What follows belongs to an exercise in optimizing a design on an open flow for small area and a short achievable clock period; a production flow would make more cautious choices.
RTL that was checked went through simulation tests only; none was proved equivalent to the original.
The series may have gaps, and a smaller design here may also do less where the tests do not look.
No functional check of the RTL was part of runs 2 to 9.

==> run_1/wire_density.png <==
Scale bar: 50 um. The die is cut into 23 by 23 equal tiles; white is low, dark blue is high, scaled to the fullest tile. Values are wire area over tile area, all layers added.
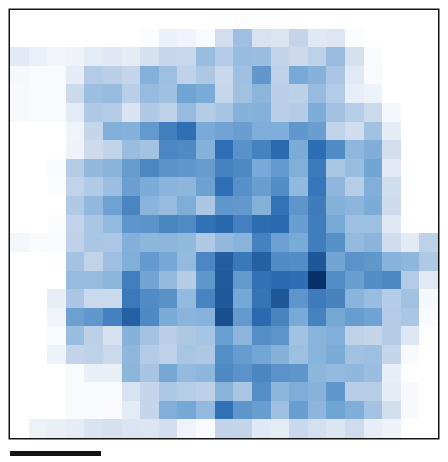
==> run_1/met3.png <==
Scale bar: 50 um.
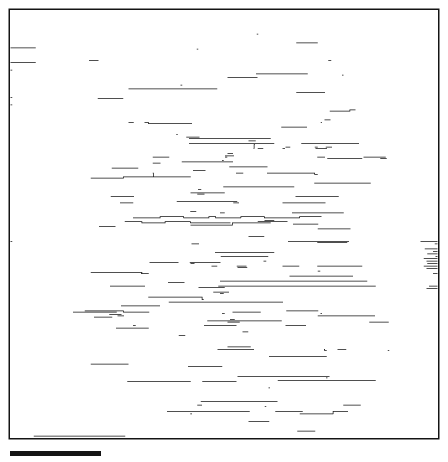
==> run_1/clock_map.png <==
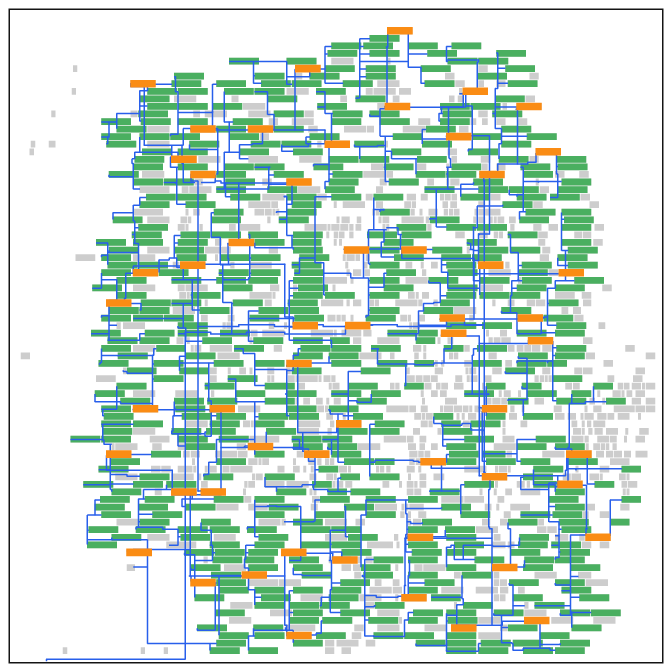
==> flow/design.v <==
`timescale 1ns / 1ps
module fifo(clk, rst, buf_in, buf_out, wr_en, rd_en, buf_empty, buf_full, fifo_counter);
input clk, rst, wr_en, rd_en;
input [7:0]buf_in;
output [7:0]buf_out;
output buf_full, buf_empty;
output [6:0]fifo_counter;
reg [7:0]buf_out;
reg buf_full, buf_empty;
reg [6:0]fifo_counter;
reg [6:0]rd_ptr, wr_ptr;
reg [7:0]buf_mem[63:0];
          always@(fifo_counter)begin
            buf_empty = (fifo_counter == 0);
            buf_full = (fifo_counter == 64); 
          end
          always@(posedge clk)begin
            if(rst)
              fifo_counter <= 0;
            else if((!buf_empty && rd_en) && (!buf_full && wr_en))
              fifo_counter <= fifo_counter;
            else if(!buf_full && wr_en)
              fifo_counter <= fifo_counter+1;
            else if(!buf_empty && rd_en)
              fifo_counter <= fifo_counter-1;
            else
              fifo_counter <= fifo_counter;
          end
          always@(posedge clk)begin
            if(!buf_full && wr_en)
              buf_mem[wr_ptr[5:0]] <= buf_in;
            else
             buf_mem[wr_ptr[5:0]] <=  buf_mem[wr_ptr[5:0]];
          end
          always@(posedge clk)begin
            if(rst)
              buf_out <= 0;
            else if(!buf_empty && rd_en)
              buf_out <= buf_mem[rd_ptr[5:0]];
            else
              buf_out <= buf_out;
          end
          always@(posedge clk)begin
            if(rst)begin
              rd_ptr <= 0;
              wr_ptr <= 0;
            end 
            else begin
            if(!buf_full && wr_en)
              wr_ptr <= wr_ptr+1;
            else 
              wr_ptr <= wr_ptr;
            if(!buf_empty && rd_en)
              rd_ptr <= rd_ptr+1;
            else
              rd_ptr <= rd_ptr;
           end
         end                
endmodule
==> flow/run.sh <==
#!/bin/bash
# synth_recipe.tcl (not shown) runs the flow's synth.tcl, then flattens the netlist and writes it again
# the make line also repeats each setting of config.mk as NAME=value (left out here)
make -C /OpenROAD-flow-scripts/flow DESIGN_CONFIG=/design/flow/config.mk WORK_HOME=/design/flow/orfs CLKGATE_MAP_FILE= SYNTH_SCRIPT=/design/flow/synth_recipe.tcl finish
==> flow/config.mk <==
export PLATFORM = sky130hd
export DESIGN_NAME = fifo
export DESIGN_NICKNAME = fifo
export VERILOG_FILES = /design/flow/design.v
export SDC_FILE = /design/flow/constraint.sdc
export NUM_CORES = 4
export LEC_CHECK = 0
export CAP_MARGIN = 20
export CORE_MARGIN = 2
export CORE_UTILIZATION = 40
export SLEW_MARGIN = 20
==> flow/constraint.sdc <==
create_clock -name core_clock -period 3.0 [get_ports {clk}]
set_input_delay 0.6000 -clock core_clock [delete_from_list [all_inputs] [get_ports {clk}]]
set_output_delay 0.6000 -clock core_clock [all_outputs]
set_load 0.01 [all_outputs]
==> impl_metrics.py, run 1 <==
metrics = {
    "finish": {
        "fin_cells": 1986,
        "post-route-util_pct": 47.4,
        "nFillCells": 4417,
        "fin_area_um2": 24900,
        "seq_share_pct": 64.0,
        "multi_input_area_um2": 4920,
        "mostFrequentLayoutCells": "edfxtp_1, buf_4, mux4_2",
        "buffers": 158,
        "largest_class": "flip-flops and latches",
        "diodes": 1,
        "layout.nonclk_buf_share_pct": 5.39,
        "inverters_excl_clock": 7,
        "drive_gt1_share_pct": 26.4,
        "clkCellAreaFrac_pct": 7.32,
        "layout.cells.most_common": "edfxtp_1",
        "seq_cells": 539,
        "clockBufferCount": 65,
        "num-multi-input-gates": 489,
        "register_area_um2": 15900,
        "nets": 1270,
        "multi_input_area_share_pct": 19.8,
        "largest_reg_flops": 512,
        "area_growth_pct": 17.0,
    },
    "global_routing": {
        "grt_max_degree": 65,
        "grt_use_met3_pct": 3.21,
        "grt_use_total_pct": 17.6,
        "grt_pass1_vias": 11000,
        "globalRouteMet2Util_pct": 28.0,
        "grt_use_met1_pct": 24.8,
        "antenna_found_initial": 0,
        "grt_pass1_wl_um": 72200,
        "overflow": 0,
    },
    "route": {
        "m1WireLength_um": 21600,
        "wl_met2_um": 23000,
        "firstDrtPassIters": 5,
        "vias": 10800,
        "final_antenna_net_count": 0,
        "maxUsedRoutingLayer": "met4",
        "dr_wl_met3_um": 2510,
        "drtIter0Drc": 930,
        "vias_per_cell": 5.42,
        "wl_per_cell_um": 24.2,
        "post-route-drc-count": 0,
    },
    "clocking": {
        "cts_buffers": 55,
        "cts_resized": 0,
        "h-tree-depth": 2,
        "clkSinkCount": 539,
        "root_buffer": "clkbuf_16",
        "clockBufferDepth": 3,
        "hold_buffers": 0,
        "post-cts-setup-buffers": 0,
        "cts_tree": "built",
        "clk_pin_slew_ns": 0.06,
        "insertion_delay_ns": 0.60,
    },
    "yosys": {
        "synth.most_common_cell": "edfxtp_1",
        "synth.distinct_cells": 55,
        "synth_top_area_share_pct": 72.3,
        "ys_ff_latch": 539,
        "synth_seq_area_share_pct": 74.8,
        "ys.flop_type": "edfxtp_1",
        "synthTopCellsByArea": "edfxtp_1, mux4_2, mux2i_1",
        "synth-edff-count": 512,
        "synthAdderAreaFrac_pct": 0.506,
        "avgSynthCellArea_um2": 19.4,
        "synth_area_leader_cell": "edfxtp_1",
        "async_flop_share_pct": 0,
        "synth_top_family_by_area": "multiplexers",
        "yosysWarnings": 1,
        "synth-simple-area-share_pct": 3.88,
        "synthCells": 1094,
        "synth_common_cells": "edfxtp_1, mux4_2, nor2_1",
        "muxShareOfSynthArea_pct": 14.6,
        "syn-num-nets": 1114,
        "synth_xor_area_share_pct": 0.535,
    },
    "timing": {
        "fin_worst_skew_ns": 0.0178,
        "min_period_ns": 2.72,
        "worst_slack_ns": 0.283,
        "hold_viol": 0,
        "tightestPinTransition_ns": 1.05,
        "fin_hold_ws_ns": 0.433,
        "fin_tns_setup_ns": 0,
        "period_share_pct": 90.6,
        "setup_violations": 0,
        "clock.fmax_mhz": 368,
        "rsz0062_at_grt": "no",
        "maxSlewViolCount": 0,
        "relSlewSlack_pct": 30.2,
    },
    "setup_path": {
        "crit_chain": "nor4_4, and3_1, clkdlybuf4s50_1",
        "worst_ep_arrival_time_ns": 2.12,
        "r2r_start": "rd_ptr[0]$_SDFFE_PP0P_",
        "crit_fanout": 5,
        "end_kind": "output pin",
        "startpoint_type": "flip-flop",
        "worstPathRequired_ns": 2.40,
        "critPathLaunch": "fifo_counter[2]$_SDFFE_PP0P_",
        "worst-path-buf-inv": 1,
        "r2r_end": "buf_out[4]$_SDFFE_PP0P_",
        "crit_end": "buf_empty",
        "path_class": "reg -> out",
        "crit_cells": 3,
        "regToRegSetupSlack_ns": 0.49,
        "crit_family": "simple AND/OR/NAND/NOR gates",
        "slowest_stage": "clkdlybuf4s50_1",
        "ff2ff_path_depth": 7,
    },
    "floorplanning": {
        "start_util_pct": 40.5,
        "die_w_um": 235,
        "taps": 688,
        "rows": 84,
        "coreArea_um2": 52600,
        "io_pins": 29,
    },
    "placement": {
        "dp_slack_ns": 0.194,
        "dpl.hpwl_um": 30500,
        "dp_cells": 1881,
        "portBuffers": 28,
        "placed_area_um2": 23100,
        "place.gp.congestion": 0.779,
    },
    "min_path": {
        "min_path_type": "in -> reg",
        "min_from": "buf_in[7]",
        "whs_path_depth": 1,
        "hold-path-endpoint": "buf_mem[2][7]$_DFFE_PP_",
    },
    "status": {
        "status": "no timing/DRC/antenna violations",
    },
    "job": {
        "cap_viol_max_count": 0,
    },
}
## Picture notes: wire_density.png
The emptiest ninth of the die: north-west. The fullest tile reaches 0.44. 20% of the tiles are nearly empty. 24% of the tiles are over half the peak. The mean over all tiles is 0.14.

## Picture notes: met3.png
The layer holds 5.2% of the routed length. The layer carries 2,510 um of wire. 102 nets have wire on it.

## Picture notes: clock_map.png
Key: green = flip-flops [count 539]; orange = cells driving clock nets [count 55]; blue = clock wires [length 6,180 um]
There are 56 routed clock nets.

==> run_1/final_congestion.png <==
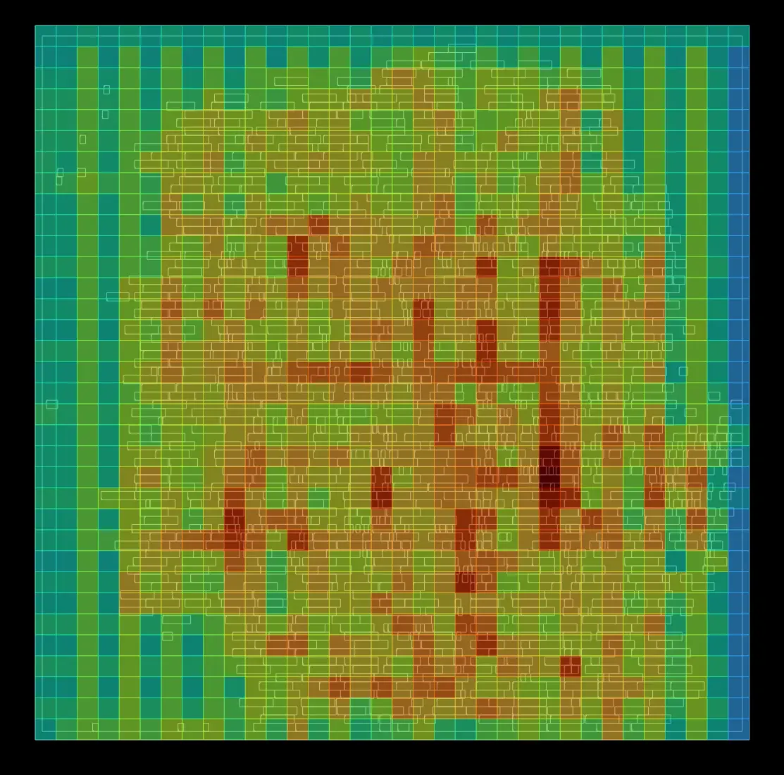

==> inputs of run 2 (changes only) <==
==> flow/design.v (replaced) <==
`timescale 1ns / 1ps
module fifo(clk, rst, buf_in, buf_out, wr_en, rd_en, buf_empty, buf_full, fifo_counter);
input clk, rst, wr_en, rd_en;
input [7:0] buf_in;
output [7:0] buf_out;
output buf_full, buf_empty;
output [6:0] fifo_counter;
reg [7:0] buf_out;
reg [6:0] fifo_counter;
reg empty_r;
reg [511:0] store;
wire full = fifo_counter[6];
wire wr = wr_en & ~full;
wire rd = rd_en & ~empty_r;
assign buf_full = full;
assign buf_empty = empty_r;
reg [7:0] head;
integer i;
always @* begin
  head = 8'd0;
  for (i = 0; i < 64; i = i + 1)
    if (fifo_counter[5:0] == ((i + 1) & 63))
      head = head | store[8*i +: 8];
end
always @(posedge clk)
  if (wr)
    store <= {store[503:0], buf_in};
wire [6:0] cnt_inc = fifo_counter + 7'd1;
wire [6:0] cnt_dec = fifo_counter - 7'd1;
wire cnt_is1 = (fifo_counter == 7'd1);
always @(posedge clk) begin
  if (rst) begin
    fifo_counter <= 7'd0;
    empty_r <= 1'b1;
    buf_out <= 8'd0;
  end else begin
    if (wr & ~rd)
      fifo_counter <= cnt_inc;
    else if (rd & ~wr)
      fifo_counter <= cnt_dec;
    if (wr)
      empty_r <= 1'b0;
    else if (rd & cnt_is1)
      empty_r <= 1'b1;
    if (rd)
      buf_out <= head;
  end
end
endmodule
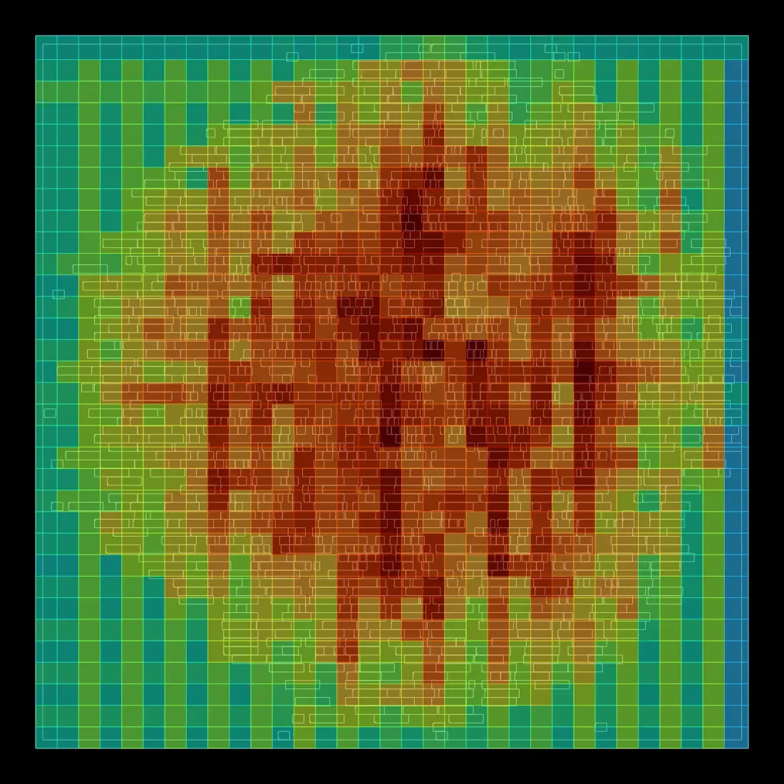
(run_2/final_congestion.png)
Routed wire per std cell: 33.4 um
final core utilization: 48.0%
Top Usage Layer GRT: met2
met3 Track Usage GR: 6.87%
met1 Resource Use GR: 36.1%

==> run 2 against run 1 <==
Routed wire length rose by 45%. Non-clock buffer count rose by 16. Sequential share of layout area rose by 1.4 points. Still clean on timing, DRC and antenna.
==> impl_metrics.py, run 2 <==
metrics = {
    "setup_path": {
        "path_class": "reg -> reg",
        "crit_chain": "ha_1, nand3b_2, nor2_1, a22oi_1, nand4_1, nor4_1, a311oi_1",
        "startpoint_type": "flip-flop",
        "worst_ep_arrival_time_ns": 3.40,
        "crit_family": "simple AND/OR/NAND/NOR gates",
        "end_kind": "flip-flop",
        "r2r_end": "buf_out[3]$_SDFFE_PP0P_",
        "critPathMaxStageDelay_ns": 0.80,
        "worst-path-buf-inv": 0,
        "r2r_start": "fifo_counter[1]$_SDFFE_PP0P_",
        "crit_fanout": 12,
        "crit_end": "buf_out[3]$_SDFFE_PP0P_",
        "crit_cells": 7,
        "critPathLaunch": "fifo_counter[1]$_SDFFE_PP0P_",
        "slowest_stage": "nor2_1",
        "worstPathRequired_ns": 3.51,
        "ff2ff_path_depth": 7,
        "regToRegSetupSlack_ns": 0.11,
    },
    "finish": {
        "buffers": 174,
        "fin_cells": 2086,
        "multi_input_area_share_pct": 17.2,
        "nets": 1387,
        "fin_area_um2": 24000,
        "seq_share_pct": 65.4,
        "seq_cells": 528,
        "multi_input_area_um2": 4140,
        "register_area_um2": 15700,
        "largest_reg_flops": 512,
        "area_growth_pct": 19.1,
        "clkCellAreaFrac_pct": 7.70,
        "largest_class": "flip-flops and latches",
        "drive_gt1_share_pct": 18.8,
        "mostFrequentLayoutCells": "edfxtp_1, buf_4, a22oi_1",
        "num-multi-input-gates": 605,
        "layout.cells.most_common": "edfxtp_1",
        "diodes": 0,
        "layout.nonclk_buf_share_pct": 6.05,
        "inverters_excl_clock": 7,
        "nFillCells": 4225,
        "clockBufferCount": 74,
    },
    "timing": {
        "tightestPinTransition_ns": 1.24,
        "fin_tns_setup_ns": 0,
        "fin_hold_ws_ns": 0.444,
        "relSlewSlack_pct": 16.8,
        "worst_slack_ns": 0.110,
        "period_share_pct": 96.3,
        "fin_worst_skew_ns": 0.0221,
        "maxSlewViolCount": 0,
        "min_period_ns": 2.89,
        "hold_viol": 0,
        "rsz0062_at_grt": "no",
        "clock.fmax_mhz": 346,
        "setup_violations": 0,
    },
    "floorplanning": {
        "taps": 672,
        "io_pins": 29,
        "die_w_um": 228,
        "fp.dieArea_um2": 52200,
        "chipHeight_um": 228,
        "coreArea_um2": 50000,
        "rows": 82,
        "start_util_pct": 40.3,
    },
    "yosys": {
        "synthAdderAreaFrac_pct": 0.372,
        "synth_common_cells": "edfxtp_1, a22oi_1, a32oi_1",
        "synthTopCellsByArea": "edfxtp_1, a22oi_1, a32oi_1",
        "synth.most_common_cell": "edfxtp_1",
        "avgSynthCellArea_um2": 16.6,
        "synth-simple-area-share_pct": 7.93,
        "ys_ff_latch": 528,
        "muxShareOfSynthArea_pct": 1.13,
        "yosysWarnings": 1,
        "synth_seq_area_share_pct": 77.9,
        "ys.flop_type": "edfxtp_1",
        "async_flop_share_pct": 0,
        "synth_area_leader_cell": "edfxtp_1",
        "synth_xor_area_share_pct": 0.174,
        "synth-edff-count": 512,
        "synth_top_family_by_area": "compound AO/OA/AOI/OAI gates",
        "synthCells": 1212,
        "synth.distinct_cells": 58,
        "synth_top_area_share_pct": 76.3,
        "netlist_area_um2": 20200,
        "syn-num-nets": 1230,
        "synth_compound_gate_area_share_pct": 10.6,
    },
    "global_routing": {
        "overflow": 0,
        "grt_pass1_vias": 12900,
        "grt_pass1_wl_um": 96800,
        "grt_max_degree": 73,
        "globalRouteMet2Util_pct": 37.8,
        "antenna_found_initial": 1,
    },
    "route": {
        "post-route-drc-count": 0,
        "dr_wl_met3_um": 9410,
        "drtIter0Drc": 2371,
        "m1WireLength_um": 26300,
        "firstDrtPassIters": 8,
        "final_antenna_net_count": 0,
        "wl_met2_um": 29600,
        "vias_per_cell": 6.52,
        "maxUsedRoutingLayer": "met5",
    },
    "clocking": {
        "clk_pin_slew_ns": 0.07,
        "clockBufferDepth": 3,
        "insertion_delay_ns": 0.60,
        "h-tree-depth": 2,
        "hold_buffers": 0,
        "root_buffer": "clkbuf_16",
        "cts_buffers": 53,
        "cts_resized": 0,
        "clkSinkCount": 528,
        "cts_tree": "built",
        "post-cts-setup-buffers": 0,
    },
    "placement": {
        "dpl.hpwl_um": 48500,
        "place.gp.congestion": 0.979,
        "placed_area_um2": 22200,
        "portBuffers": 28,
        "dp_cells": 1986,
        "dp_slack_ns": 0.193,
    },
    "min_path": {
        "min_from": "store[195]$_DFFE_PP_",
        "hold-path-endpoint": "store[203]$_DFFE_PP_",
        "min_path_type": "reg -> reg",
        "whs_path_depth": 0,
    },
    "job": {
        "cap_viol_max_count": 0,
    },
    "status": {
        "status": "no timing/DRC/antenna violations",
    },
}
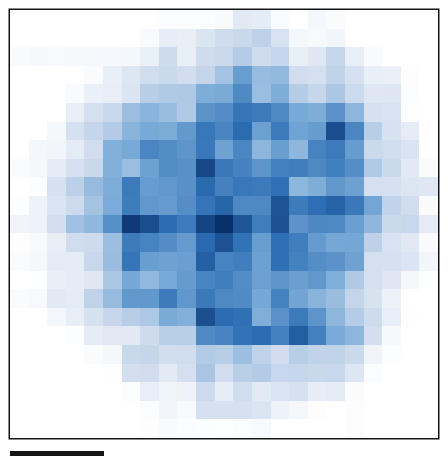
(run_2/wire_density.png)
Scale bar: 50 um. The die is cut into 23 by 23 equal tiles; white is low, dark blue is high, scaled to the fullest tile. Values are wire area over tile area, all layers added.
The densest ninth of the die: center. The fullest tile reaches 0.86. 25% of the tiles are nearly empty. The emptiest ninth of the die: south-west. The mean over all tiles is 0.24.
total track usage: 26.1%
final WL: 69,600 um
vias: 13.6k

==> run_2/clock_map.png <==
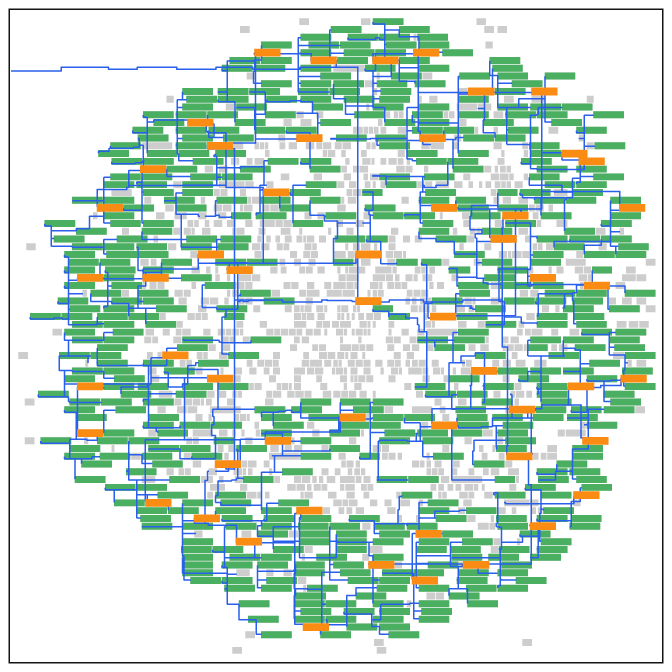

==> inputs of run 3 (changes only) <==
--- a/flow/config.mk
+++ b/flow/config.mk
@@ -9,3 +9,4 @@
 export CORE_MARGIN = 2
-export CORE_UTILIZATION = 40
+export CORE_UTILIZATION = 60
+export SETUP_SLACK_MARGIN = 1.2
 export SLEW_MARGIN = 20
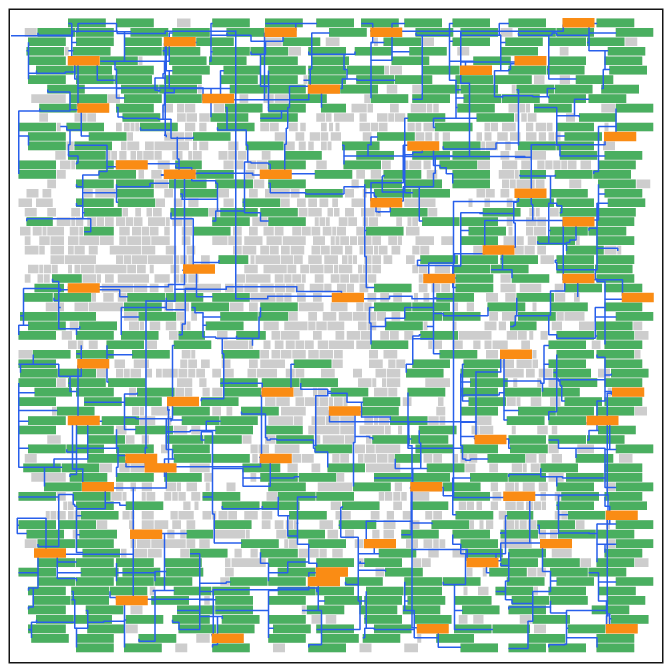
(run_3/clock_map.png)
Key: orange = cells driving clock nets [count 52]; green = flip-flops [count 528]; blue = clock wires [length 5,870 um]
There are 53 routed clock nets. Position of the flops: widely spread.

==> run 3 against run 2 <==
Flip-flop and latch count stayed put. Design area increased by 4.5%. Still clean on timing, DRC and antenna. Routed wire length up 0.33%. Highest routed layer is now met4. Largest cell class unchanged. Cell count is 7.2% lower.
==> impl_metrics.py, run 3 <==
metrics = {
    "timing": {
        "setup_violations": 0,
        "min_period_ns": 2.38,
        "period_share_pct": 79.3,
        "worst_slack_ns": 0.621,
        "fin_tns_setup_ns": 0,
        "fin_worst_skew_ns": 0.0318,
        "hold_viol": 0,
        "relSlewSlack_pct": 31.6,
        "clock.fmax_mhz": 420,
        "maxSlewViolCount": 0,
        "rsz0062_at_grt": "yes",
        "tightestPinTransition_ns": 1.02,
        "fin_hold_ws_ns": 0.443,
    },
    "yosys": {
        "synthAdderAreaFrac_pct": 0.372,
        "yosysWarnings": 1,
        "synth.most_common_cell": "edfxtp_1",
        "netlist_area_um2": 20200,
        "synth.distinct_cells": 58,
        "synth_area_leader_cell": "edfxtp_1",
        "synth_compound_gate_area_share_pct": 10.6,
        "synthTopCellsByArea": "edfxtp_1, a22oi_1, a32oi_1",
        "async_flop_share_pct": 0,
        "synth-edff-count": 512,
        "synth_seq_area_share_pct": 77.9,
        "synth_xor_area_share_pct": 0.174,
        "muxShareOfSynthArea_pct": 1.13,
        "synth_common_cells": "edfxtp_1, a22oi_1, a32oi_1",
        "synth_top_area_share_pct": 76.3,
        "synthCells": 1212,
        "avgSynthCellArea_um2": 16.6,
        "syn-num-nets": 1230,
        "ys_ff_latch": 528,
        "synth-simple-area-share_pct": 7.93,
        "synth_top_family_by_area": "compound AO/OA/AOI/OAI gates",
        "ys.flop_type": "edfxtp_1",
    },
    "setup_path": {
        "regToRegSetupSlack_ns": 0.62,
        "crit_cells": 9,
        "path_class": "reg -> reg",
        "critPathMaxStageDelay_ns": 0.40,
        "worst-path-buf-inv": 2,
        "ff2ff_path_depth": 9,
        "end_kind": "flip-flop",
        "crit_fanout": 7,
        "slowest_stage": "dfxtp_4",
        "critPathLaunch": "fifo_counter[1]$_SDFFE_PP0P_",
        "r2r_end": "buf_out[7]$_SDFFE_PP0P_",
        "crit_family": "simple AND/OR/NAND/NOR gates",
        "startpoint_type": "flip-flop",
        "crit_chain": "inv_4, ha_4, and3b_4, and2_4, buf_4, a32oi_1, nand4_1, nor4_2, a311oi_1",
        "worstPathRequired_ns": 3.43,
        "worst_ep_arrival_time_ns": 2.81,
        "r2r_start": "fifo_counter[1]$_SDFFE_PP0P_",
        "crit_end": "buf_out[7]$_SDFFE_PP0P_",
    },
    "floorplanning": {
        "taps": 448,
        "start_util_pct": 60.6,
        "coreArea_um2": 33300,
        "io_pins": 29,
        "rows": 67,
        "fp.dieArea_um2": 35100,
        "die_w_um": 187,
        "chipHeight_um": 187,
    },
    "global_routing": {
        "antenna_found_initial": 0,
        "grt_pass1_wl_um": 95900,
        "globalRouteMet2Util_pct": 54.9,
        "grt_use_met1_pct": 55.0,
        "grt_use_met3_pct": 14.2,
        "grt_use_total_pct": 39.5,
        "grt_max_degree": 155,
        "overflow": 0,
        "grt_busiest_layer": "met1",
        "grt_pass1_vias": 13300,
    },
    "min_path": {
        "hold-path-endpoint": "store[100]$_DFFE_PP_",
        "min_path_type": "reg -> reg",
        "whs_path_depth": 0,
        "min_from": "store[92]$_DFFE_PP_",
    },
    "finish": {
        "multi_input_area_um2": 4740,
        "register_area_um2": 15700,
        "nets": 1463,
        "inverters_excl_clock": 7,
        "clockBufferCount": 77,
        "post-route-util_pct": 75.4,
        "largest_reg_flops": 512,
        "multi_input_area_share_pct": 18.9,
        "mostFrequentLayoutCells": "edfxtp_1, buf_4, a22oi_1",
        "fin_area_um2": 25100,
        "area_growth_pct": 24.4,
        "diodes": 0,
        "layout.nonclk_buf_share_pct": 9.66,
        "largest_class": "flip-flops and latches",
        "clkCellAreaFrac_pct": 6.35,
        "nFillCells": 2019,
        "buffers": 251,
        "drive_gt1_share_pct": 29.6,
        "num-multi-input-gates": 605,
        "layout.cells.most_common": "edfxtp_1",
        "fin_cells": 1935,
        "seq_share_pct": 62.7,
        "seq_cells": 528,
    },
    "clocking": {
        "root_buffer": "clkbuf_16",
        "insertion_delay_ns": 0.62,
        "cts_tree": "built",
        "h-tree-depth": 2,
        "hold_buffers": 0,
        "post-cts-setup-buffers": 88,
        "clkSinkCount": 528,
        "clk_pin_slew_ns": 0.06,
        "clockBufferDepth": 3,
        "cts_resized": 234,
        "cts_buffers": 52,
    },
    "placement": {
        "dp_cells": 1736,
        "dp_slack_ns": 0.355,
        "dpl.hpwl_um": 45700,
        "place.gp.congestion": 0.973,
        "portBuffers": 28,
        "placed_area_um2": 21800,
    },
    "route": {
        "maxUsedRoutingLayer": "met4",
        "final_antenna_net_count": 0,
        "routed_wl_um": 69900,
        "firstDrtPassIters": 6,
        "wl_met2_um": 28700,
        "vias_per_cell": 7.42,
        "drtIter0Drc": 3062,
        "dr_wl_met3_um": 11400,
        "m1WireLength_um": 24900,
        "vias": 14400,
        "wl_per_cell_um": 36.1,
        "post-route-drc-count": 0,
    },
    "status": {
        "status": "no timing/DRC/antenna violations",
    },
    "job": {
        "cap_viol_max_count": 0,
    },
}
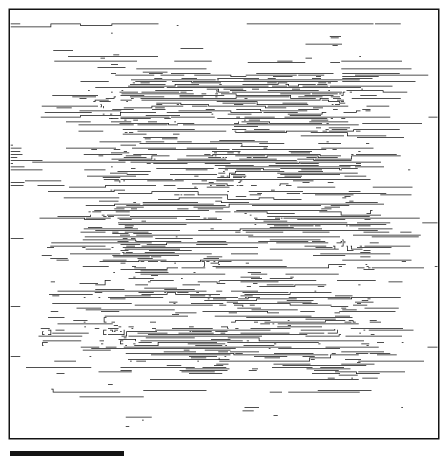
(run_3/met3.png)
Scale bar: 50 um.
The layer carries 11,400 um of wire. The wires run mostly horizontal.

==> run_3/wire_density.png <==
Scale bar: 50 um. The die is cut into 37 by 37 equal tiles; white is low, dark blue is high, scaled to the fullest tile. Values are wire area over tile area, all layers added.
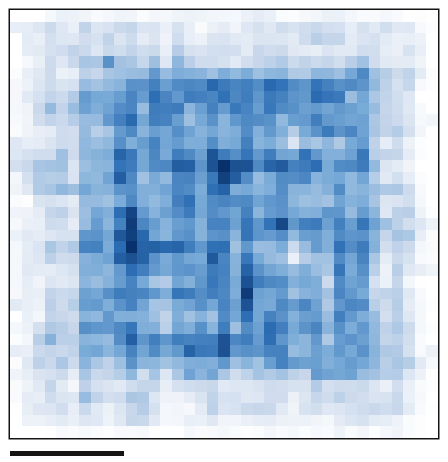

==> inputs of run 4 (changes only) <==
--- a/flow/design.v
+++ b/flow/design.v
@@ -16,10 +16,33 @@
 assign buf_empty = empty_r;
-reg [7:0] head;
-integer i;
+wire [5:0] c = fifo_counter[5:0];
+wire [7:0] sel_lo, sel_hi;
+genvar k, j;
+generate
+  for (k = 0; k < 8; k = k + 1) begin : g_dec
+    assign sel_lo[k] = (c[2:0] == k);
+    assign sel_hi[k] = (c[5:3] == k);
+  end
+endgenerate
+wire [7:0] grp [0:7];
+wire [7:0] head;
+generate
+  for (j = 0; j < 8; j = j + 1) begin : g_grp
+    reg [7:0] g;
+    integer m;
+    always @* begin
+      g = 8'd0;
+      for (m = 0; m < 8; m = m + 1)
+        g = g | ({8{sel_lo[m]}} & store[8*((8*j + m + 63) % 64) +: 8]);
+    end
+    assign grp[j] = g;
+  end
+endgenerate
+reg [7:0] h;
+integer n;
 always @* begin
-  head = 8'd0;
-  for (i = 0; i < 64; i = i + 1)
-    if (fifo_counter[5:0] == ((i + 1) & 63))
-      head = head | store[8*i +: 8];
+  h = 8'd0;
+  for (n = 0; n < 8; n = n + 1)
+    h = h | ({8{sel_hi[n]}} & grp[n]);
 end
+assign head = h;
 always @(posedge clk)
--- a/flow/config.mk
+++ b/flow/config.mk
@@ -9,4 +9,4 @@
 export CORE_MARGIN = 2
-export CORE_UTILIZATION = 60
-export SETUP_SLACK_MARGIN = 1.2
+export CORE_UTILIZATION = 65
+export SETUP_SLACK_MARGIN = 1.3
 export SLEW_MARGIN = 20
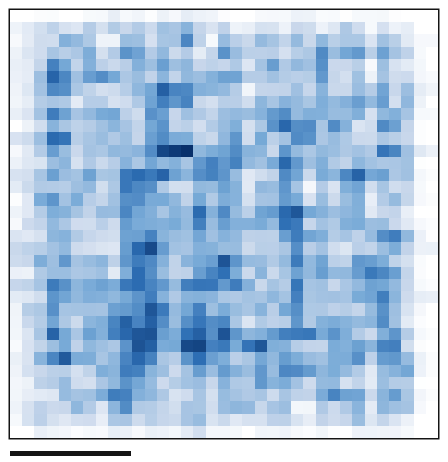
(run_4/wire_density.png)
Scale bar: 50 um. The die is cut into 35 by 35 equal tiles; white is low, dark blue is high, scaled to the fullest tile. Values are wire area over tile area, all layers added.
The fullest tile reaches 0.71. 4.9% of the tiles are nearly empty. The mean over all tiles is 0.25.

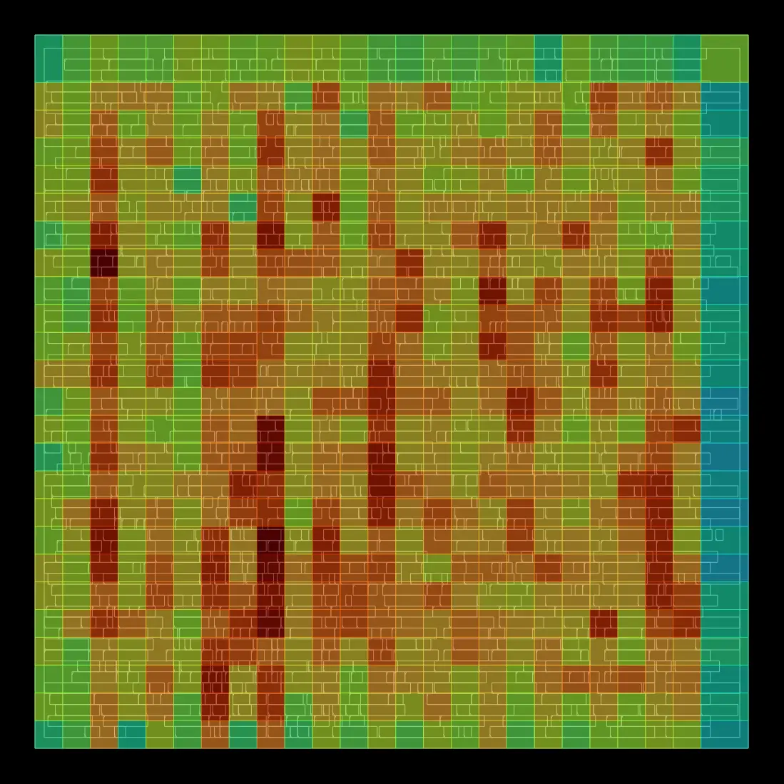
(run_4/final_congestion.png)
met1 Resource Use GR: 45.7%
final core utilization: 78.9%
met3 Track Usage GR: 4.84%
total track usage: 30.2%

==> run 4 against run 3 <==
Register-to-register slack worse by 0.07 ns. Highest routed layer is now met5. Cell count is 17% lower. Fmax is 3.0% lower. Count of clock-buffer cells in the layout is 4 lower. Critical endpoint is now buf_out[5]$_SDFFE_PP0P_. Core utilization is 3.5 points higher.
==> impl_metrics.py, run 4 <==
metrics = {
    "status": {
        "status": "no timing/DRC/antenna violations",
    },
    "finish": {
        "largest_class": "flip-flops and latches",
        "clkCellAreaFrac_pct": 7.35,
        "largest_reg_flops": 512,
        "layout.cells.most_common": "edfxtp_1",
        "area_growth_pct": 19.6,
        "fin_area_um2": 23400,
        "drive_gt1_share_pct": 23.2,
        "multi_input_area_share_pct": 15.6,
        "nets": 1195,
        "nFillCells": 1550,
        "layout.nonclk_buf_share_pct": 7.54,
        "seq_cells": 528,
        "num-multi-input-gates": 444,
        "mostFrequentLayoutCells": "edfxtp_1, a222oi_1, buf_4",
        "diodes": 0,
        "clockBufferCount": 73,
        "fin_cells": 1606,
        "register_area_um2": 15700,
        "buffers": 144,
        "multi_input_area_um2": 3640,
    },
    "setup_path": {
        "worst-path-buf-inv": 2,
        "worstPathRequired_ns": 3.44,
        "crit_fanout": 10,
        "crit_chain": "inv_4, ha_4, buf_6, a222oi_1, nand2_1, a222oi_1, o22a_1, a311oi_1",
        "crit_end": "buf_out[5]$_SDFFE_PP0P_",
        "regToRegSetupSlack_ns": 0.55,
        "critPathLaunch": "fifo_counter[0]$_SDFFE_PP0P_",
        "startpoint_type": "flip-flop",
        "r2r_start": "fifo_counter[0]$_SDFFE_PP0P_",
        "ff2ff_path_depth": 8,
        "r2r_end": "buf_out[5]$_SDFFE_PP0P_",
        "crit_family": "compound AO/OA/AOI/OAI gates",
        "slowest_stage": "a222oi_1",
        "worst_ep_arrival_time_ns": 2.89,
        "path_class": "reg -> reg",
    },
    "route": {
        "routed_wl_um": 47100,
        "dr_wl_met3_um": 4740,
        "m1WireLength_um": 18800,
        "wl_per_cell_um": 29.3,
        "post-route-drc-count": 0,
        "vias": 11600,
        "final_antenna_net_count": 0,
        "wl_met2_um": 22000,
        "vias_per_cell": 7.21,
        "firstDrtPassIters": 8,
        "drtIter0Drc": 2046,
    },
    "yosys": {
        "async_flop_share_pct": 0,
        "ys.flop_type": "edfxtp_1",
        "synth_compound_gate_area_share_pct": 12.5,
        "synth-simple-area-share_pct": 2.52,
        "synth_area_leader_cell": "edfxtp_1",
        "synthAdderAreaFrac_pct": 0.512,
        "synth_top_area_share_pct": 78.7,
        "synth.most_common_cell": "edfxtp_1",
        "synthTopCellsByArea": "edfxtp_1, a222oi_1, a22oi_1",
        "muxShareOfSynthArea_pct": 1.66,
        "syn-num-nets": 1075,
        "synth_top_family_by_area": "compound AO/OA/AOI/OAI gates",
        "synth_xor_area_share_pct": 0.269,
        "netlist_area_um2": 19500,
        "ys_ff_latch": 528,
        "yosysWarnings": 1,
        "synth_common_cells": "edfxtp_1, a222oi_1, nand2_1",
        "synth_seq_area_share_pct": 80.3,
        "synth-edff-count": 512,
    },
    "timing": {
        "fin_worst_skew_ns": 0.0238,
        "fin_hold_ws_ns": 0.435,
        "setup_violations": 0,
        "clock.fmax_mhz": 408,
        "min_period_ns": 2.45,
        "worst_slack_ns": 0.547,
        "period_share_pct": 81.8,
        "hold_viol": 0,
        "tightestPinTransition_ns": 0.631,
        "maxSlewViolCount": 0,
        "fin_tns_setup_ns": 0,
    },
    "floorplanning": {
        "chipHeight_um": 177,
        "coreArea_um2": 29600,
        "taps": 390,
        "fp.dieArea_um2": 31500,
        "io_pins": 29,
        "rows": 63,
    },
    "clocking": {
        "clockBufferDepth": 3,
        "root_buffer": "clkbuf_16",
        "cts_resized": 128,
        "insertion_delay_ns": 0.57,
        "cts_tree": "built",
        "post-cts-setup-buffers": 43,
        "hold_buffers": 0,
        "cts_buffers": 52,
        "clkSinkCount": 528,
        "h-tree-depth": 2,
    },
    "placement": {
        "dpl.hpwl_um": 24200,
        "dp_slack_ns": 0.285,
        "place.gp.congestion": 0.787,
        "dp_cells": 1450,
        "portBuffers": 28,
    },
    "global_routing": {
        "globalRouteMet2Util_pct": 45.7,
        "grt_busiest_layer": "met1",
        "antenna_found_initial": 1,
        "grt_pass1_wl_um": 70400,
        "grt_pass1_vias": 11300,
        "grt_max_degree": 62,
        "overflow": 0,
    },
    "min_path": {
        "hold-path-endpoint": "store[477]$_DFFE_PP_",
        "whs_path_depth": 0,
        "min_path_type": "reg -> reg",
    },
}
==> run_4/clock_map.png <==
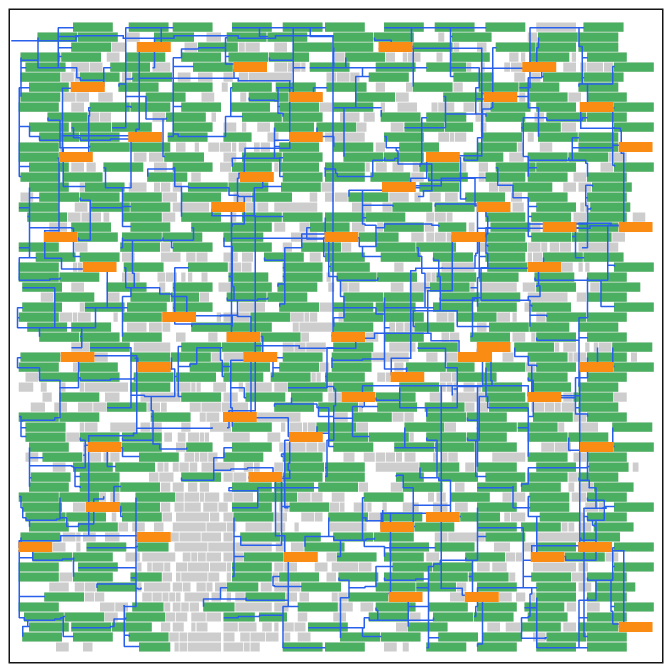

==> inputs of run 5 (changes only) <==
==> flow/design.v (replaced) <==
`timescale 1ns / 1ps
module fifo(clk, rst, buf_in, buf_out, wr_en, rd_en, buf_empty, buf_full, fifo_counter);
input clk, rst, wr_en, rd_en;
input [7:0] buf_in;
output [7:0] buf_out;
output buf_full, buf_empty;
output [6:0] fifo_counter;
reg [7:0] buf_out;
reg [6:0] fifo_counter;
reg empty_r;
reg [511:0] store;
reg [7:0] sel_lo;    
reg [7:0] sel_hi;    
wire full = fifo_counter[6];
wire wr = wr_en & ~full;
wire rd = rd_en & ~empty_r;
assign buf_full = full;
assign buf_empty = empty_r;
reg [7:0] grp [0:7];
reg [7:0] head;
integer j, m;
always @* begin
  for (j = 0; j < 8; j = j + 1) begin
    grp[j] = 8'd0;
    for (m = 0; m < 8; m = m + 1)
      grp[j] = grp[j] | ({8{sel_lo[m]}} & store[8*((8*j + m + 63) % 64) +: 8]);
  end
  head = 8'd0;
  for (j = 0; j < 8; j = j + 1)
    head = head | ({8{sel_hi[j]}} & grp[j]);
end
always @(posedge clk)
  if (wr)
    store <= {store[503:0], buf_in};
wire inc = wr & ~rd;
wire dec = rd & ~wr;
wire cnt_is1 = (fifo_counter == 7'd1);
always @(posedge clk) begin
  if (rst) begin
    fifo_counter <= 7'd0;
    empty_r <= 1'b1;
    buf_out <= 8'd0;
    sel_lo <= 8'd1;
    sel_hi <= 8'd1;
  end else begin
    if (inc) begin
      fifo_counter <= fifo_counter + 7'd1;
      sel_lo <= {sel_lo[6:0], sel_lo[7]};
      if (sel_lo[7])
        sel_hi <= {sel_hi[6:0], sel_hi[7]};
    end else if (dec) begin
      fifo_counter <= fifo_counter - 7'd1;
      sel_lo <= {sel_lo[0], sel_lo[7:1]};
      if (sel_lo[0])
        sel_hi <= {sel_hi[0], sel_hi[7:1]};
    end
    if (wr)
      empty_r <= 1'b0;
    else if (rd & cnt_is1)
      empty_r <= 1'b1;
    if (rd)
      buf_out <= head;
  end
end
endmodule
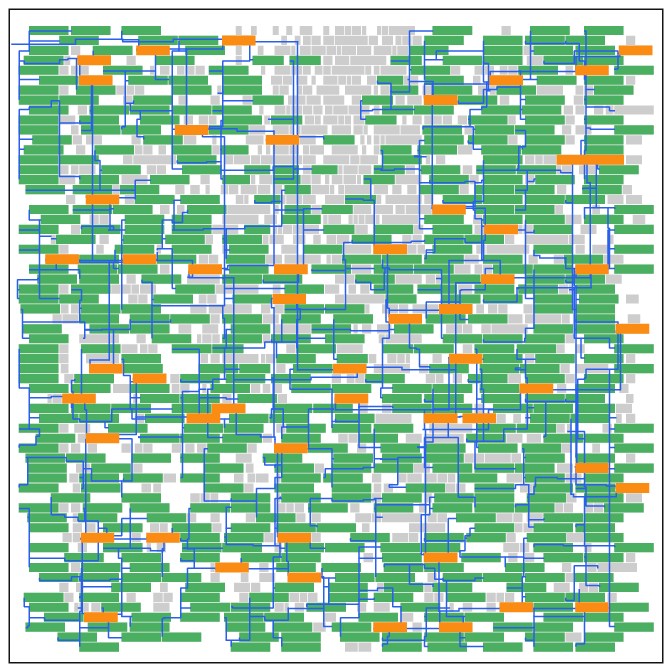
(run_5/clock_map.png)
Key: green = flip-flops [count 544]; orange = cells driving clock nets [count 52]; blue = clock wires [length 6,080 um]
Position of the flops: widely spread. There are 53 routed clock nets.

==> run 5 against run 4 <==
Core utilization rose by 1.5 points. First-iteration DRC count fell by 12%. Die area rose by 1.1%. Count of clock-buffer cells in the layout fell by 7. Clock skew fell by 0.0090 ns. Routed wire length rose by 8.1%. Critical endpoint is now buf_out[1]$_SDFFE_PP0P_.
==> impl_metrics.py, run 5 <==
metrics = {
    "floorplanning": {
        "rows": 63,
        "chipHeight_um": 178,
        "coreArea_um2": 29800,
        "io_pins": 29,
    },
    "route": {
        "m1WireLength_um": 19600,
        "wl_per_cell_um": 30.8,
        "wl_met2_um": 24400,
        "vias": 11900,
        "firstDrtPassIters": 6,
        "post-route-drc-count": 0,
        "routed_wl_um": 50900,
        "vias_per_cell": 7.17,
    },
    "timing": {
        "worst_slack_ns": 1.01,
        "min_period_ns": 1.99,
        "setup_violations": 0,
        "period_share_pct": 66.2,
        "fin_tns_setup_ns": 0,
    },
    "clocking": {
        "clkSinkCount": 544,
        "post-cts-setup-buffers": 64,
    },
    "min_path": {
        "min_path_type": "reg -> reg",
        "hold-path-endpoint": "store[460]$_DFFE_PP_",
        "whs_path_depth": 0,
    },
    "global_routing": {
        "grt_use_met3_pct": 5.75,
        "grt_use_total_pct": 31.9,
        "grt_max_degree": 99,
        "grt_use_met1_pct": 45.9,
        "grt_pass1_vias": 11500,
        "overflow": 0,
    },
    "placement": {
        "portBuffers": 28,
        "dp_cells": 1470,
        "place.gp.congestion": 0.771,
    },
    "finish": {
        "multi_input_area_share_pct": 15.8,
        "layout.cells.most_common": "edfxtp_1",
        "register_area_um2": 16100,
        "clockBufferCount": 66,
        "multi_input_area_um2": 3790,
        "largest_reg_flops": 512,
        "drive_gt1_share_pct": 24.2,
        "seq_cells": 544,
    },
    "setup_path": {
        "path_class": "reg -> reg",
        "ff2ff_path_depth": 7,
        "regToRegSetupSlack_ns": 1.01,
        "startpoint_type": "flip-flop",
        "slowest_stage": "a222oi_1",
        "r2r_start": "sel_lo[4]$_SDFFE_PP0P_",
        "crit_chain": "buf_12, buf_16, a22oi_2, nand4_1, a222oi_1, and3_4, a31oi_2",
        "worst_ep_arrival_time_ns": 2.42,
        "crit_fanout": 7,
    },
    "yosys": {
        "netlist_area_um2": 19800,
        "synth-edff-count": 512,
        "synth_compound_gate_area_share_pct": 12.1,
        "synthTopCellsByArea": "edfxtp_1, a22oi_1, dfxtp_1",
        "synth-simple-area-share_pct": 3.52,
        "synth_seq_area_share_pct": 81.1,
        "yosysWarnings": 2,
    },
    "status": {
        "status": "no timing/DRC/antenna violations",
    },
}
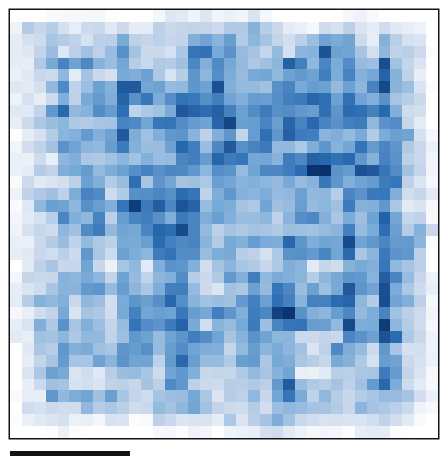
(run_5/wire_density.png)
Scale bar: 50 um. The die is cut into 36 by 36 equal tiles; white is low, dark blue is high, scaled to the fullest tile. Values are wire area over tile area, all layers added.
The fullest tile reaches 0.67. The mean over all tiles is 0.27. The emptiest ninth of the die: south-west. 4.1% of the tiles are nearly empty. 33% of the tiles are over half the peak.

==> run_5/final_congestion.png <==
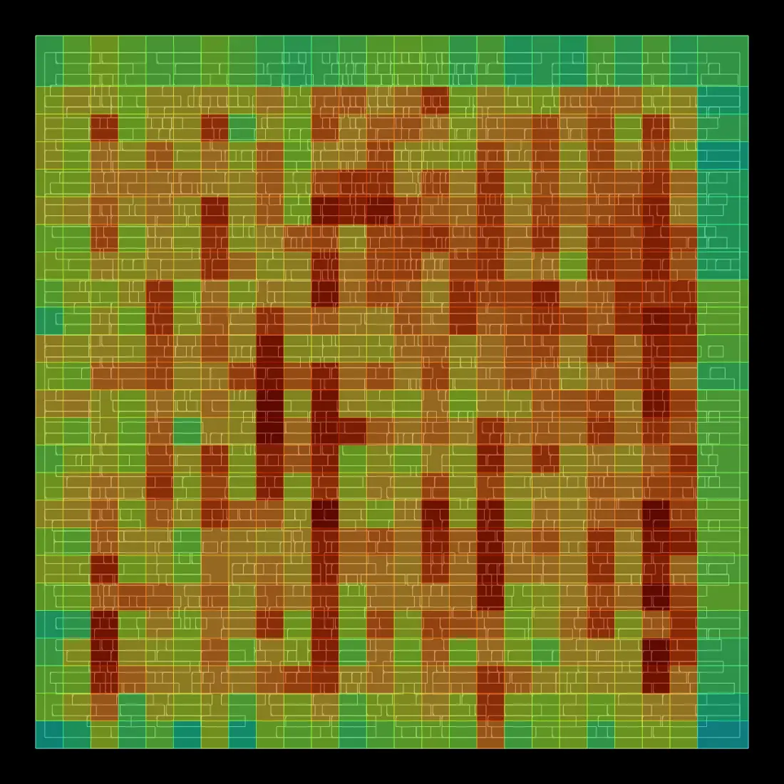

==> inputs of run 6 (changes only) <==
--- a/flow/design.v
+++ b/flow/design.v
@@ -18,15 +18,17 @@
 assign buf_empty = empty_r;
-reg [7:0] grp [0:7];
-reg [7:0] head;
-integer j, m;
-always @* begin
-  for (j = 0; j < 8; j = j + 1) begin
-    grp[j] = 8'd0;
-    for (m = 0; m < 8; m = m + 1)
-      grp[j] = grp[j] | ({8{sel_lo[m]}} & store[8*((8*j + m + 63) % 64) +: 8]);
+wire [7:0] head;
+genvar b, j, q;
+generate
+  for (b = 0; b < 8; b = b + 1) begin : g_bit
+    wire [7:0] grp;
+    for (j = 0; j < 8; j = j + 1) begin : g_grp
+      wire [7:0] d;
+      for (q = 0; q < 8; q = q + 1) begin : g_ent
+        assign d[q] = store[8*((8*j + q + 63) % 64) + b];
+      end
+      fifo_sel8 u_lo (.s(sel_lo), .d(d), .y(grp[j]));
+    end
+    fifo_sel8 u_hi (.s(sel_hi), .d(grp), .y(head[b]));
   end
-  head = 8'd0;
-  for (j = 0; j < 8; j = j + 1)
-    head = head | ({8{sel_hi[j]}} & grp[j]);
-end
+endgenerate
 always @(posedge clk)
@@ -65 +67,6 @@
 endmodule
+module fifo_sel8(s, d, y);
+input [7:0] s, d;
+output y;
+assign y = |(s & d);
+endmodule
--- a/flow/config.mk
+++ b/flow/config.mk
@@ -10,3 +10,4 @@
 export CORE_UTILIZATION = 65
-export SETUP_SLACK_MARGIN = 1.3
+export SETUP_SLACK_MARGIN = 1.4
 export SLEW_MARGIN = 20
+export SYNTH_HIERARCHICAL = 1
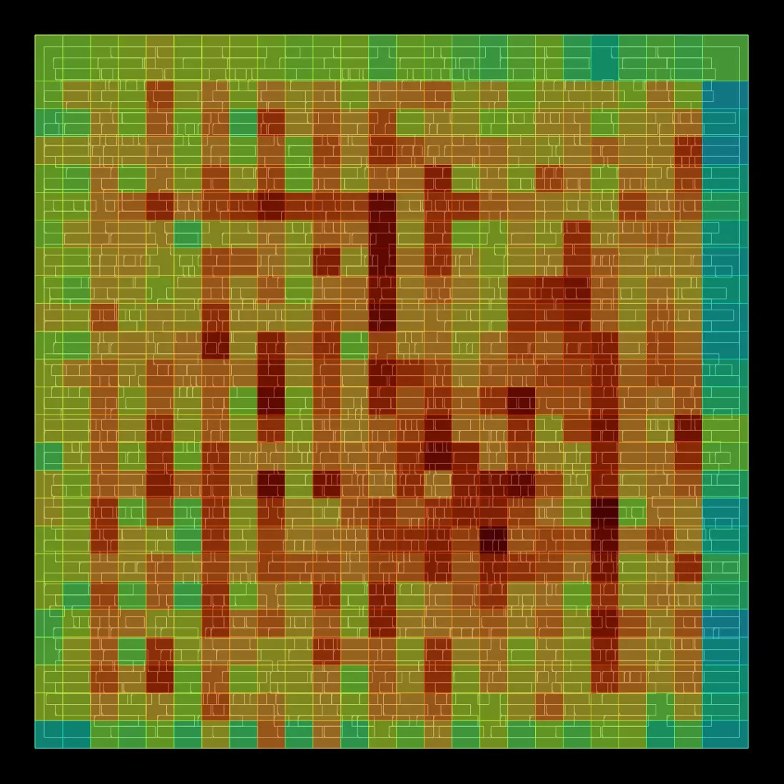
(run_6/final_congestion.png)
met2 GRT Util: 44.7%
Routed wire per std cell: 30.2 um
final core utilization: 81.5%

==> run 6 against run 5 <==
Synthesized cell count decreased by 5.2%. Largest cell class unchanged. Still clean on timing, DRC and antenna. Highest routed layer unchanged. Die area decreased by 1.4%. Fmax rose by 5.9%. First-iteration DRC count down 11%. Critical endpoint is now sel_hi[3]$_SDFFE_PP0P_.
==> impl_metrics.py, run 6 <==
metrics = {
    "setup_path": {
        "startpoint_type": "flip-flop",
        "regToRegSetupSlack_ns": 1.12,
        "worst_ep_arrival_time_ns": 2.34,
        "path_class": "reg -> reg",
        "ff2ff_path_depth": 10,
        "crit_fanout": 7,
        "crit_chain": "nor2b_4, inv_4, ha_4, buf_6, buf_8, nand2b_4, a21oi_4, buf_6, nor2_1, a211oi_1",
        "critPathLaunch": "empty_r$_SDFFE_PP1P_",
        "slowest_stage": "dfxtp_2",
        "worstPathRequired_ns": 3.46,
        "r2r_start": "empty_r$_SDFFE_PP1P_",
        "r2r_end": "sel_hi[3]$_SDFFE_PP0P_",
    },
    "route": {
        "maxUsedRoutingLayer": "met4",
        "dr_wl_met3_um": 6050,
        "vias_per_cell": 7.12,
        "post-route-drc-count": 0,
        "m1WireLength_um": 19300,
        "wl_met2_um": 23000,
        "firstDrtPassIters": 6,
    },
    "timing": {
        "period_share_pct": 62.6,
        "relSlewSlack_pct": 23.9,
        "min_period_ns": 1.88,
        "fin_tns_setup_ns": 0,
        "setup_violations": 0,
        "worst_slack_ns": 1.12,
    },
    "yosys": {
        "netlist_area_um2": 19500,
        "synth-edff-count": 512,
        "synth-simple-area-share_pct": 3.75,
        "synth.most_common_cell": "edfxtp_1",
        "async_flop_share_pct": 0,
        "synth.distinct_cells": 33,
        "synth_top_family_by_area": "compound AO/OA/AOI/OAI gates",
        "synth_xor_area_share_pct": 0.225,
        "yosysWarnings": 7,
        "synth_seq_area_share_pct": 82.3,
        "synth_compound_gate_area_share_pct": 12.3,
        "synth_top_area_share_pct": 79.0,
        "synthTopCellsByArea": "edfxtp_1, a22oi_1, dfxtp_1",
    },
    "finish": {
        "layout.cells.most_common": "edfxtp_1",
        "multi_input_area_share_pct": 16.1,
        "nets": 1243,
        "register_area_um2": 16100,
        "multi_input_area_um2": 3870,
        "largest_reg_flops": 512,
        "drive_gt1_share_pct": 26.2,
        "inverters_excl_clock": 5,
        "num-multi-input-gates": 484,
        "seq_cells": 544,
        "clockBufferCount": 76,
        "seq_share_pct": 66.7,
    },
    "clocking": {
        "post-cts-setup-buffers": 36,
        "clockBufferDepth": 3,
        "root_buffer": "clkbuf_16",
        "clkSinkCount": 544,
    },
    "global_routing": {
        "grt_use_total_pct": 30.3,
        "overflow": 0,
        "grt_pass1_vias": 11300,
        "grt_use_met1_pct": 45.3,
        "grt_max_degree": 70,
    },
    "min_path": {
        "min_path_type": "reg -> reg",
        "whs_path_depth": 0,
        "min_from": "store[343]$_DFFE_PP_",
        "hold-path-endpoint": "store[351]$_DFFE_PP_",
    },
    "floorplanning": {
        "chipHeight_um": 177,
        "rows": 63,
        "coreArea_um2": 29600,
        "fp.dieArea_um2": 31300,
        "io_pins": 29,
    },
    "placement": {
        "portBuffers": 28,
        "dp_cells": 1488,
        "place.gp.congestion": 0.799,
    },
    "status": {
        "status": "no timing/DRC/antenna violations",
    },
    "job": {
        "cap_viol_max_count": 0,
    },
}
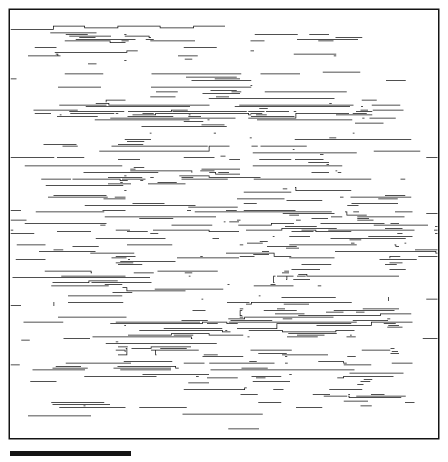
(run_6/met3.png)
Scale bar: 50 um.
The layer holds 12% of the routed length. The layer carries 6,050 um of wire. The wires run mostly horizontal. The longest straight run is 59.3 um.
vias: 11.8k
final WL: 50,100 um
met3 Track Usage GR: 6.23%

==> run_6/registers.png <==
Scale bar: 50 um. Other sequential cells in the stronger gray, the rest of the logic in the fainter gray.
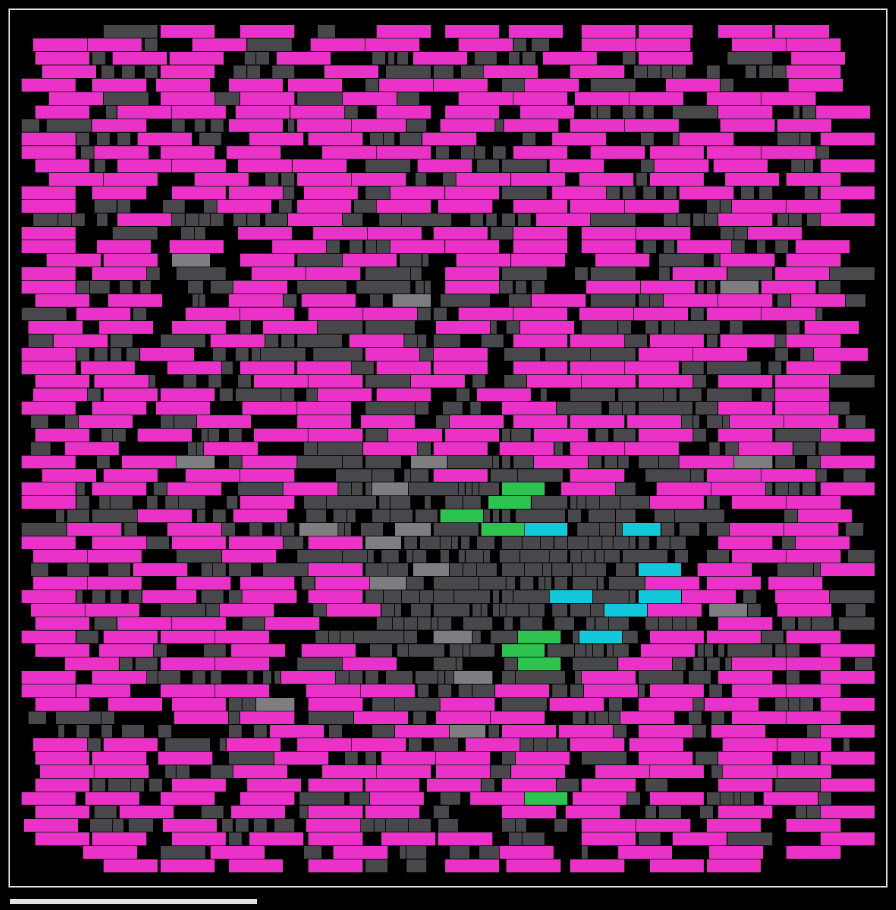

==> inputs of run 7 (changes only) <==
--- a/flow/config.mk
+++ b/flow/config.mk
@@ -10,2 +10,4 @@
 export CORE_UTILIZATION = 65
+export CTS_CLUSTER_DIAMETER = 60
+export CTS_CLUSTER_SIZE = 22
 export SETUP_SLACK_MARGIN = 1.4
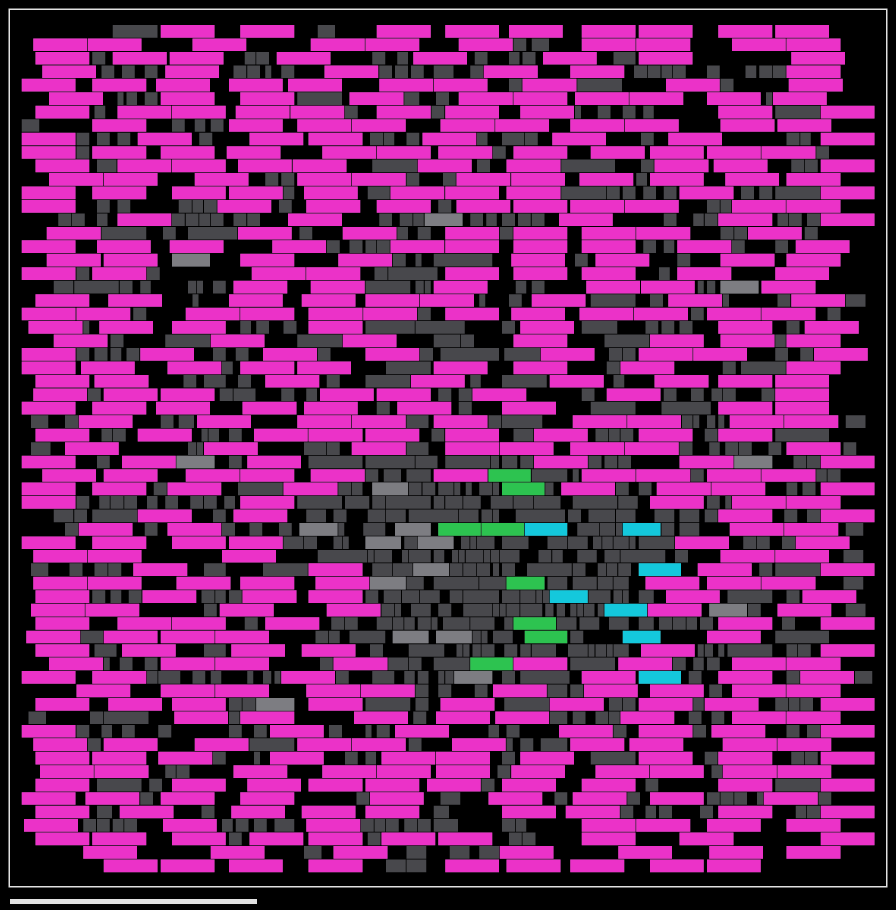
(run_7/registers.png)
Scale bar: 50 um. Other sequential cells in the stronger gray, the rest of the logic in the fainter gray.
Key: magenta = store [sequential cells 512, where widely spread]; cyan = fifo_counter [sequential cells 7]; green = sel_lo [sequential cells 8]
Another 17 sequential cells are not colored.
sequential share of cell area: 70.4%
register area: 16,100 um^2
final core utilization: 77.2%

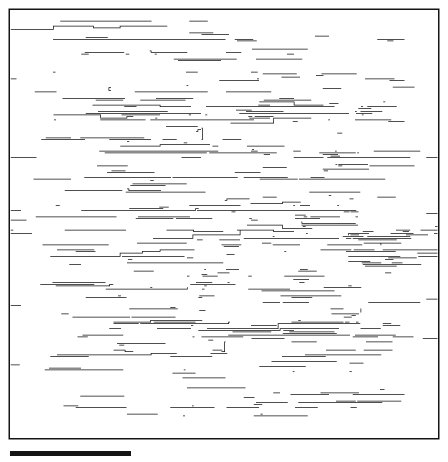
(run_7/met3.png)
Scale bar: 50 um.
The longest straight run is 71.1 um. The wires run mostly horizontal.

==> run 7 against run 6 <==
Still clean. Register-to-register slack improved by 0.02 ns. Worst hold slack improved by 0.0045 ns. Synthesized cell count did not move. Setup slack improved by 0.016 ns. Largest cell class unchanged. Highest routed layer unchanged.
==> impl_metrics.py, run 7 <==
metrics = {
    "route": {
        "routed_wl_um": 47100,
        "vias": 11400,
        "final_antenna_net_count": 0,
        "firstDrtPassIters": 6,
        "maxUsedRoutingLayer": "met4",
        "wl_per_cell_um": 29.3,
        "dr_wl_met3_um": 4650,
        "vias_per_cell": 7.09,
        "post-route-drc-count": 0,
        "wl_met2_um": 21500,
        "m1WireLength_um": 19000,
    },
    "timing": {
        "rsz0062_at_grt": "yes",
        "setup_violations": 0,
        "period_share_pct": 62.0,
        "fin_tns_setup_ns": 0,
        "min_period_ns": 1.86,
        "relSlewSlack_pct": 31.0,
        "worst_slack_ns": 1.14,
    },
    "clocking": {
        "clkSinkCount": 544,
        "root_buffer": "clkbuf_16",
        "post-cts-setup-buffers": 34,
        "clockBufferDepth": 3,
    },
    "yosys": {
        "synthTopCellsByArea": "edfxtp_1, a22oi_1, dfxtp_1",
        "async_flop_share_pct": 0,
        "synth.most_common_cell": "edfxtp_1",
        "synth_compound_gate_area_share_pct": 12.3,
        "ys_ff_latch": 544,
        "synth.distinct_cells": 33,
        "synth_top_area_share_pct": 79.0,
        "synth_seq_area_share_pct": 82.3,
        "synth_top_family_by_area": "compound AO/OA/AOI/OAI gates",
        "synth-edff-count": 512,
        "synth_area_leader_cell": "edfxtp_1",
        "synth_xor_area_share_pct": 0.225,
        "avgSynthCellArea_um2": 18.6,
        "yosysWarnings": 7,
        "netlist_area_um2": 19500,
        "synth-simple-area-share_pct": 3.75,
    },
    "placement": {
        "placed_area_um2": 20600,
        "dp_slack_ns": 0.128,
        "portBuffers": 28,
        "dp_cells": 1488,
        "place.gp.congestion": 0.799,
    },
    "finish": {
        "num-multi-input-gates": 484,
        "nets": 1205,
        "layout.nonclk_buf_share_pct": 6.46,
        "multi_input_area_share_pct": 15.7,
        "clockBufferCount": 47,
        "multi_input_area_um2": 3580,
        "fin_cells": 1605,
        "mostFrequentLayoutCells": "edfxtp_1, a22oi_1, nand4_1",
        "seq_cells": 544,
        "drive_gt1_share_pct": 18.8,
        "layout.cells.most_common": "edfxtp_1",
        "largest_reg_flops": 512,
        "inverters_excl_clock": 5,
    },
    "setup_path": {
        "path_class": "in -> reg",
        "crit_family": "simple AND/OR/NAND/NOR gates",
        "crit_fanout": 4,
        "slowest_stage": "or4b_4",
        "crit_end": "fifo_counter[6]$_SDFFE_PP0P_",
        "crit_chain": "clkdlybuf4s15_2, nor2b_4, inv_4, ha_4, or4b_4, o22ai_2, a21oi_1, a31o_2",
        "r2r_start": "empty_r$_SDFFE_PP1P_",
        "ff2ff_path_depth": 7,
        "regToRegSetupSlack_ns": 1.14,
        "critPathLaunch": "rd_en",
        "startpoint_type": "input port",
        "worstPathRequired_ns": 3.40,
        "r2r_end": "fifo_counter[6]$_SDFFE_PP0P_",
    },
    "job": {
        "cap_viol_max_count": 0,
    },
    "floorplanning": {
        "coreArea_um2": 29600,
        "chipHeight_um": 177,
        "io_pins": 29,
        "fp.dieArea_um2": 31300,
        "rows": 63,
        "taps": 390,
    },
    "global_routing": {
        "globalRouteMet2Util_pct": 44.0,
        "grt_use_met1_pct": 46.0,
        "grt_pass1_vias": 11100,
        "overflow": 0,
        "grt_use_total_pct": 29.9,
        "grt_max_degree": 70,
        "grt_use_met3_pct": 4.68,
    },
    "min_path": {
        "whs_path_depth": 0,
        "min_path_type": "reg -> reg",
        "hold-path-endpoint": "store[331]$_DFFE_PP_",
        "min_from": "store[323]$_DFFE_PP_",
    },
    "status": {
        "status": "no timing/DRC/antenna violations",
    },
}
==> run_7/clock_map.png <==
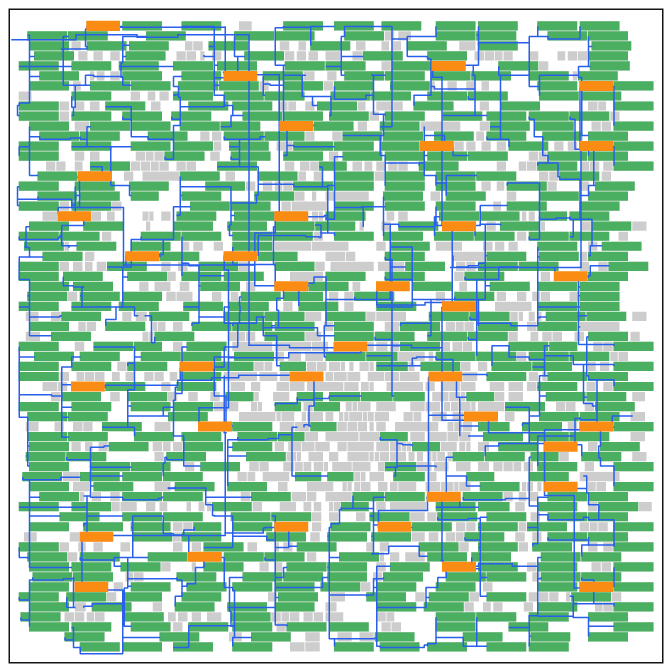

==> inputs of run 8 (changes only) <==
==> flow/design.v (replaced) <==
`timescale 1ns / 1ps
module fifo(clk, rst, buf_in, buf_out, wr_en, rd_en, buf_empty, buf_full, fifo_counter);
input clk, rst, wr_en, rd_en;
input [7:0] buf_in;
output [7:0] buf_out;
output buf_full, buf_empty;
output [6:0] fifo_counter;
reg [7:0] buf_out;
reg [6:0] fifo_counter;   
reg buf_full;             
reg buf_empty;            
reg [6:0] cnt;            
reg empty_r;              
reg [511:0] store;
reg [7:0] sel_lo;         
reg [7:0] sel_hi;         
wire wr = wr_en & ~cnt[6];
wire rd = rd_en & ~empty_r;
wire inc = wr & ~rd;
wire dec = rd & ~wr;
wire inc_hi = inc & sel_lo[7];
wire dec_hi = dec & sel_lo[0];
wire rd_last = rd_en & (cnt == 7'd1);
wire [7:0] head;
genvar b, j, q;
generate
  for (b = 0; b < 8; b = b + 1) begin : g_bit
    wire [7:0] grp;
    for (j = 0; j < 8; j = j + 1) begin : g_grp
      wire [7:0] d;
      for (q = 0; q < 8; q = q + 1) begin : g_ent
        assign d[q] = store[8*((8*j + q + 63) % 64) + b];
      end
      fifo_sel8 u_lo (.s(sel_lo), .d(d), .y(grp[j]));
    end
    fifo_sel8 u_hi (.s(sel_hi), .d(grp), .y(head[b]));
  end
endgenerate
always @(posedge clk)
  if (wr)
    store <= {store[503:0], buf_in};
wire [6:0] cnt_inc = cnt + 7'd1;
wire [6:0] cnt_dec = cnt - 7'd1;
wire up = inc & ~rst;
wire dn = dec & ~rst;
wire keep = ~inc & ~dec & ~rst;
wire up_hi = inc_hi & ~rst;
wire dn_hi = dec_hi & ~rst;
wire keep_hi = ~inc_hi & ~dec_hi & ~rst;
wire [6:0] cnt_nx, cnt_out_nx;
wire [7:0] lo_nx, hi_nx;
wire full_nx, empty_nx, empty_out_nx;
generate
  for (q = 0; q < 7; q = q + 1) begin : g_cnt
    fifo_upd u_c (.i(up), .d(dn), .h(keep), .a(cnt_inc[q]), .b(cnt_dec[q]), .c(cnt[q]),
                  .y(cnt_nx[q]));
    fifo_upd u_o (.i(up), .d(dn), .h(keep), .a(cnt_inc[q]), .b(cnt_dec[q]), .c(cnt[q]),
                  .y(cnt_out_nx[q]));
  end
  for (q = 0; q < 8; q = q + 1) begin : g_ring
    if (q == 0) begin : g_first
      fifo_upd_set u_l (.r(rst), .i(up), .d(dn), .h(keep), .a(sel_lo[7]), .b(sel_lo[1]),
                        .c(sel_lo[0]), .y(lo_nx[0]));
      fifo_upd_set u_h (.r(rst), .i(up_hi), .d(dn_hi), .h(keep_hi), .a(sel_hi[7]),
                        .b(sel_hi[1]), .c(sel_hi[0]), .y(hi_nx[0]));
    end else begin : g_rest
      fifo_upd u_l (.i(up), .d(dn), .h(keep), .a(sel_lo[q-1]), .b(sel_lo[(q+1)%8]),
                    .c(sel_lo[q]), .y(lo_nx[q]));
      fifo_upd u_h (.i(up_hi), .d(dn_hi), .h(keep_hi), .a(sel_hi[q-1]), .b(sel_hi[(q+1)%8]),
                    .c(sel_hi[q]), .y(hi_nx[q]));
    end
  end
endgenerate
fifo_upd u_full (.i(up), .d(dn), .h(keep), .a(cnt_inc[6]), .b(cnt_dec[6]), .c(cnt[6]),
                 .y(full_nx));
fifo_eupd u_e (.rst(rst), .wr(wr), .last(rd_last), .e(empty_r), .y(empty_nx));
fifo_eupd u_eo (.rst(rst), .wr(wr), .last(rd_last), .e(empty_r), .y(empty_out_nx));
always @(posedge clk) begin
  cnt <= cnt_nx;
  fifo_counter <= cnt_out_nx;
  buf_full <= full_nx;
  empty_r <= empty_nx;
  buf_empty <= empty_out_nx;
  sel_lo <= lo_nx;
  sel_hi <= hi_nx;
  if (rst)
    buf_out <= 8'd0;
  else if (rd)
    buf_out <= head;
end
endmodule
module fifo_sel8(s, d, y);
input [7:0] s, d;
output y;
assign y = |(s & d);
endmodule
module fifo_upd(i, d, h, a, b, c, y);
input i, d, h, a, b, c;
output y;
assign y = (i & a) | (d & b) | (h & c);
endmodule
module fifo_upd_set(r, i, d, h, a, b, c, y);
input r, i, d, h, a, b, c;
output y;
assign y = r | (i & a) | (d & b) | (h & c);
endmodule
module fifo_eupd(rst, wr, last, e, y);
input rst, wr, last, e;
output y;
assign y = rst | (~wr & (e | last));
endmodule
--- a/flow/config.mk
+++ b/flow/config.mk
@@ -12,3 +12,3 @@
 export CTS_CLUSTER_SIZE = 22
-export SETUP_SLACK_MARGIN = 1.4
+export SETUP_SLACK_MARGIN = 1.7
 export SLEW_MARGIN = 20
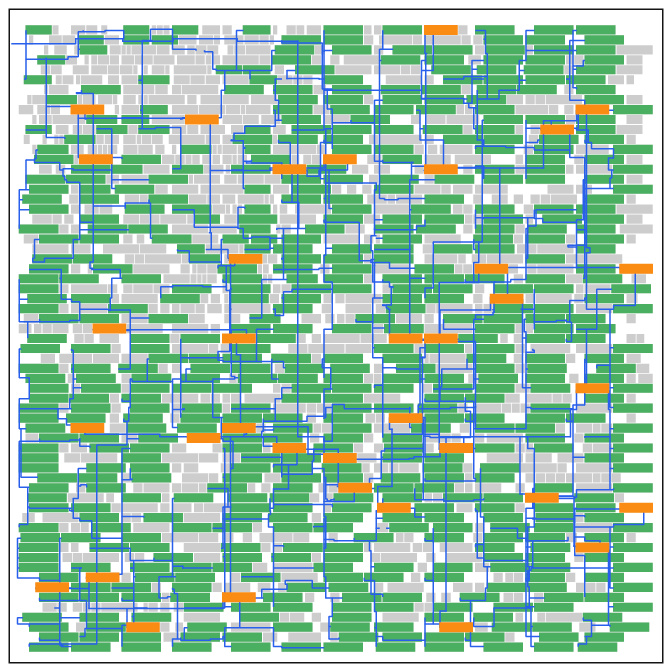
(run_8/clock_map.png)
Key: green = flip-flops [count 553]; orange = cells driving clock nets [count 35]; blue = clock wires [length 6,190 um]
There are 36 routed clock nets. Position of the flops: widely spread.
Clock Skews: 0.0199 ns
worst-skew pair later-pin latency: 0.55 ns

==> run 8 against run 7 <==
Register-to-register slack worse by 0.26 ns. Global-route usage up 6.3 points. Still clean on timing, DRC and antenna.
==> impl_metrics.py, run 8 <==
metrics = {
    "status": {
        "status": "no timing/DRC/antenna violations",
    },
    "finish": {
        "layout.cells.most_common": "edfxtp_1",
        "nets": 1354,
        "seq_cells": 553,
        "multi_input_area_um2": 3690,
        "drive_gt1_share_pct": 27.8,
        "clockBufferCount": 39,
        "fin_cells": 1748,
        "seq_share_pct": 61.9,
        "layout.nonclk_buf_share_pct": 17.2,
    },
    "route": {
        "m1WireLength_um": 21200,
        "firstDrtPassIters": 8,
        "dr_wl_met3_um": 8300,
        "wl_met2_um": 31000,
        "vias": 13500,
        "vias_per_cell": 7.75,
    },
    "setup_path": {
        "crit_family": "simple AND/OR/NAND/NOR gates",
        "crit_chain": "buf_12, a22oi_1, nand4_1, a22oi_2, nand4_1, nand2_1, a21oi_1",
        "slowest_stage": "dfxtp_4",
        "path_class": "reg -> reg",
        "startpoint_type": "flip-flop",
        "critPathLaunch": "sel_lo[3]$_DFF_P_",
        "crit_fanout": 27,
        "regToRegSetupSlack_ns": 0.88,
        "worstPathRequired_ns": 3.42,
    },
    "yosys": {
        "synth.most_common_cell": "edfxtp_1",
        "synth_top_family_by_area": "compound AO/OA/AOI/OAI gates",
        "async_flop_share_pct": 0,
        "netlist_area_um2": 19700,
        "synthTopCellsByArea": "edfxtp_1, a22oi_1, dfxtp_1",
        "synth_top_area_share_pct": 78.0,
        "synth_seq_area_share_pct": 82.1,
        "synth_compound_gate_area_share_pct": 12.9,
        "synth.distinct_cells": 28,
    },
    "clocking": {
        "root_buffer": "clkbuf_16",
        "clockBufferDepth": 3,
        "post-cts-setup-buffers": 85,
    },
    "floorplanning": {
        "chipHeight_um": 178,
        "io_pins": 29,
        "coreArea_um2": 29700,
        "fp.dieArea_um2": 31700,
    },
    "timing": {
        "min_period_ns": 2.12,
        "rsz0062_at_grt": "yes",
        "fin_tns_setup_ns": 0,
        "relSlewSlack_pct": 31.1,
        "setup_violations": 0,
    },
    "placement": {
        "dp_slack_ns": 0.353,
        "dp_cells": 1501,
        "place.gp.congestion": 0.797,
        "portBuffers": 28,
        "placed_area_um2": 20900,
    },
    "global_routing": {
        "globalRouteMet2Util_pct": 58.2,
        "grt_max_degree": 28,
        "grt_use_met3_pct": 7.61,
        "grt_pass1_vias": 12700,
    },
    "min_path": {
        "whs_path_depth": 0,
        "min_from": "store[47]$_DFFE_PP_",
    },
}
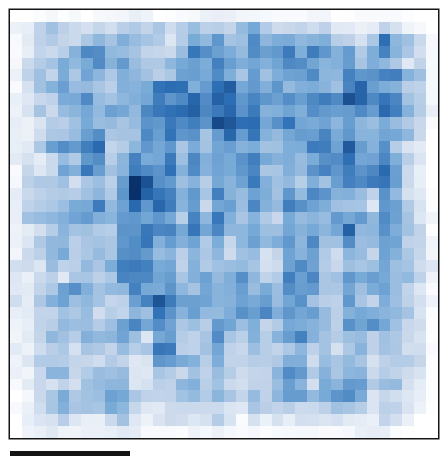
(run_8/wire_density.png)
Scale bar: 50 um. The die is cut into 36 by 36 equal tiles; white is low, dark blue is high, scaled to the fullest tile. Values are wire area over tile area, all layers added.
28% of the tiles are over half the peak. The fullest tile reaches 0.93. 2.9% of the tiles are nearly empty. The mean over all tiles is 0.36.
total track usage: 36.3%
Routed wire per std cell: 36.7 um
final WL: 64,200 um

==> run_8/registers.png <==
Scale bar: 50 um. Other sequential cells in the stronger gray, the rest of the logic in the fainter gray.
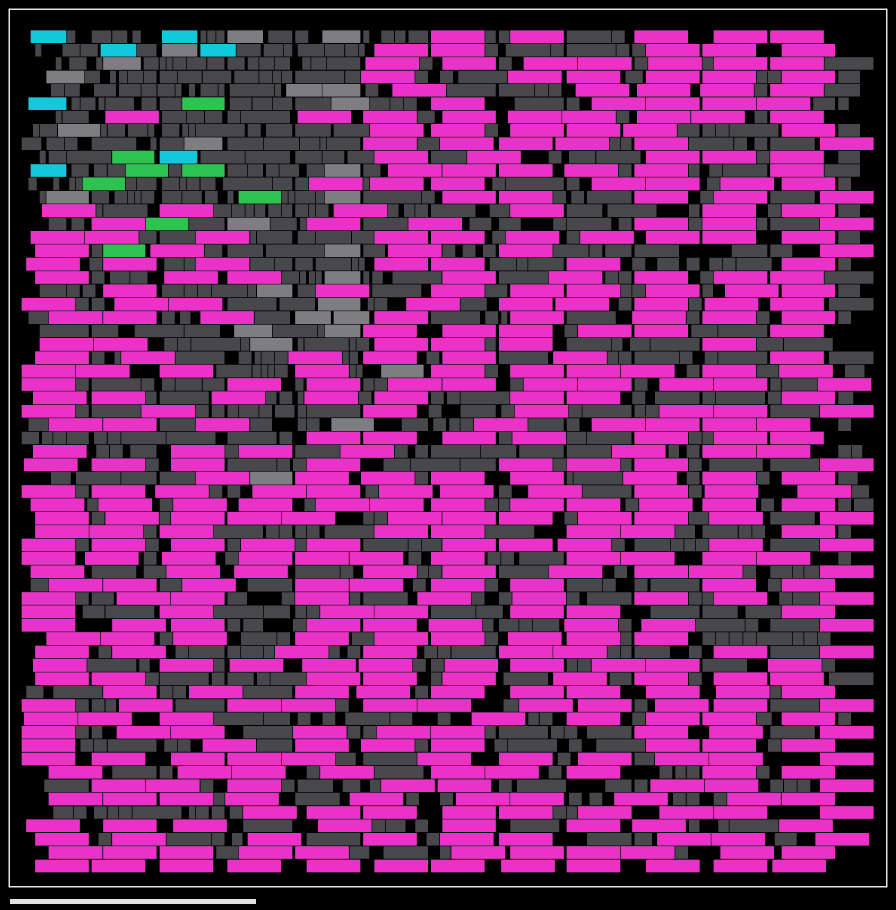

==> inputs of run 9 (changes only) <==
--- a/flow/config.mk
+++ b/flow/config.mk
@@ -12,3 +12,3 @@
 export CTS_CLUSTER_SIZE = 22
-export SETUP_SLACK_MARGIN = 1.7
+export SETUP_SLACK_MARGIN = 1.4
 export SLEW_MARGIN = 20
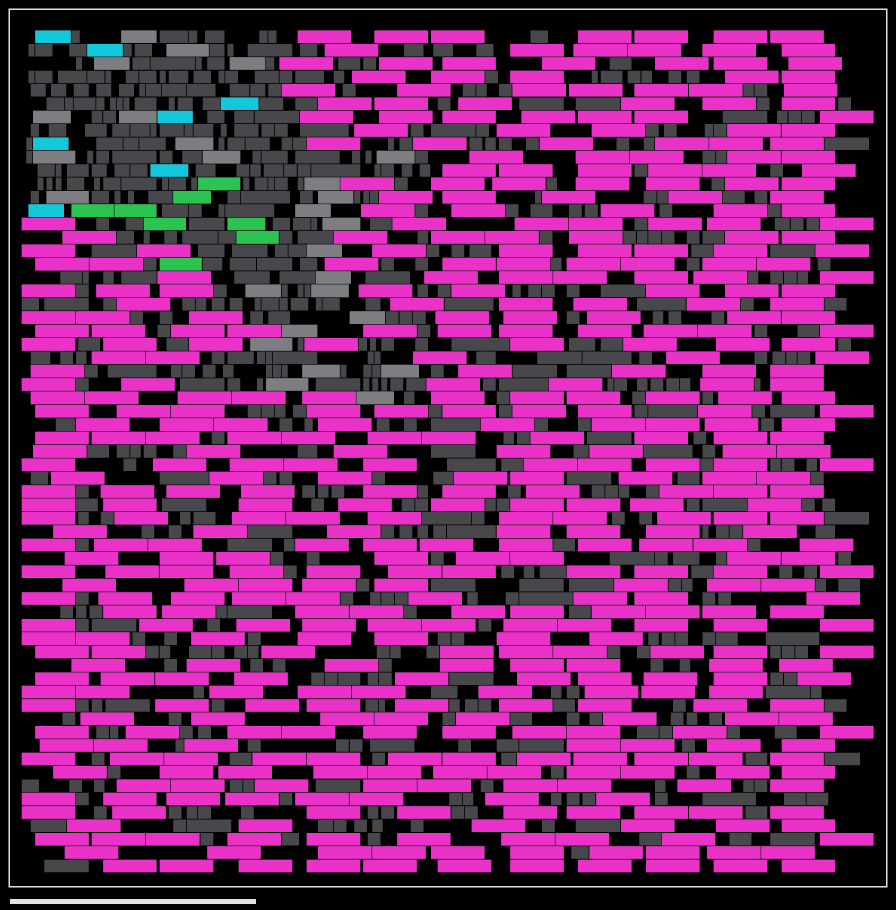
(run_9/registers.png)
Scale bar: 50 um. Other sequential cells in the stronger gray, the rest of the logic in the fainter gray.
Key: green = sel_lo [sequential cells 8, where north-west]; magenta = store [sequential cells 512, where widely spread]; cyan = fifo_counter [sequential cells 7, where north-west]
Another 26 sequential cells are not colored.

==> run 9 against run 8 <==
Cell count decreased by 8.1%. Design area decreased by 11%. First-iteration DRC count decreased by 34%. Synthesized cell count unchanged. Register-to-register slack improved by 0.34 ns. Core utilization decreased by 10 points. Fmax increased by 19%. Non-clock buffer count decreased by 147.
==> impl_metrics.py, run 9 <==
metrics = {
    "route": {
        "wl_per_cell_um": 29.5,
        "vias_per_cell": 7.12,
        "routed_wl_um": 47400,
        "wl_met2_um": 22700,
        "firstDrtPassIters": 7,
        "drtIter0Drc": 1634,
        "dr_wl_met3_um": 4800,
        "vias": 11400,
        "m1WireLength_um": 18600,
    },
    "global_routing": {
        "globalRouteMet2Util_pct": 45.7,
        "grt_busiest_layer": "met2",
        "grt_use_met3_pct": 7.12,
        "grt_max_degree": 135,
        "grt_pass1_vias": 11300,
        "grt_use_total_pct": 29.4,
        "grt_use_met1_pct": 41.9,
        "overflow": 0,
    },
    "yosys": {
        "synthTopCellsByArea": "edfxtp_1, a22oi_1, dfxtp_1",
        "synthCells": 1050,
        "synth_compound_gate_area_share_pct": 12.9,
        "syn-num-nets": 1067,
        "async_flop_share_pct": 0,
        "synth_top_area_share_pct": 78.0,
        "synth.most_common_cell": "edfxtp_1",
        "synth-edff-count": 512,
        "ys.flop_type": "edfxtp_1",
        "yosysWarnings": 7,
        "synth_seq_area_share_pct": 82.1,
        "synth_common_cells": "edfxtp_1, a22oi_1, nand4_1",
        "netlist_area_um2": 19700,
        "ys_ff_latch": 553,
        "synth-simple-area-share_pct": 3.36,
        "synth_top_family_by_area": "compound AO/OA/AOI/OAI gates",
        "synth.distinct_cells": 28,
        "synth_xor_area_share_pct": 0.444,
    },
    "setup_path": {
        "crit_chain": "buf_12, a22oi_2, nand4_1, a22oi_1, nand4_1, nand2_1, a21oi_1",
        "crit_fanout": 7,
        "critPathLaunch": "sel_lo[5]$_DFF_P_",
        "slowest_stage": "dfxtp_4",
        "regToRegSetupSlack_ns": 1.23,
        "r2r_end": "buf_out[6]$_SDFFE_PP0P_",
        "path_class": "reg -> reg",
        "crit_family": "simple AND/OR/NAND/NOR gates",
        "startpoint_type": "flip-flop",
        "r2r_start": "sel_lo[5]$_DFF_P_",
        "worstPathRequired_ns": 3.42,
        "worst-path-buf-inv": 1,
    },
    "placement": {
        "dp_slack_ns": 0.347,
        "portBuffers": 28,
        "dp_cells": 1496,
        "place.gp.congestion": 0.750,
        "placed_area_um2": 20800,
        "dpl.hpwl_um": 22800,
    },
    "timing": {
        "fin_tns_setup_ns": 0,
        "setup_violations": 0,
        "rsz0062_at_grt": "yes",
        "relSlewSlack_pct": 34.2,
        "min_period_ns": 1.77,
        "fin_hold_ws_ns": 0.449,
        "fin_worst_skew_ns": 0.0133,
        "worst_slack_ns": 1.23,
    },
    "min_path": {
        "hold-path-endpoint": "store[377]$_DFFE_PP_",
        "whs_path_depth": 0,
        "min_from": "store[369]$_DFFE_PP_",
    },
    "finish": {
        "nets": 1209,
        "layout.nonclk_buf_share_pct": 6.45,
        "clockBufferCount": 42,
        "post-route-util_pct": 78.3,
        "buffers": 104,
        "multi_input_area_um2": 3700,
        "seq_share_pct": 69.8,
        "fin_area_um2": 23300,
        "num-multi-input-gates": 462,
        "layout.cells.most_common": "edfxtp_1",
        "seq_cells": 553,
        "mostFrequentLayoutCells": "edfxtp_1, a22oi_1, nand4_1",
        "nFillCells": 1558,
        "drive_gt1_share_pct": 19.8,
        "multi_input_area_share_pct": 15.9,
        "largest_reg_flops": 512,
        "fin_cells": 1607,
        "inverters_excl_clock": 34,
        "largest_class": "flip-flops and latches",
        "diodes": 0,
        "register_area_um2": 16300,
    },
    "floorplanning": {
        "start_util_pct": 66.4,
        "die_w_um": 178,
        "fp.dieArea_um2": 31700,
        "chipHeight_um": 178,
        "taps": 390,
        "io_pins": 29,
        "coreArea_um2": 29700,
    },
    "clocking": {
        "insertion_delay_ns": 0.54,
        "clk_pin_slew_ns": 0.09,
        "post-cts-setup-buffers": 17,
        "cts_buffers": 37,
        "cts_resized": 178,
        "clockBufferDepth": 3,
        "root_buffer": "clkbuf_16",
    },
    "status": {
        "status": "no timing/DRC/antenna violations",
    },
    "job": {
        "cap_viol_max_count": 0,
    },
}
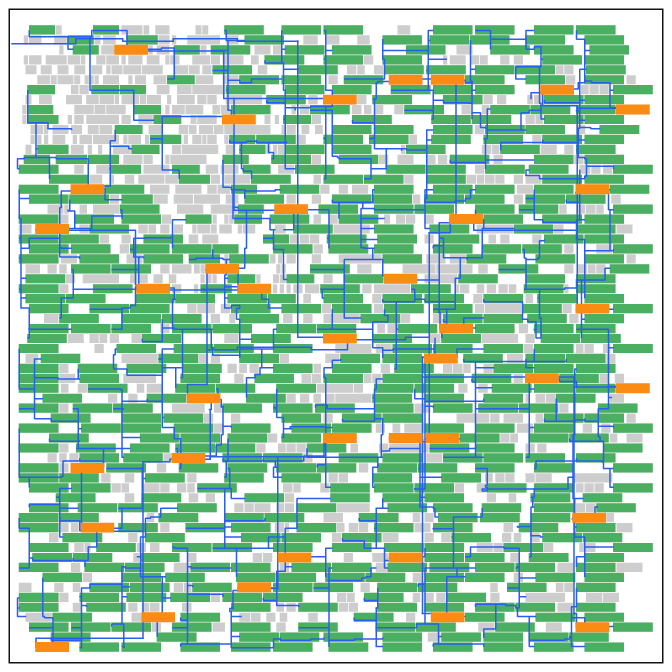
(run_9/clock_map.png)
Key: blue = clock wires [length 5,510 um]; green = flip-flops [count 553]; orange = cells driving clock nets [count 37]
There are 38 routed clock nets. Position of the flops: widely spread.

==> run_9/final_congestion.png <==
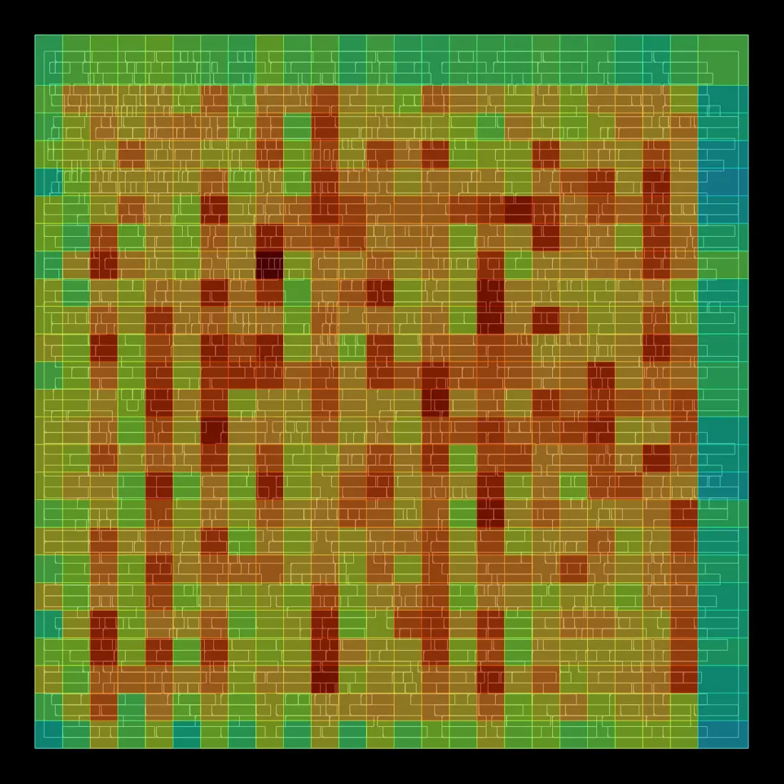

==> inputs of run 10 (changes only) <==
--- a/flow/design.v
+++ b/flow/design.v
@@ -23,3 +23,6 @@
 wire rd_last = rd_en & (cnt == 7'd1);
-wire [7:0] head;
+wire rd_go = rd & ~rst;
+wire rd_hold = ~rd & ~rst;
+wire [7:0] sel_rd = sel_hi & {8{rd_go}};
+wire [7:0] out_nx;
 genvar b, j, q;
@@ -35,3 +38,3 @@
     end
-    fifo_sel8 u_hi (.s(sel_hi), .d(grp), .y(head[b]));
+    fifo_sel8h u_hi (.s(sel_rd), .d(grp), .h(rd_hold), .q(buf_out[b]), .y(out_nx[b]));
   end
@@ -85,6 +88,3 @@
   sel_hi <= hi_nx;
-  if (rst)
-    buf_out <= 8'd0;
-  else if (rd)
-    buf_out <= head;
+  buf_out <= out_nx;
 end
@@ -95,2 +95,8 @@
 assign y = |(s & d);
+endmodule
+module fifo_sel8h(s, d, h, q, y);
+input [7:0] s, d;
+input h, q;
+output y;
+assign y = |(s & d) | (h & q);
 endmodule
--- a/flow/config.mk
+++ b/flow/config.mk
@@ -12,3 +12,3 @@
 export CTS_CLUSTER_SIZE = 22
-export SETUP_SLACK_MARGIN = 1.4
+export SETUP_SLACK_MARGIN = 1.2
 export SLEW_MARGIN = 20
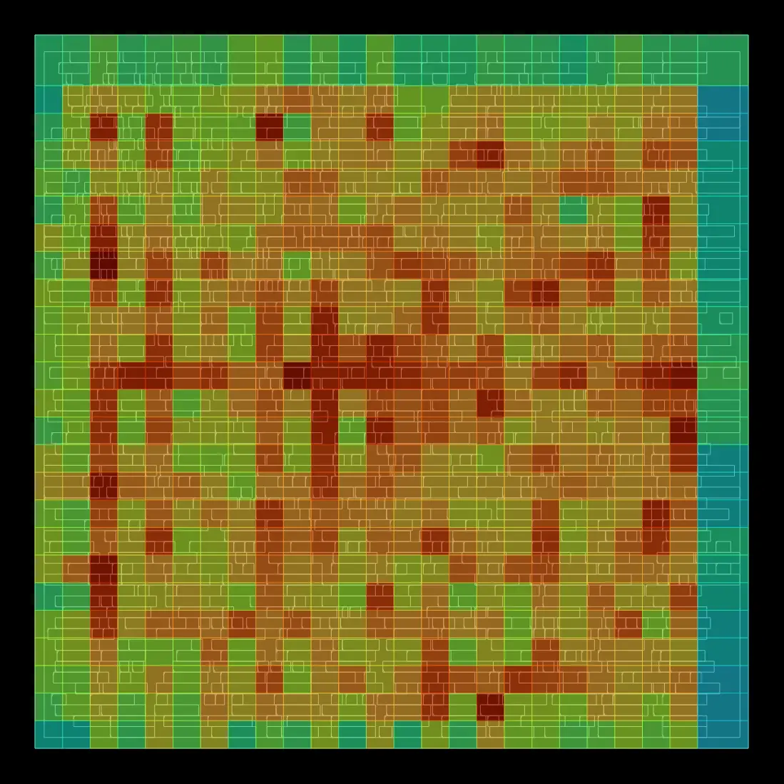
(run_10/final_congestion.png)
total track usage: 28.1%
Top Usage Layer GRT: met1

==> run 10 against run 9 <==
Global-route usage is 1.4 points lower. Count of clock-buffer cells in the layout is 2 higher. Critical endpoint is now buf_out[4]$_DFF_P_. Core utilization is 2.2 points lower. Flip-flop and latch count stayed put. Largest cell class unchanged.
==> impl_metrics.py, run 10 <==
metrics = {
    "status": {
        "status": "no timing/DRC/antenna violations",
    },
    "setup_path": {
        "r2r_start": "sel_lo[0]$_DFF_P_",
        "worstPathRequired_ns": 3.38,
        "slowest_stage": "a222oi_1",
        "critPathLaunch": "sel_lo[0]$_DFF_P_",
        "end_kind": "flip-flop",
        "crit_family": "compound AO/OA/AOI/OAI gates",
        "crit_chain": "buf_12, a22oi_2, nand4_1, a222oi_1, nand3_1",
        "r2r_end": "buf_out[4]$_DFF_P_",
        "regToRegSetupSlack_ns": 1.17,
        "worst-path-buf-inv": 1,
        "path_class": "reg -> reg",
        "crit_fanout": 35,
        "startpoint_type": "flip-flop",
    },
    "timing": {
        "worst_slack_ns": 1.17,
        "min_period_ns": 1.83,
        "fin_worst_skew_ns": 0.0112,
        "relSlewSlack_pct": 65.1,
        "fin_tns_setup_ns": 0,
        "setup_violations": 0,
        "fin_hold_ws_ns": 0.448,
        "rsz0062_at_grt": "yes",
    },
    "finish": {
        "num-multi-input-gates": 445,
        "multi_input_area_share_pct": 15.4,
        "fin_area_um2": 22700,
        "fin_cells": 1579,
        "buffers": 95,
        "inverters_excl_clock": 34,
        "register_area_um2": 16200,
        "mostFrequentLayoutCells": "edfxtp_1, a22oi_1, nand4_1",
        "clockBufferCount": 44,
        "multi_input_area_um2": 3500,
        "nFillCells": 1658,
        "layout.cells.most_common": "edfxtp_1",
        "layout.nonclk_buf_share_pct": 5.29,
        "largest_reg_flops": 512,
        "diodes": 0,
        "largest_class": "flip-flops and latches",
        "post-route-util_pct": 76.1,
        "seq_share_pct": 71.6,
    },
    "floorplanning": {
        "taps": 390,
        "coreArea_um2": 29800,
        "start_util_pct": 66.3,
        "die_w_um": 178,
        "fp.dieArea_um2": 31800,
        "chipHeight_um": 178,
    },
    "yosys": {
        "ys_ff_latch": 553,
        "synth-simple-area-share_pct": 3.28,
        "synth_top_area_share_pct": 77.9,
        "async_flop_share_pct": 0,
        "yosysWarnings": 7,
        "synth-edff-count": 512,
        "synth_seq_area_share_pct": 82.0,
        "synth.distinct_cells": 26,
        "synth_common_cells": "edfxtp_1, a22oi_1, nand4_1",
        "synth_compound_gate_area_share_pct": 13.2,
        "syn-num-nets": 1050,
        "synthTopCellsByArea": "edfxtp_1, a22oi_1, dfxtp_1",
        "synth_top_family_by_area": "compound AO/OA/AOI/OAI gates",
        "synthCells": 1033,
        "ys.flop_type": "edfxtp_1",
        "netlist_area_um2": 19700,
    },
    "route": {
        "dr_wl_met3_um": 5500,
        "vias_per_cell": 7.19,
        "wl_per_cell_um": 29.5,
        "routed_wl_um": 46500,
        "vias": 11400,
        "m1WireLength_um": 18400,
        "wl_met2_um": 21700,
        "drtIter0Drc": 1920,
        "firstDrtPassIters": 8,
        "post-route-drc-count": 0,
    },
    "placement": {
        "place.gp.congestion": 0.763,
        "portBuffers": 28,
        "dp_slack_ns": 0.484,
        "placed_area_um2": 21000,
        "dpl.hpwl_um": 23200,
        "dp_cells": 1484,
    },
    "min_path": {
        "min_from": "store[155]$_DFFE_PP_",
        "hold-path-endpoint": "store[163]$_DFFE_PP_",
        "whs_path_depth": 0,
    },
    "clocking": {
        "post-cts-setup-buffers": 14,
        "root_buffer": "clkbuf_16",
        "cts_buffers": 35,
        "cts_resized": 53,
        "clockBufferDepth": 3,
        "clk_pin_slew_ns": 0.08,
    },
    "global_routing": {
        "globalRouteMet2Util_pct": 42.2,
        "grt_use_met1_pct": 43.2,
        "grt_max_degree": 93,
        "grt_use_met3_pct": 5.71,
        "overflow": 0,
        "grt_pass1_vias": 10900,
    },
}
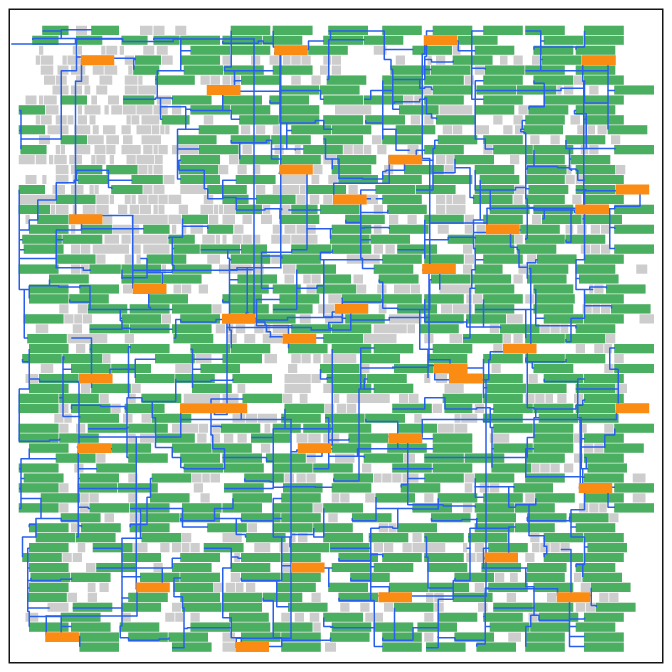
(run_10/clock_map.png)
Key: orange = cells driving clock nets [count 35]; green = flip-flops [count 553]; blue = clock wires [length 5,500 um]
Position of the flops: widely spread. There are 36 routed clock nets.
worst-skew pair later-pin latency: 0.54 ns

==> run_10/met3.png <==
Scale bar: 50 um.
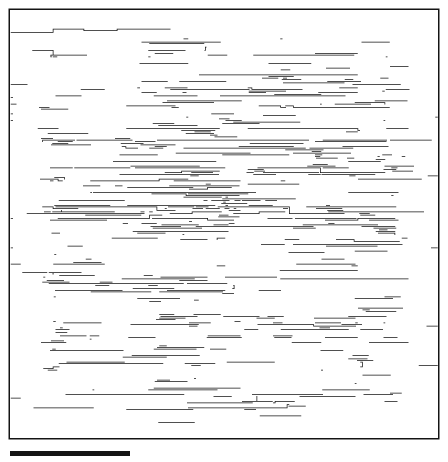

==> inputs of run 11 (changes only) <==
--- a/flow/config.mk
+++ b/flow/config.mk
@@ -12,3 +12,3 @@
 export CTS_CLUSTER_SIZE = 22
-export SETUP_SLACK_MARGIN = 1.2
+export SETUP_SLACK_MARGIN = 1.55
 export SLEW_MARGIN = 20
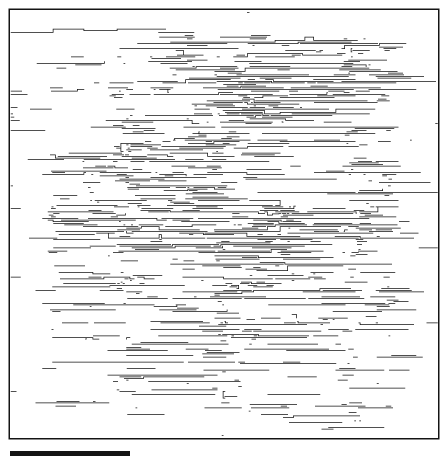
(run_11/met3.png)
Scale bar: 50 um.
The longest straight run is 73.6 um. The layer carries 9,000 um of wire. 304 nets have wire on it. The wires run mostly horizontal.

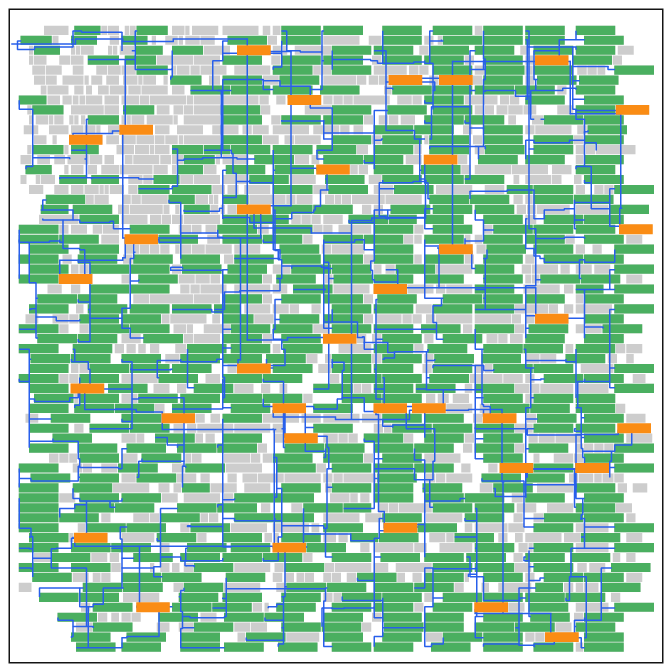
(run_11/clock_map.png)
Key: orange = cells driving clock nets [count 35]; blue = clock wires [length 5,690 um]; green = flip-flops [count 553]
Position of the flops: widely spread. There are 36 routed clock nets.

==> run 11 against run 10 <==
Sequential share of layout area shrank 8.0 points. Critical endpoint is now buf_out[1]$_DFF_P_. Die area did not move. Setup slack got worse by 0.077 ns. Largest cell class unchanged. Synthesized area did not move. Flip-flop and latch count unchanged. Non-clock buffer count up 124. Cell count increased by 8.1%. Count of clock-buffer cells in the layout unchanged. Routed wire length is 35% higher. Still clean. Fmax decreased by 4.0%.
==> impl_metrics.py, run 11 <==
metrics = {
    "route": {
        "firstDrtPassIters": 7,
        "drtIter0Drc": 2432,
        "wl_per_cell_um": 36.8,
        "maxUsedRoutingLayer": "met4",
        "wl_met2_um": 28900,
        "dr_wl_met3_um": 9000,
        "vias_per_cell": 7.69,
        "vias": 13100,
        "post-route-drc-count": 0,
        "routed_wl_um": 62800,
        "final_antenna_net_count": 0,
        "m1WireLength_um": 21300,
    },
    "timing": {
        "worst_slack_ns": 1.10,
        "period_share_pct": 63.4,
        "relSlewSlack_pct": 73.7,
        "maxSlewViolCount": 0,
        "tightestPinTransition_ns": 0.394,
        "clock.fmax_mhz": 526,
        "fin_tns_setup_ns": 0,
        "fin_worst_skew_ns": 0.0239,
        "fin_hold_ws_ns": 0.452,
        "rsz0062_at_grt": "yes",
        "setup_violations": 0,
        "hold_viol": 0,
        "min_period_ns": 1.90,
    },
    "finish": {
        "register_area_um2": 16300,
        "num-multi-input-gates": 446,
        "clkCellAreaFrac_pct": 4.43,
        "drive_gt1_share_pct": 28.4,
        "multi_input_area_share_pct": 14.8,
        "fin_area_um2": 25600,
        "largest_reg_flops": 512,
        "nFillCells": 1193,
        "layout.nonclk_buf_share_pct": 14.7,
        "multi_input_area_um2": 3790,
        "diodes": 3,
        "nets": 1306,
        "largest_class": "flip-flops and latches",
        "seq_cells": 553,
        "buffers": 219,
        "area_growth_pct": 29.5,
        "inverters_excl_clock": 34,
        "clockBufferCount": 44,
        "seq_share_pct": 63.6,
        "mostFrequentLayoutCells": "edfxtp_1, a22oi_1, nand4_1",
        "post-route-util_pct": 85.8,
        "layout.cells.most_common": "edfxtp_1",
        "fin_cells": 1707,
    },
    "setup_path": {
        "crit_family": "compound AO/OA/AOI/OAI gates",
        "crit_cells": 6,
        "ff2ff_path_depth": 6,
        "end_kind": "flip-flop",
        "crit_chain": "buf_12, buf_16, a22oi_2, nand4_1, a222oi_1, nand3_1",
        "regToRegSetupSlack_ns": 1.10,
        "critPathMaxStageDelay_ns": 0.44,
        "crit_fanout": 10,
        "startpoint_type": "flip-flop",
        "r2r_start": "sel_lo[5]$_DFF_P_",
        "worstPathRequired_ns": 3.41,
        "crit_end": "buf_out[1]$_DFF_P_",
        "critPathLaunch": "sel_lo[5]$_DFF_P_",
        "r2r_end": "buf_out[1]$_DFF_P_",
        "worst-path-buf-inv": 2,
        "slowest_stage": "a222oi_1",
        "path_class": "reg -> reg",
        "worst_ep_arrival_time_ns": 2.31,
    },
    "clocking": {
        "cts_resized": 194,
        "insertion_delay_ns": 0.55,
        "post-cts-setup-buffers": 76,
        "clk_pin_slew_ns": 0.09,
        "hold_buffers": 0,
        "clkSinkCount": 553,
        "cts_buffers": 35,
        "cts_tree": "built",
        "h-tree-depth": 2,
        "clockBufferDepth": 3,
        "root_buffer": "clkbuf_16",
    },
    "yosys": {
        "synth_xor_area_share_pct": 0.444,
        "ys_ff_latch": 553,
        "avgSynthCellArea_um2": 19.1,
        "muxShareOfSynthArea_pct": 0,
        "synth.most_common_cell": "edfxtp_1",
        "synth-edff-count": 512,
        "synthCells": 1033,
        "syn-num-nets": 1050,
        "synth_seq_area_share_pct": 82.0,
        "synth-simple-area-share_pct": 3.28,
        "ys.flop_type": "edfxtp_1",
        "synth_common_cells": "edfxtp_1, a22oi_1, nand4_1",
        "netlist_area_um2": 19700,
        "synth.distinct_cells": 26,
        "async_flop_share_pct": 0,
        "synth_top_family_by_area": "compound AO/OA/AOI/OAI gates",
        "synth_area_leader_cell": "edfxtp_1",
        "yosysWarnings": 7,
        "synth_compound_gate_area_share_pct": 13.2,
        "synthTopCellsByArea": "edfxtp_1, a22oi_1, dfxtp_1",
        "synthAdderAreaFrac_pct": 0.317,
        "synth_top_area_share_pct": 77.9,
    },
    "global_routing": {
        "grt_max_degree": 35,
        "antenna_found_initial": 1,
        "grt_use_total_pct": 35.8,
        "grt_use_met3_pct": 8.46,
        "grt_pass1_vias": 12200,
        "globalRouteMet2Util_pct": 55.3,
        "grt_use_met1_pct": 49.7,
        "grt_busiest_layer": "met2",
        "grt_pass1_wl_um": 80600,
        "overflow": 0,
    },
    "placement": {
        "dpl.hpwl_um": 21100,
        "portBuffers": 28,
        "placed_area_um2": 20800,
        "dp_slack_ns": 0.461,
        "dp_cells": 1471,
        "place.gp.congestion": 0.754,
    },
    "floorplanning": {
        "coreArea_um2": 29800,
        "chipHeight_um": 178,
        "io_pins": 29,
        "start_util_pct": 66.3,
        "fp.dieArea_um2": 31800,
        "rows": 63,
        "taps": 390,
        "die_w_um": 178,
    },
    "min_path": {
        "whs_path_depth": 0,
        "min_from": "store[339]$_DFFE_PP_",
        "hold-path-endpoint": "store[347]$_DFFE_PP_",
        "min_path_type": "reg -> reg",
    },
    "status": {
        "status": "no timing/DRC/antenna violations",
    },
    "job": {
        "cap_viol_max_count": 0,
    },
}
==> run_11/wire_density.png <==
Scale bar: 50 um. The die is cut into 36 by 36 equal tiles; white is low, dark blue is high, scaled to the fullest tile. Values are wire area over tile area, all layers added.
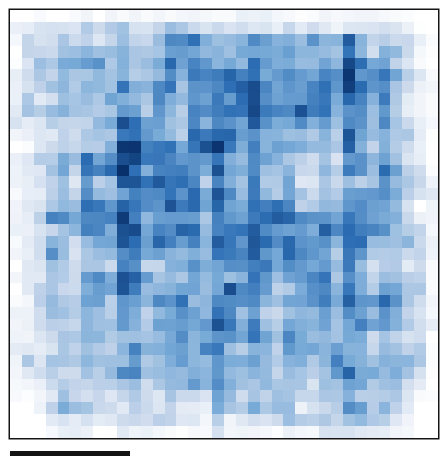

==> inputs of run 12 (changes only) <==
--- a/flow/config.mk
+++ b/flow/config.mk
@@ -12,3 +12,3 @@
 export CTS_CLUSTER_SIZE = 22
-export SETUP_SLACK_MARGIN = 1.55
+export SETUP_SLACK_MARGIN = 1.4
 export SLEW_MARGIN = 20
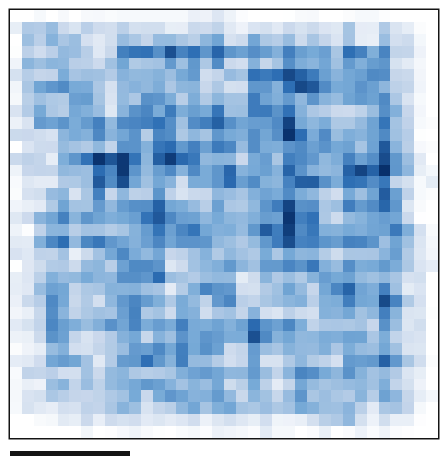
(run_12/wire_density.png)
Scale bar: 50 um. The die is cut into 36 by 36 equal tiles; white is low, dark blue is high, scaled to the fullest tile. Values are wire area over tile area, all layers added.
The mean over all tiles is 0.27. The fullest tile reaches 0.71. 31% of the tiles are over half the peak. The densest ninth of the die: center.

==> run 12 against run 11 <==
Synthesized area unchanged. Count of clock-buffer cells in the layout is 1 lower. Setup slack better by 0.22 ns. Synthesized cell count unchanged. Via count decreased by 9.3%. Global-route usage down 4.5 points. Clock skew is 0.0023 ns lower. Routed wire length shrank 19%. Worst hold slack worse by 0.0057 ns.
==> impl_metrics.py, run 12 <==
metrics = {
    "status": {
        "status": "no timing/DRC/antenna violations",
    },
    "setup_path": {
        "end_kind": "flip-flop",
        "worstPathRequired_ns": 3.39,
        "critPathLaunch": "sel_lo[2]$_DFF_P_",
        "crit_fanout": 8,
        "crit_family": "compound AO/OA/AOI/OAI gates",
        "critPathMaxStageDelay_ns": 0.40,
        "r2r_end": "buf_out[6]$_DFF_P_",
        "slowest_stage": "dfxtp_4",
        "startpoint_type": "flip-flop",
        "regToRegSetupSlack_ns": 1.32,
        "worst_ep_arrival_time_ns": 2.08,
        "worst-path-buf-inv": 2,
        "crit_chain": "buf_12, buf_16, a22oi_1, nand4_1, a22o_1, a221oi_2, nand3_1",
        "r2r_start": "sel_lo[2]$_DFF_P_",
        "crit_end": "buf_out[6]$_DFF_P_",
        "path_class": "reg -> reg",
        "crit_cells": 7,
    },
    "clocking": {
        "clockBufferDepth": 3,
        "clk_pin_slew_ns": 0.09,
        "post-cts-setup-buffers": 39,
        "insertion_delay_ns": 0.54,
        "cts_resized": 183,
        "clkSinkCount": 553,
        "hold_buffers": 0,
        "root_buffer": "clkbuf_16",
    },
    "finish": {
        "register_area_um2": 16300,
        "fin_area_um2": 23800,
        "inverters_excl_clock": 34,
        "multi_input_area_share_pct": 15.9,
        "num-multi-input-gates": 447,
        "buffers": 140,
        "clkCellAreaFrac_pct": 4.85,
        "clockBufferCount": 43,
        "area_growth_pct": 20.7,
        "seq_cells": 553,
        "layout.cells.most_common": "edfxtp_1",
        "largest_class": "flip-flops and latches",
        "multi_input_area_um2": 3780,
        "drive_gt1_share_pct": 23.9,
        "layout.nonclk_buf_share_pct": 8.43,
        "nets": 1228,
        "nFillCells": 1515,
        "fin_cells": 1625,
        "mostFrequentLayoutCells": "edfxtp_1, a22oi_1, nand4_1",
        "post-route-util_pct": 80.0,
    },
    "yosys": {
        "syn-num-nets": 1050,
        "ys_ff_latch": 553,
        "synthAdderAreaFrac_pct": 0.317,
        "synth-simple-area-share_pct": 3.28,
        "synth-edff-count": 512,
        "synth_area_leader_cell": "edfxtp_1",
        "synth_compound_gate_area_share_pct": 13.2,
        "async_flop_share_pct": 0,
        "yosysWarnings": 7,
        "ys.flop_type": "edfxtp_1",
        "synth.most_common_cell": "edfxtp_1",
        "avgSynthCellArea_um2": 19.1,
        "synth_common_cells": "edfxtp_1, a22oi_1, nand4_1",
        "synth_seq_area_share_pct": 82.0,
        "synthCells": 1033,
        "synth_top_family_by_area": "compound AO/OA/AOI/OAI gates",
        "synth_top_area_share_pct": 77.9,
        "synthTopCellsByArea": "edfxtp_1, a22oi_1, dfxtp_1",
        "synth_xor_area_share_pct": 0.444,
        "muxShareOfSynthArea_pct": 0,
    },
    "route": {
        "firstDrtPassIters": 7,
        "wl_met2_um": 23500,
        "post-route-drc-count": 0,
        "m1WireLength_um": 19300,
        "drtIter0Drc": 1956,
        "final_antenna_net_count": 0,
        "dr_wl_met3_um": 6600,
        "wl_per_cell_um": 31.2,
        "vias_per_cell": 7.32,
        "maxUsedRoutingLayer": "met4",
    },
    "floorplanning": {
        "rows": 63,
        "chipHeight_um": 178,
        "taps": 390,
        "coreArea_um2": 29800,
        "io_pins": 29,
        "die_w_um": 178,
        "fp.dieArea_um2": 31800,
        "start_util_pct": 66.3,
    },
    "timing": {
        "tightestPinTransition_ns": 0.355,
        "maxSlewViolCount": 0,
        "fin_hold_ws_ns": 0.446,
        "hold_viol": 0,
        "setup_violations": 0,
        "worst_slack_ns": 1.32,
        "min_period_ns": 1.68,
        "relSlewSlack_pct": 76.3,
        "fin_worst_skew_ns": 0.0216,
        "rsz0062_at_grt": "yes",
        "clock.fmax_mhz": 594,
        "period_share_pct": 56.1,
        "fin_tns_setup_ns": 0,
    },
    "placement": {
        "portBuffers": 28,
        "dpl.hpwl_um": 22700,
        "placed_area_um2": 20900,
        "dp_cells": 1488,
        "place.gp.congestion": 0.785,
        "dp_slack_ns": 0.428,
    },
    "global_routing": {
        "grt_pass1_wl_um": 71800,
        "overflow": 0,
        "grt_use_met1_pct": 47.8,
        "globalRouteMet2Util_pct": 46.6,
        "antenna_found_initial": 0,
        "grt_pass1_vias": 11200,
        "grt_use_total_pct": 31.2,
    },
    "min_path": {
        "min_path_type": "reg -> reg",
        "min_from": "store[442]$_DFFE_PP_",
        "hold-path-endpoint": "store[450]$_DFFE_PP_",
    },
    "job": {
        "cap_viol_max_count": 0,
    },
}
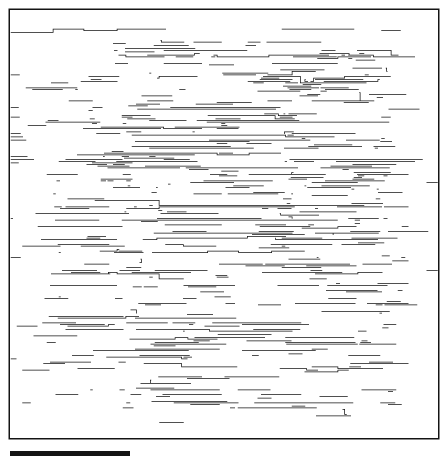
(run_12/met3.png)
Scale bar: 50 um.
The wires run mostly horizontal. 202 nets have wire on it. The longest straight run is 89.7 um.
met3 Track Usage GR: 6.82%
final WL: 50,700 um


==> notes/layouts.md <==
Pictures saved along the way, in no particular order.

M3 wires.
Scale bar: 50 um.
panel A
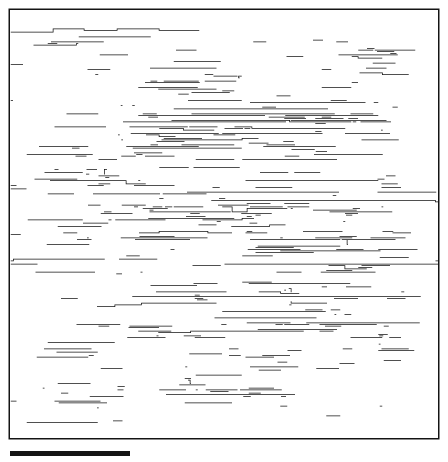
panel B
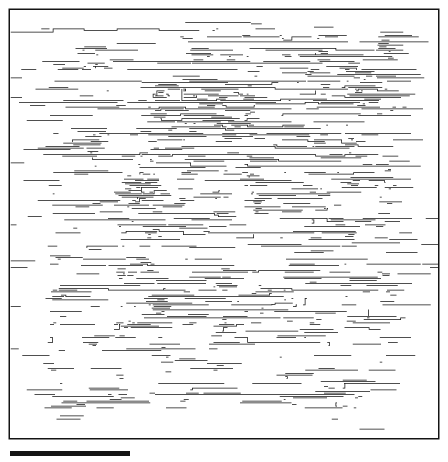
| picture | from |
|---|---|
| panel B | run 8 |
| panel A | run 9 |

Key to panel A:
The layer carries 4,800 um of wire. The longest straight run is 120 um.


## Gallery

Where the registers sit.
Scale bar: 50 um. Other sequential cells in the stronger gray, the rest of the logic in the fainter gray.
picture 1
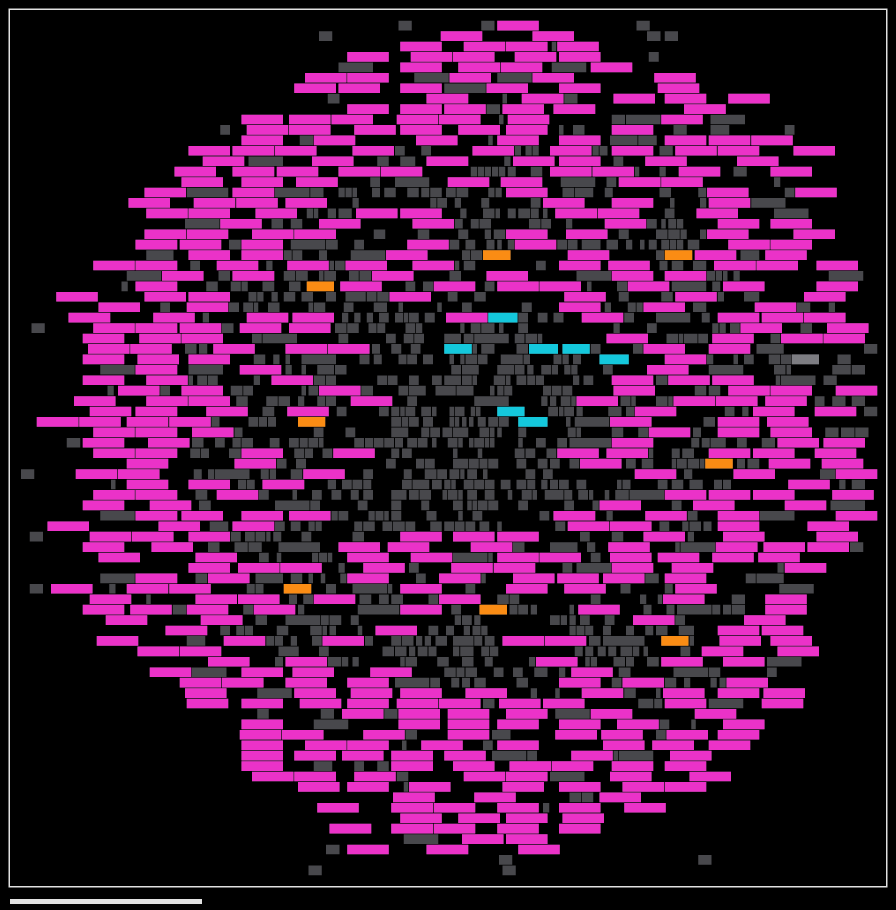
picture 2
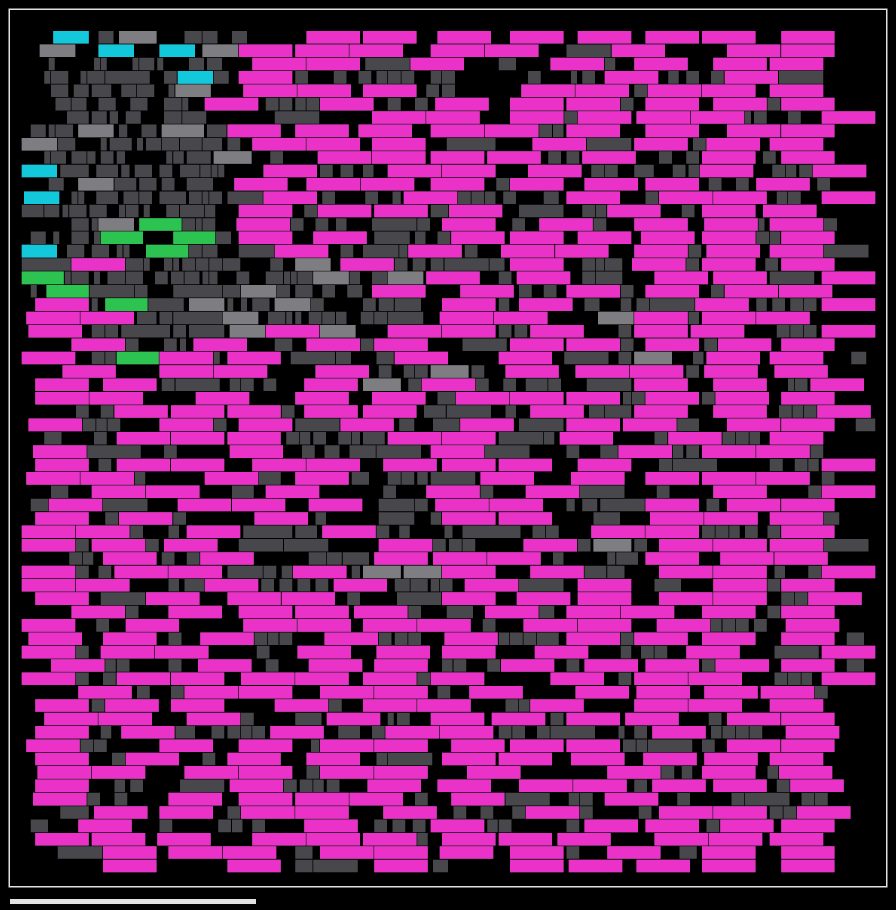
picture 3
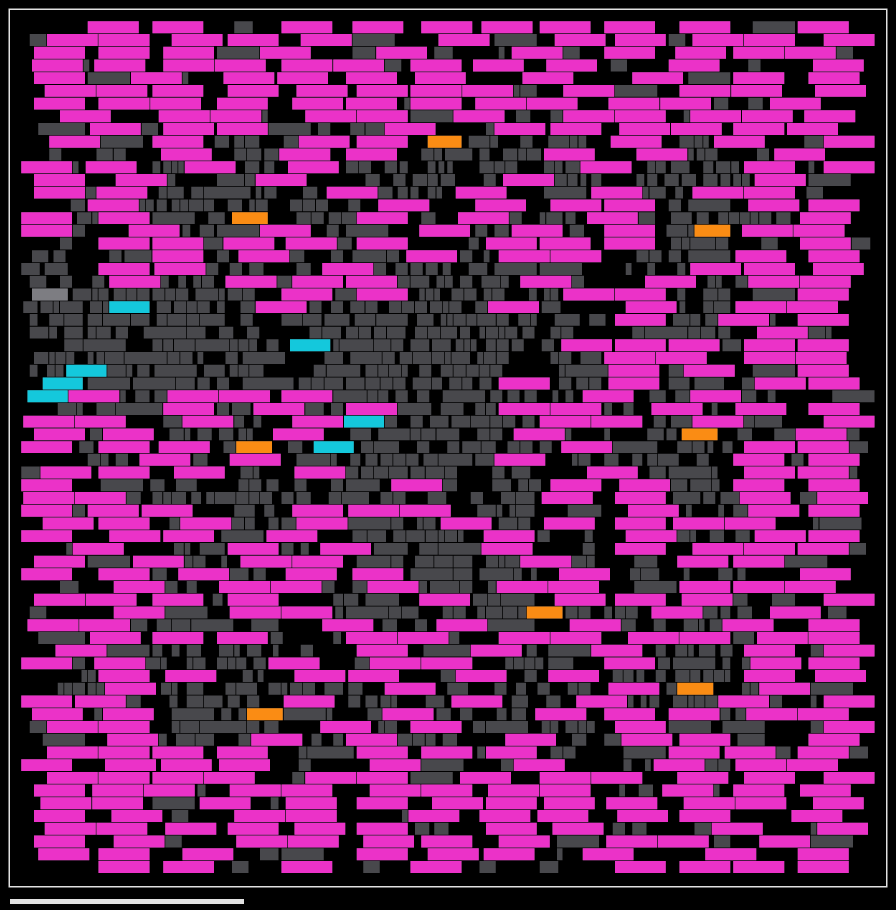
picture 4
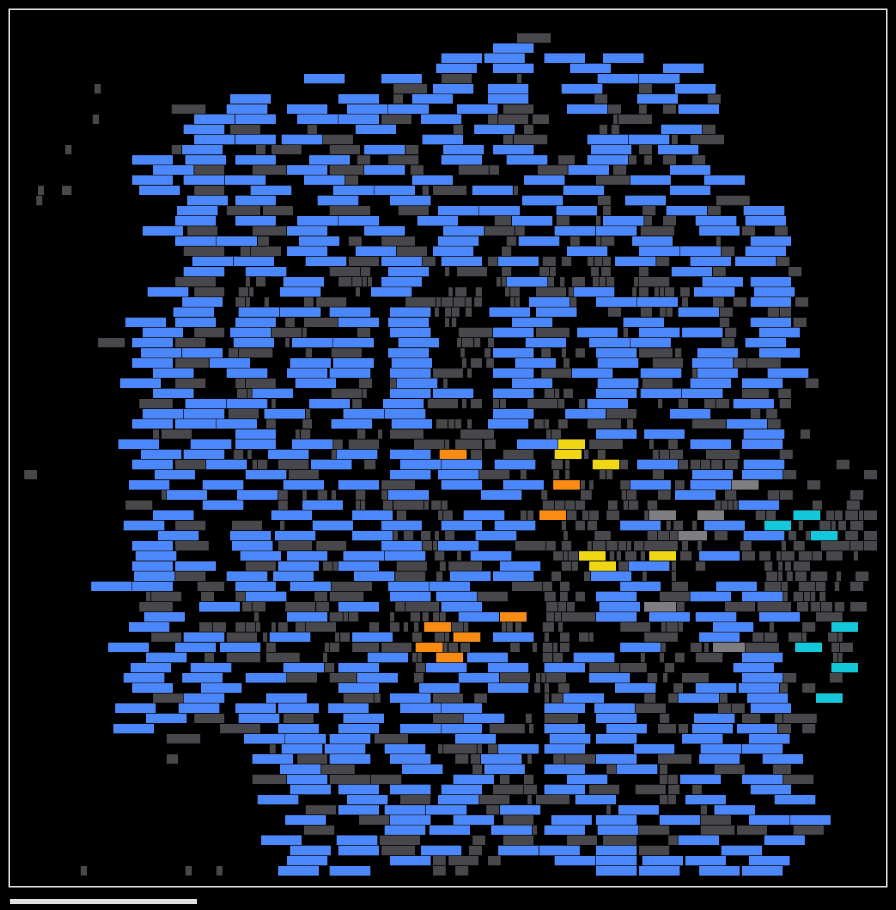
picture 5
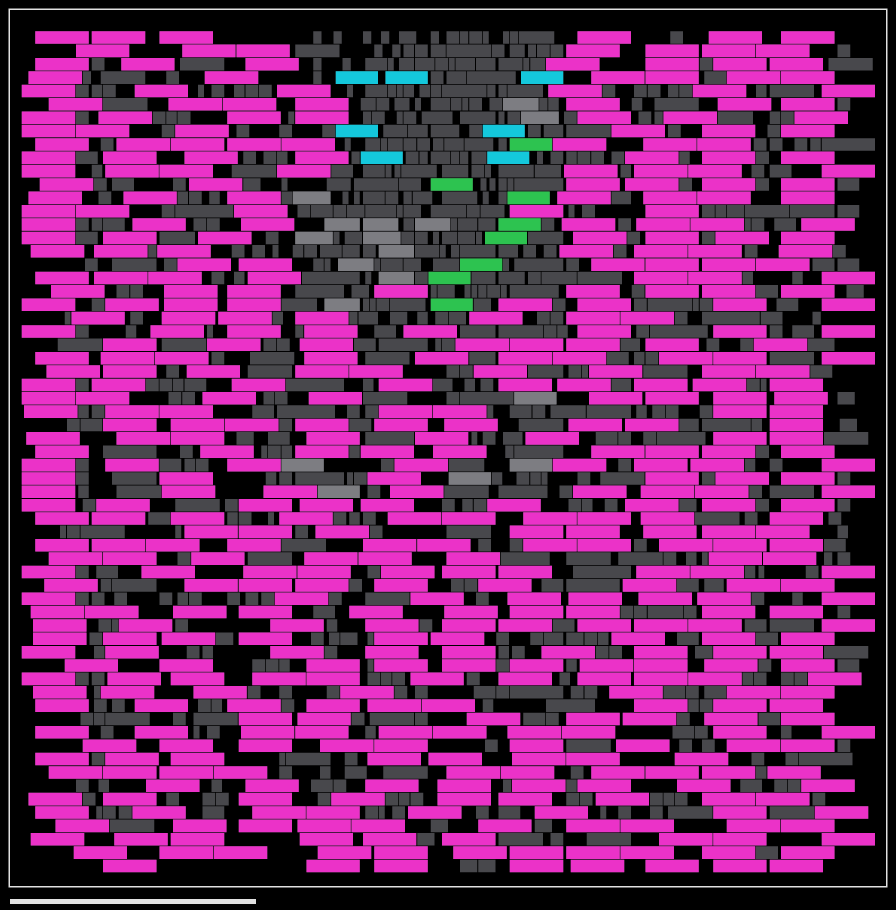
run 3 -> picture 3
run 10 -> picture 2
run 1 -> picture 4
run 2 -> picture 1
run 5 -> picture 5

-- re-timing with driven ports --
The results above use ideal ports. As a check the final layouts listed here were re-extracted and re-timed, cells and wires unchanged.
Step 1: set_driving_cell puts a clkbuf_16 on clk and a buf_2 on each other input, an assumption about the parent block.
Step 2, shift: input delay + t, output delay - t, t = (earliest + latest rising clock arrival at the registers) / 2. This alone moves slack from input paths to output paths.
Slacks: ideal / step 1 / step 2; pairs: ideal / step 1.
run	t, ns	setup WS [ns]	latest minus earliest clock arrival (ns)
run 1	0.655	0.283 / 0.225 / 0.188	0.019 / 0.019
run 2	0.650	0.110 / 0.110 / 0.110	0.026 / 0.026
run 3	0.653	0.621 / 0.621 / 0.583	0.032 / 0.032
run 4	0.612	0.547 / 0.547 / 0.547	0.026 / 0.026
run 5	0.612	1.013 / 1.013 / 0.640	0.021 / 0.020
run 6	0.620	1.123 / 1.123 / 0.642	0.028 / 0.028
run 7	0.574	1.140 / 1.143 / 0.586	0.027 / 0.026
run 8	0.595	0.883 / 0.883 / 0.797	0.025 / 0.025
run 9	0.581	1.225 / 1.225 / 0.859	0.017 / 0.017
run 10	0.578	1.174 / 1.167 / 0.801	0.019 / 0.018
run 11	0.594	1.097 / 1.097 / 0.715	0.029 / 0.028
run 12	0.587	1.316 / 1.316 / 0.852	0.026 / 0.026
After both steps setup and hold are still met in every run listed. The setup slack of run 7, which loses most, moves by +0.003 ns with the drivers and by -0.554 ns with both steps.
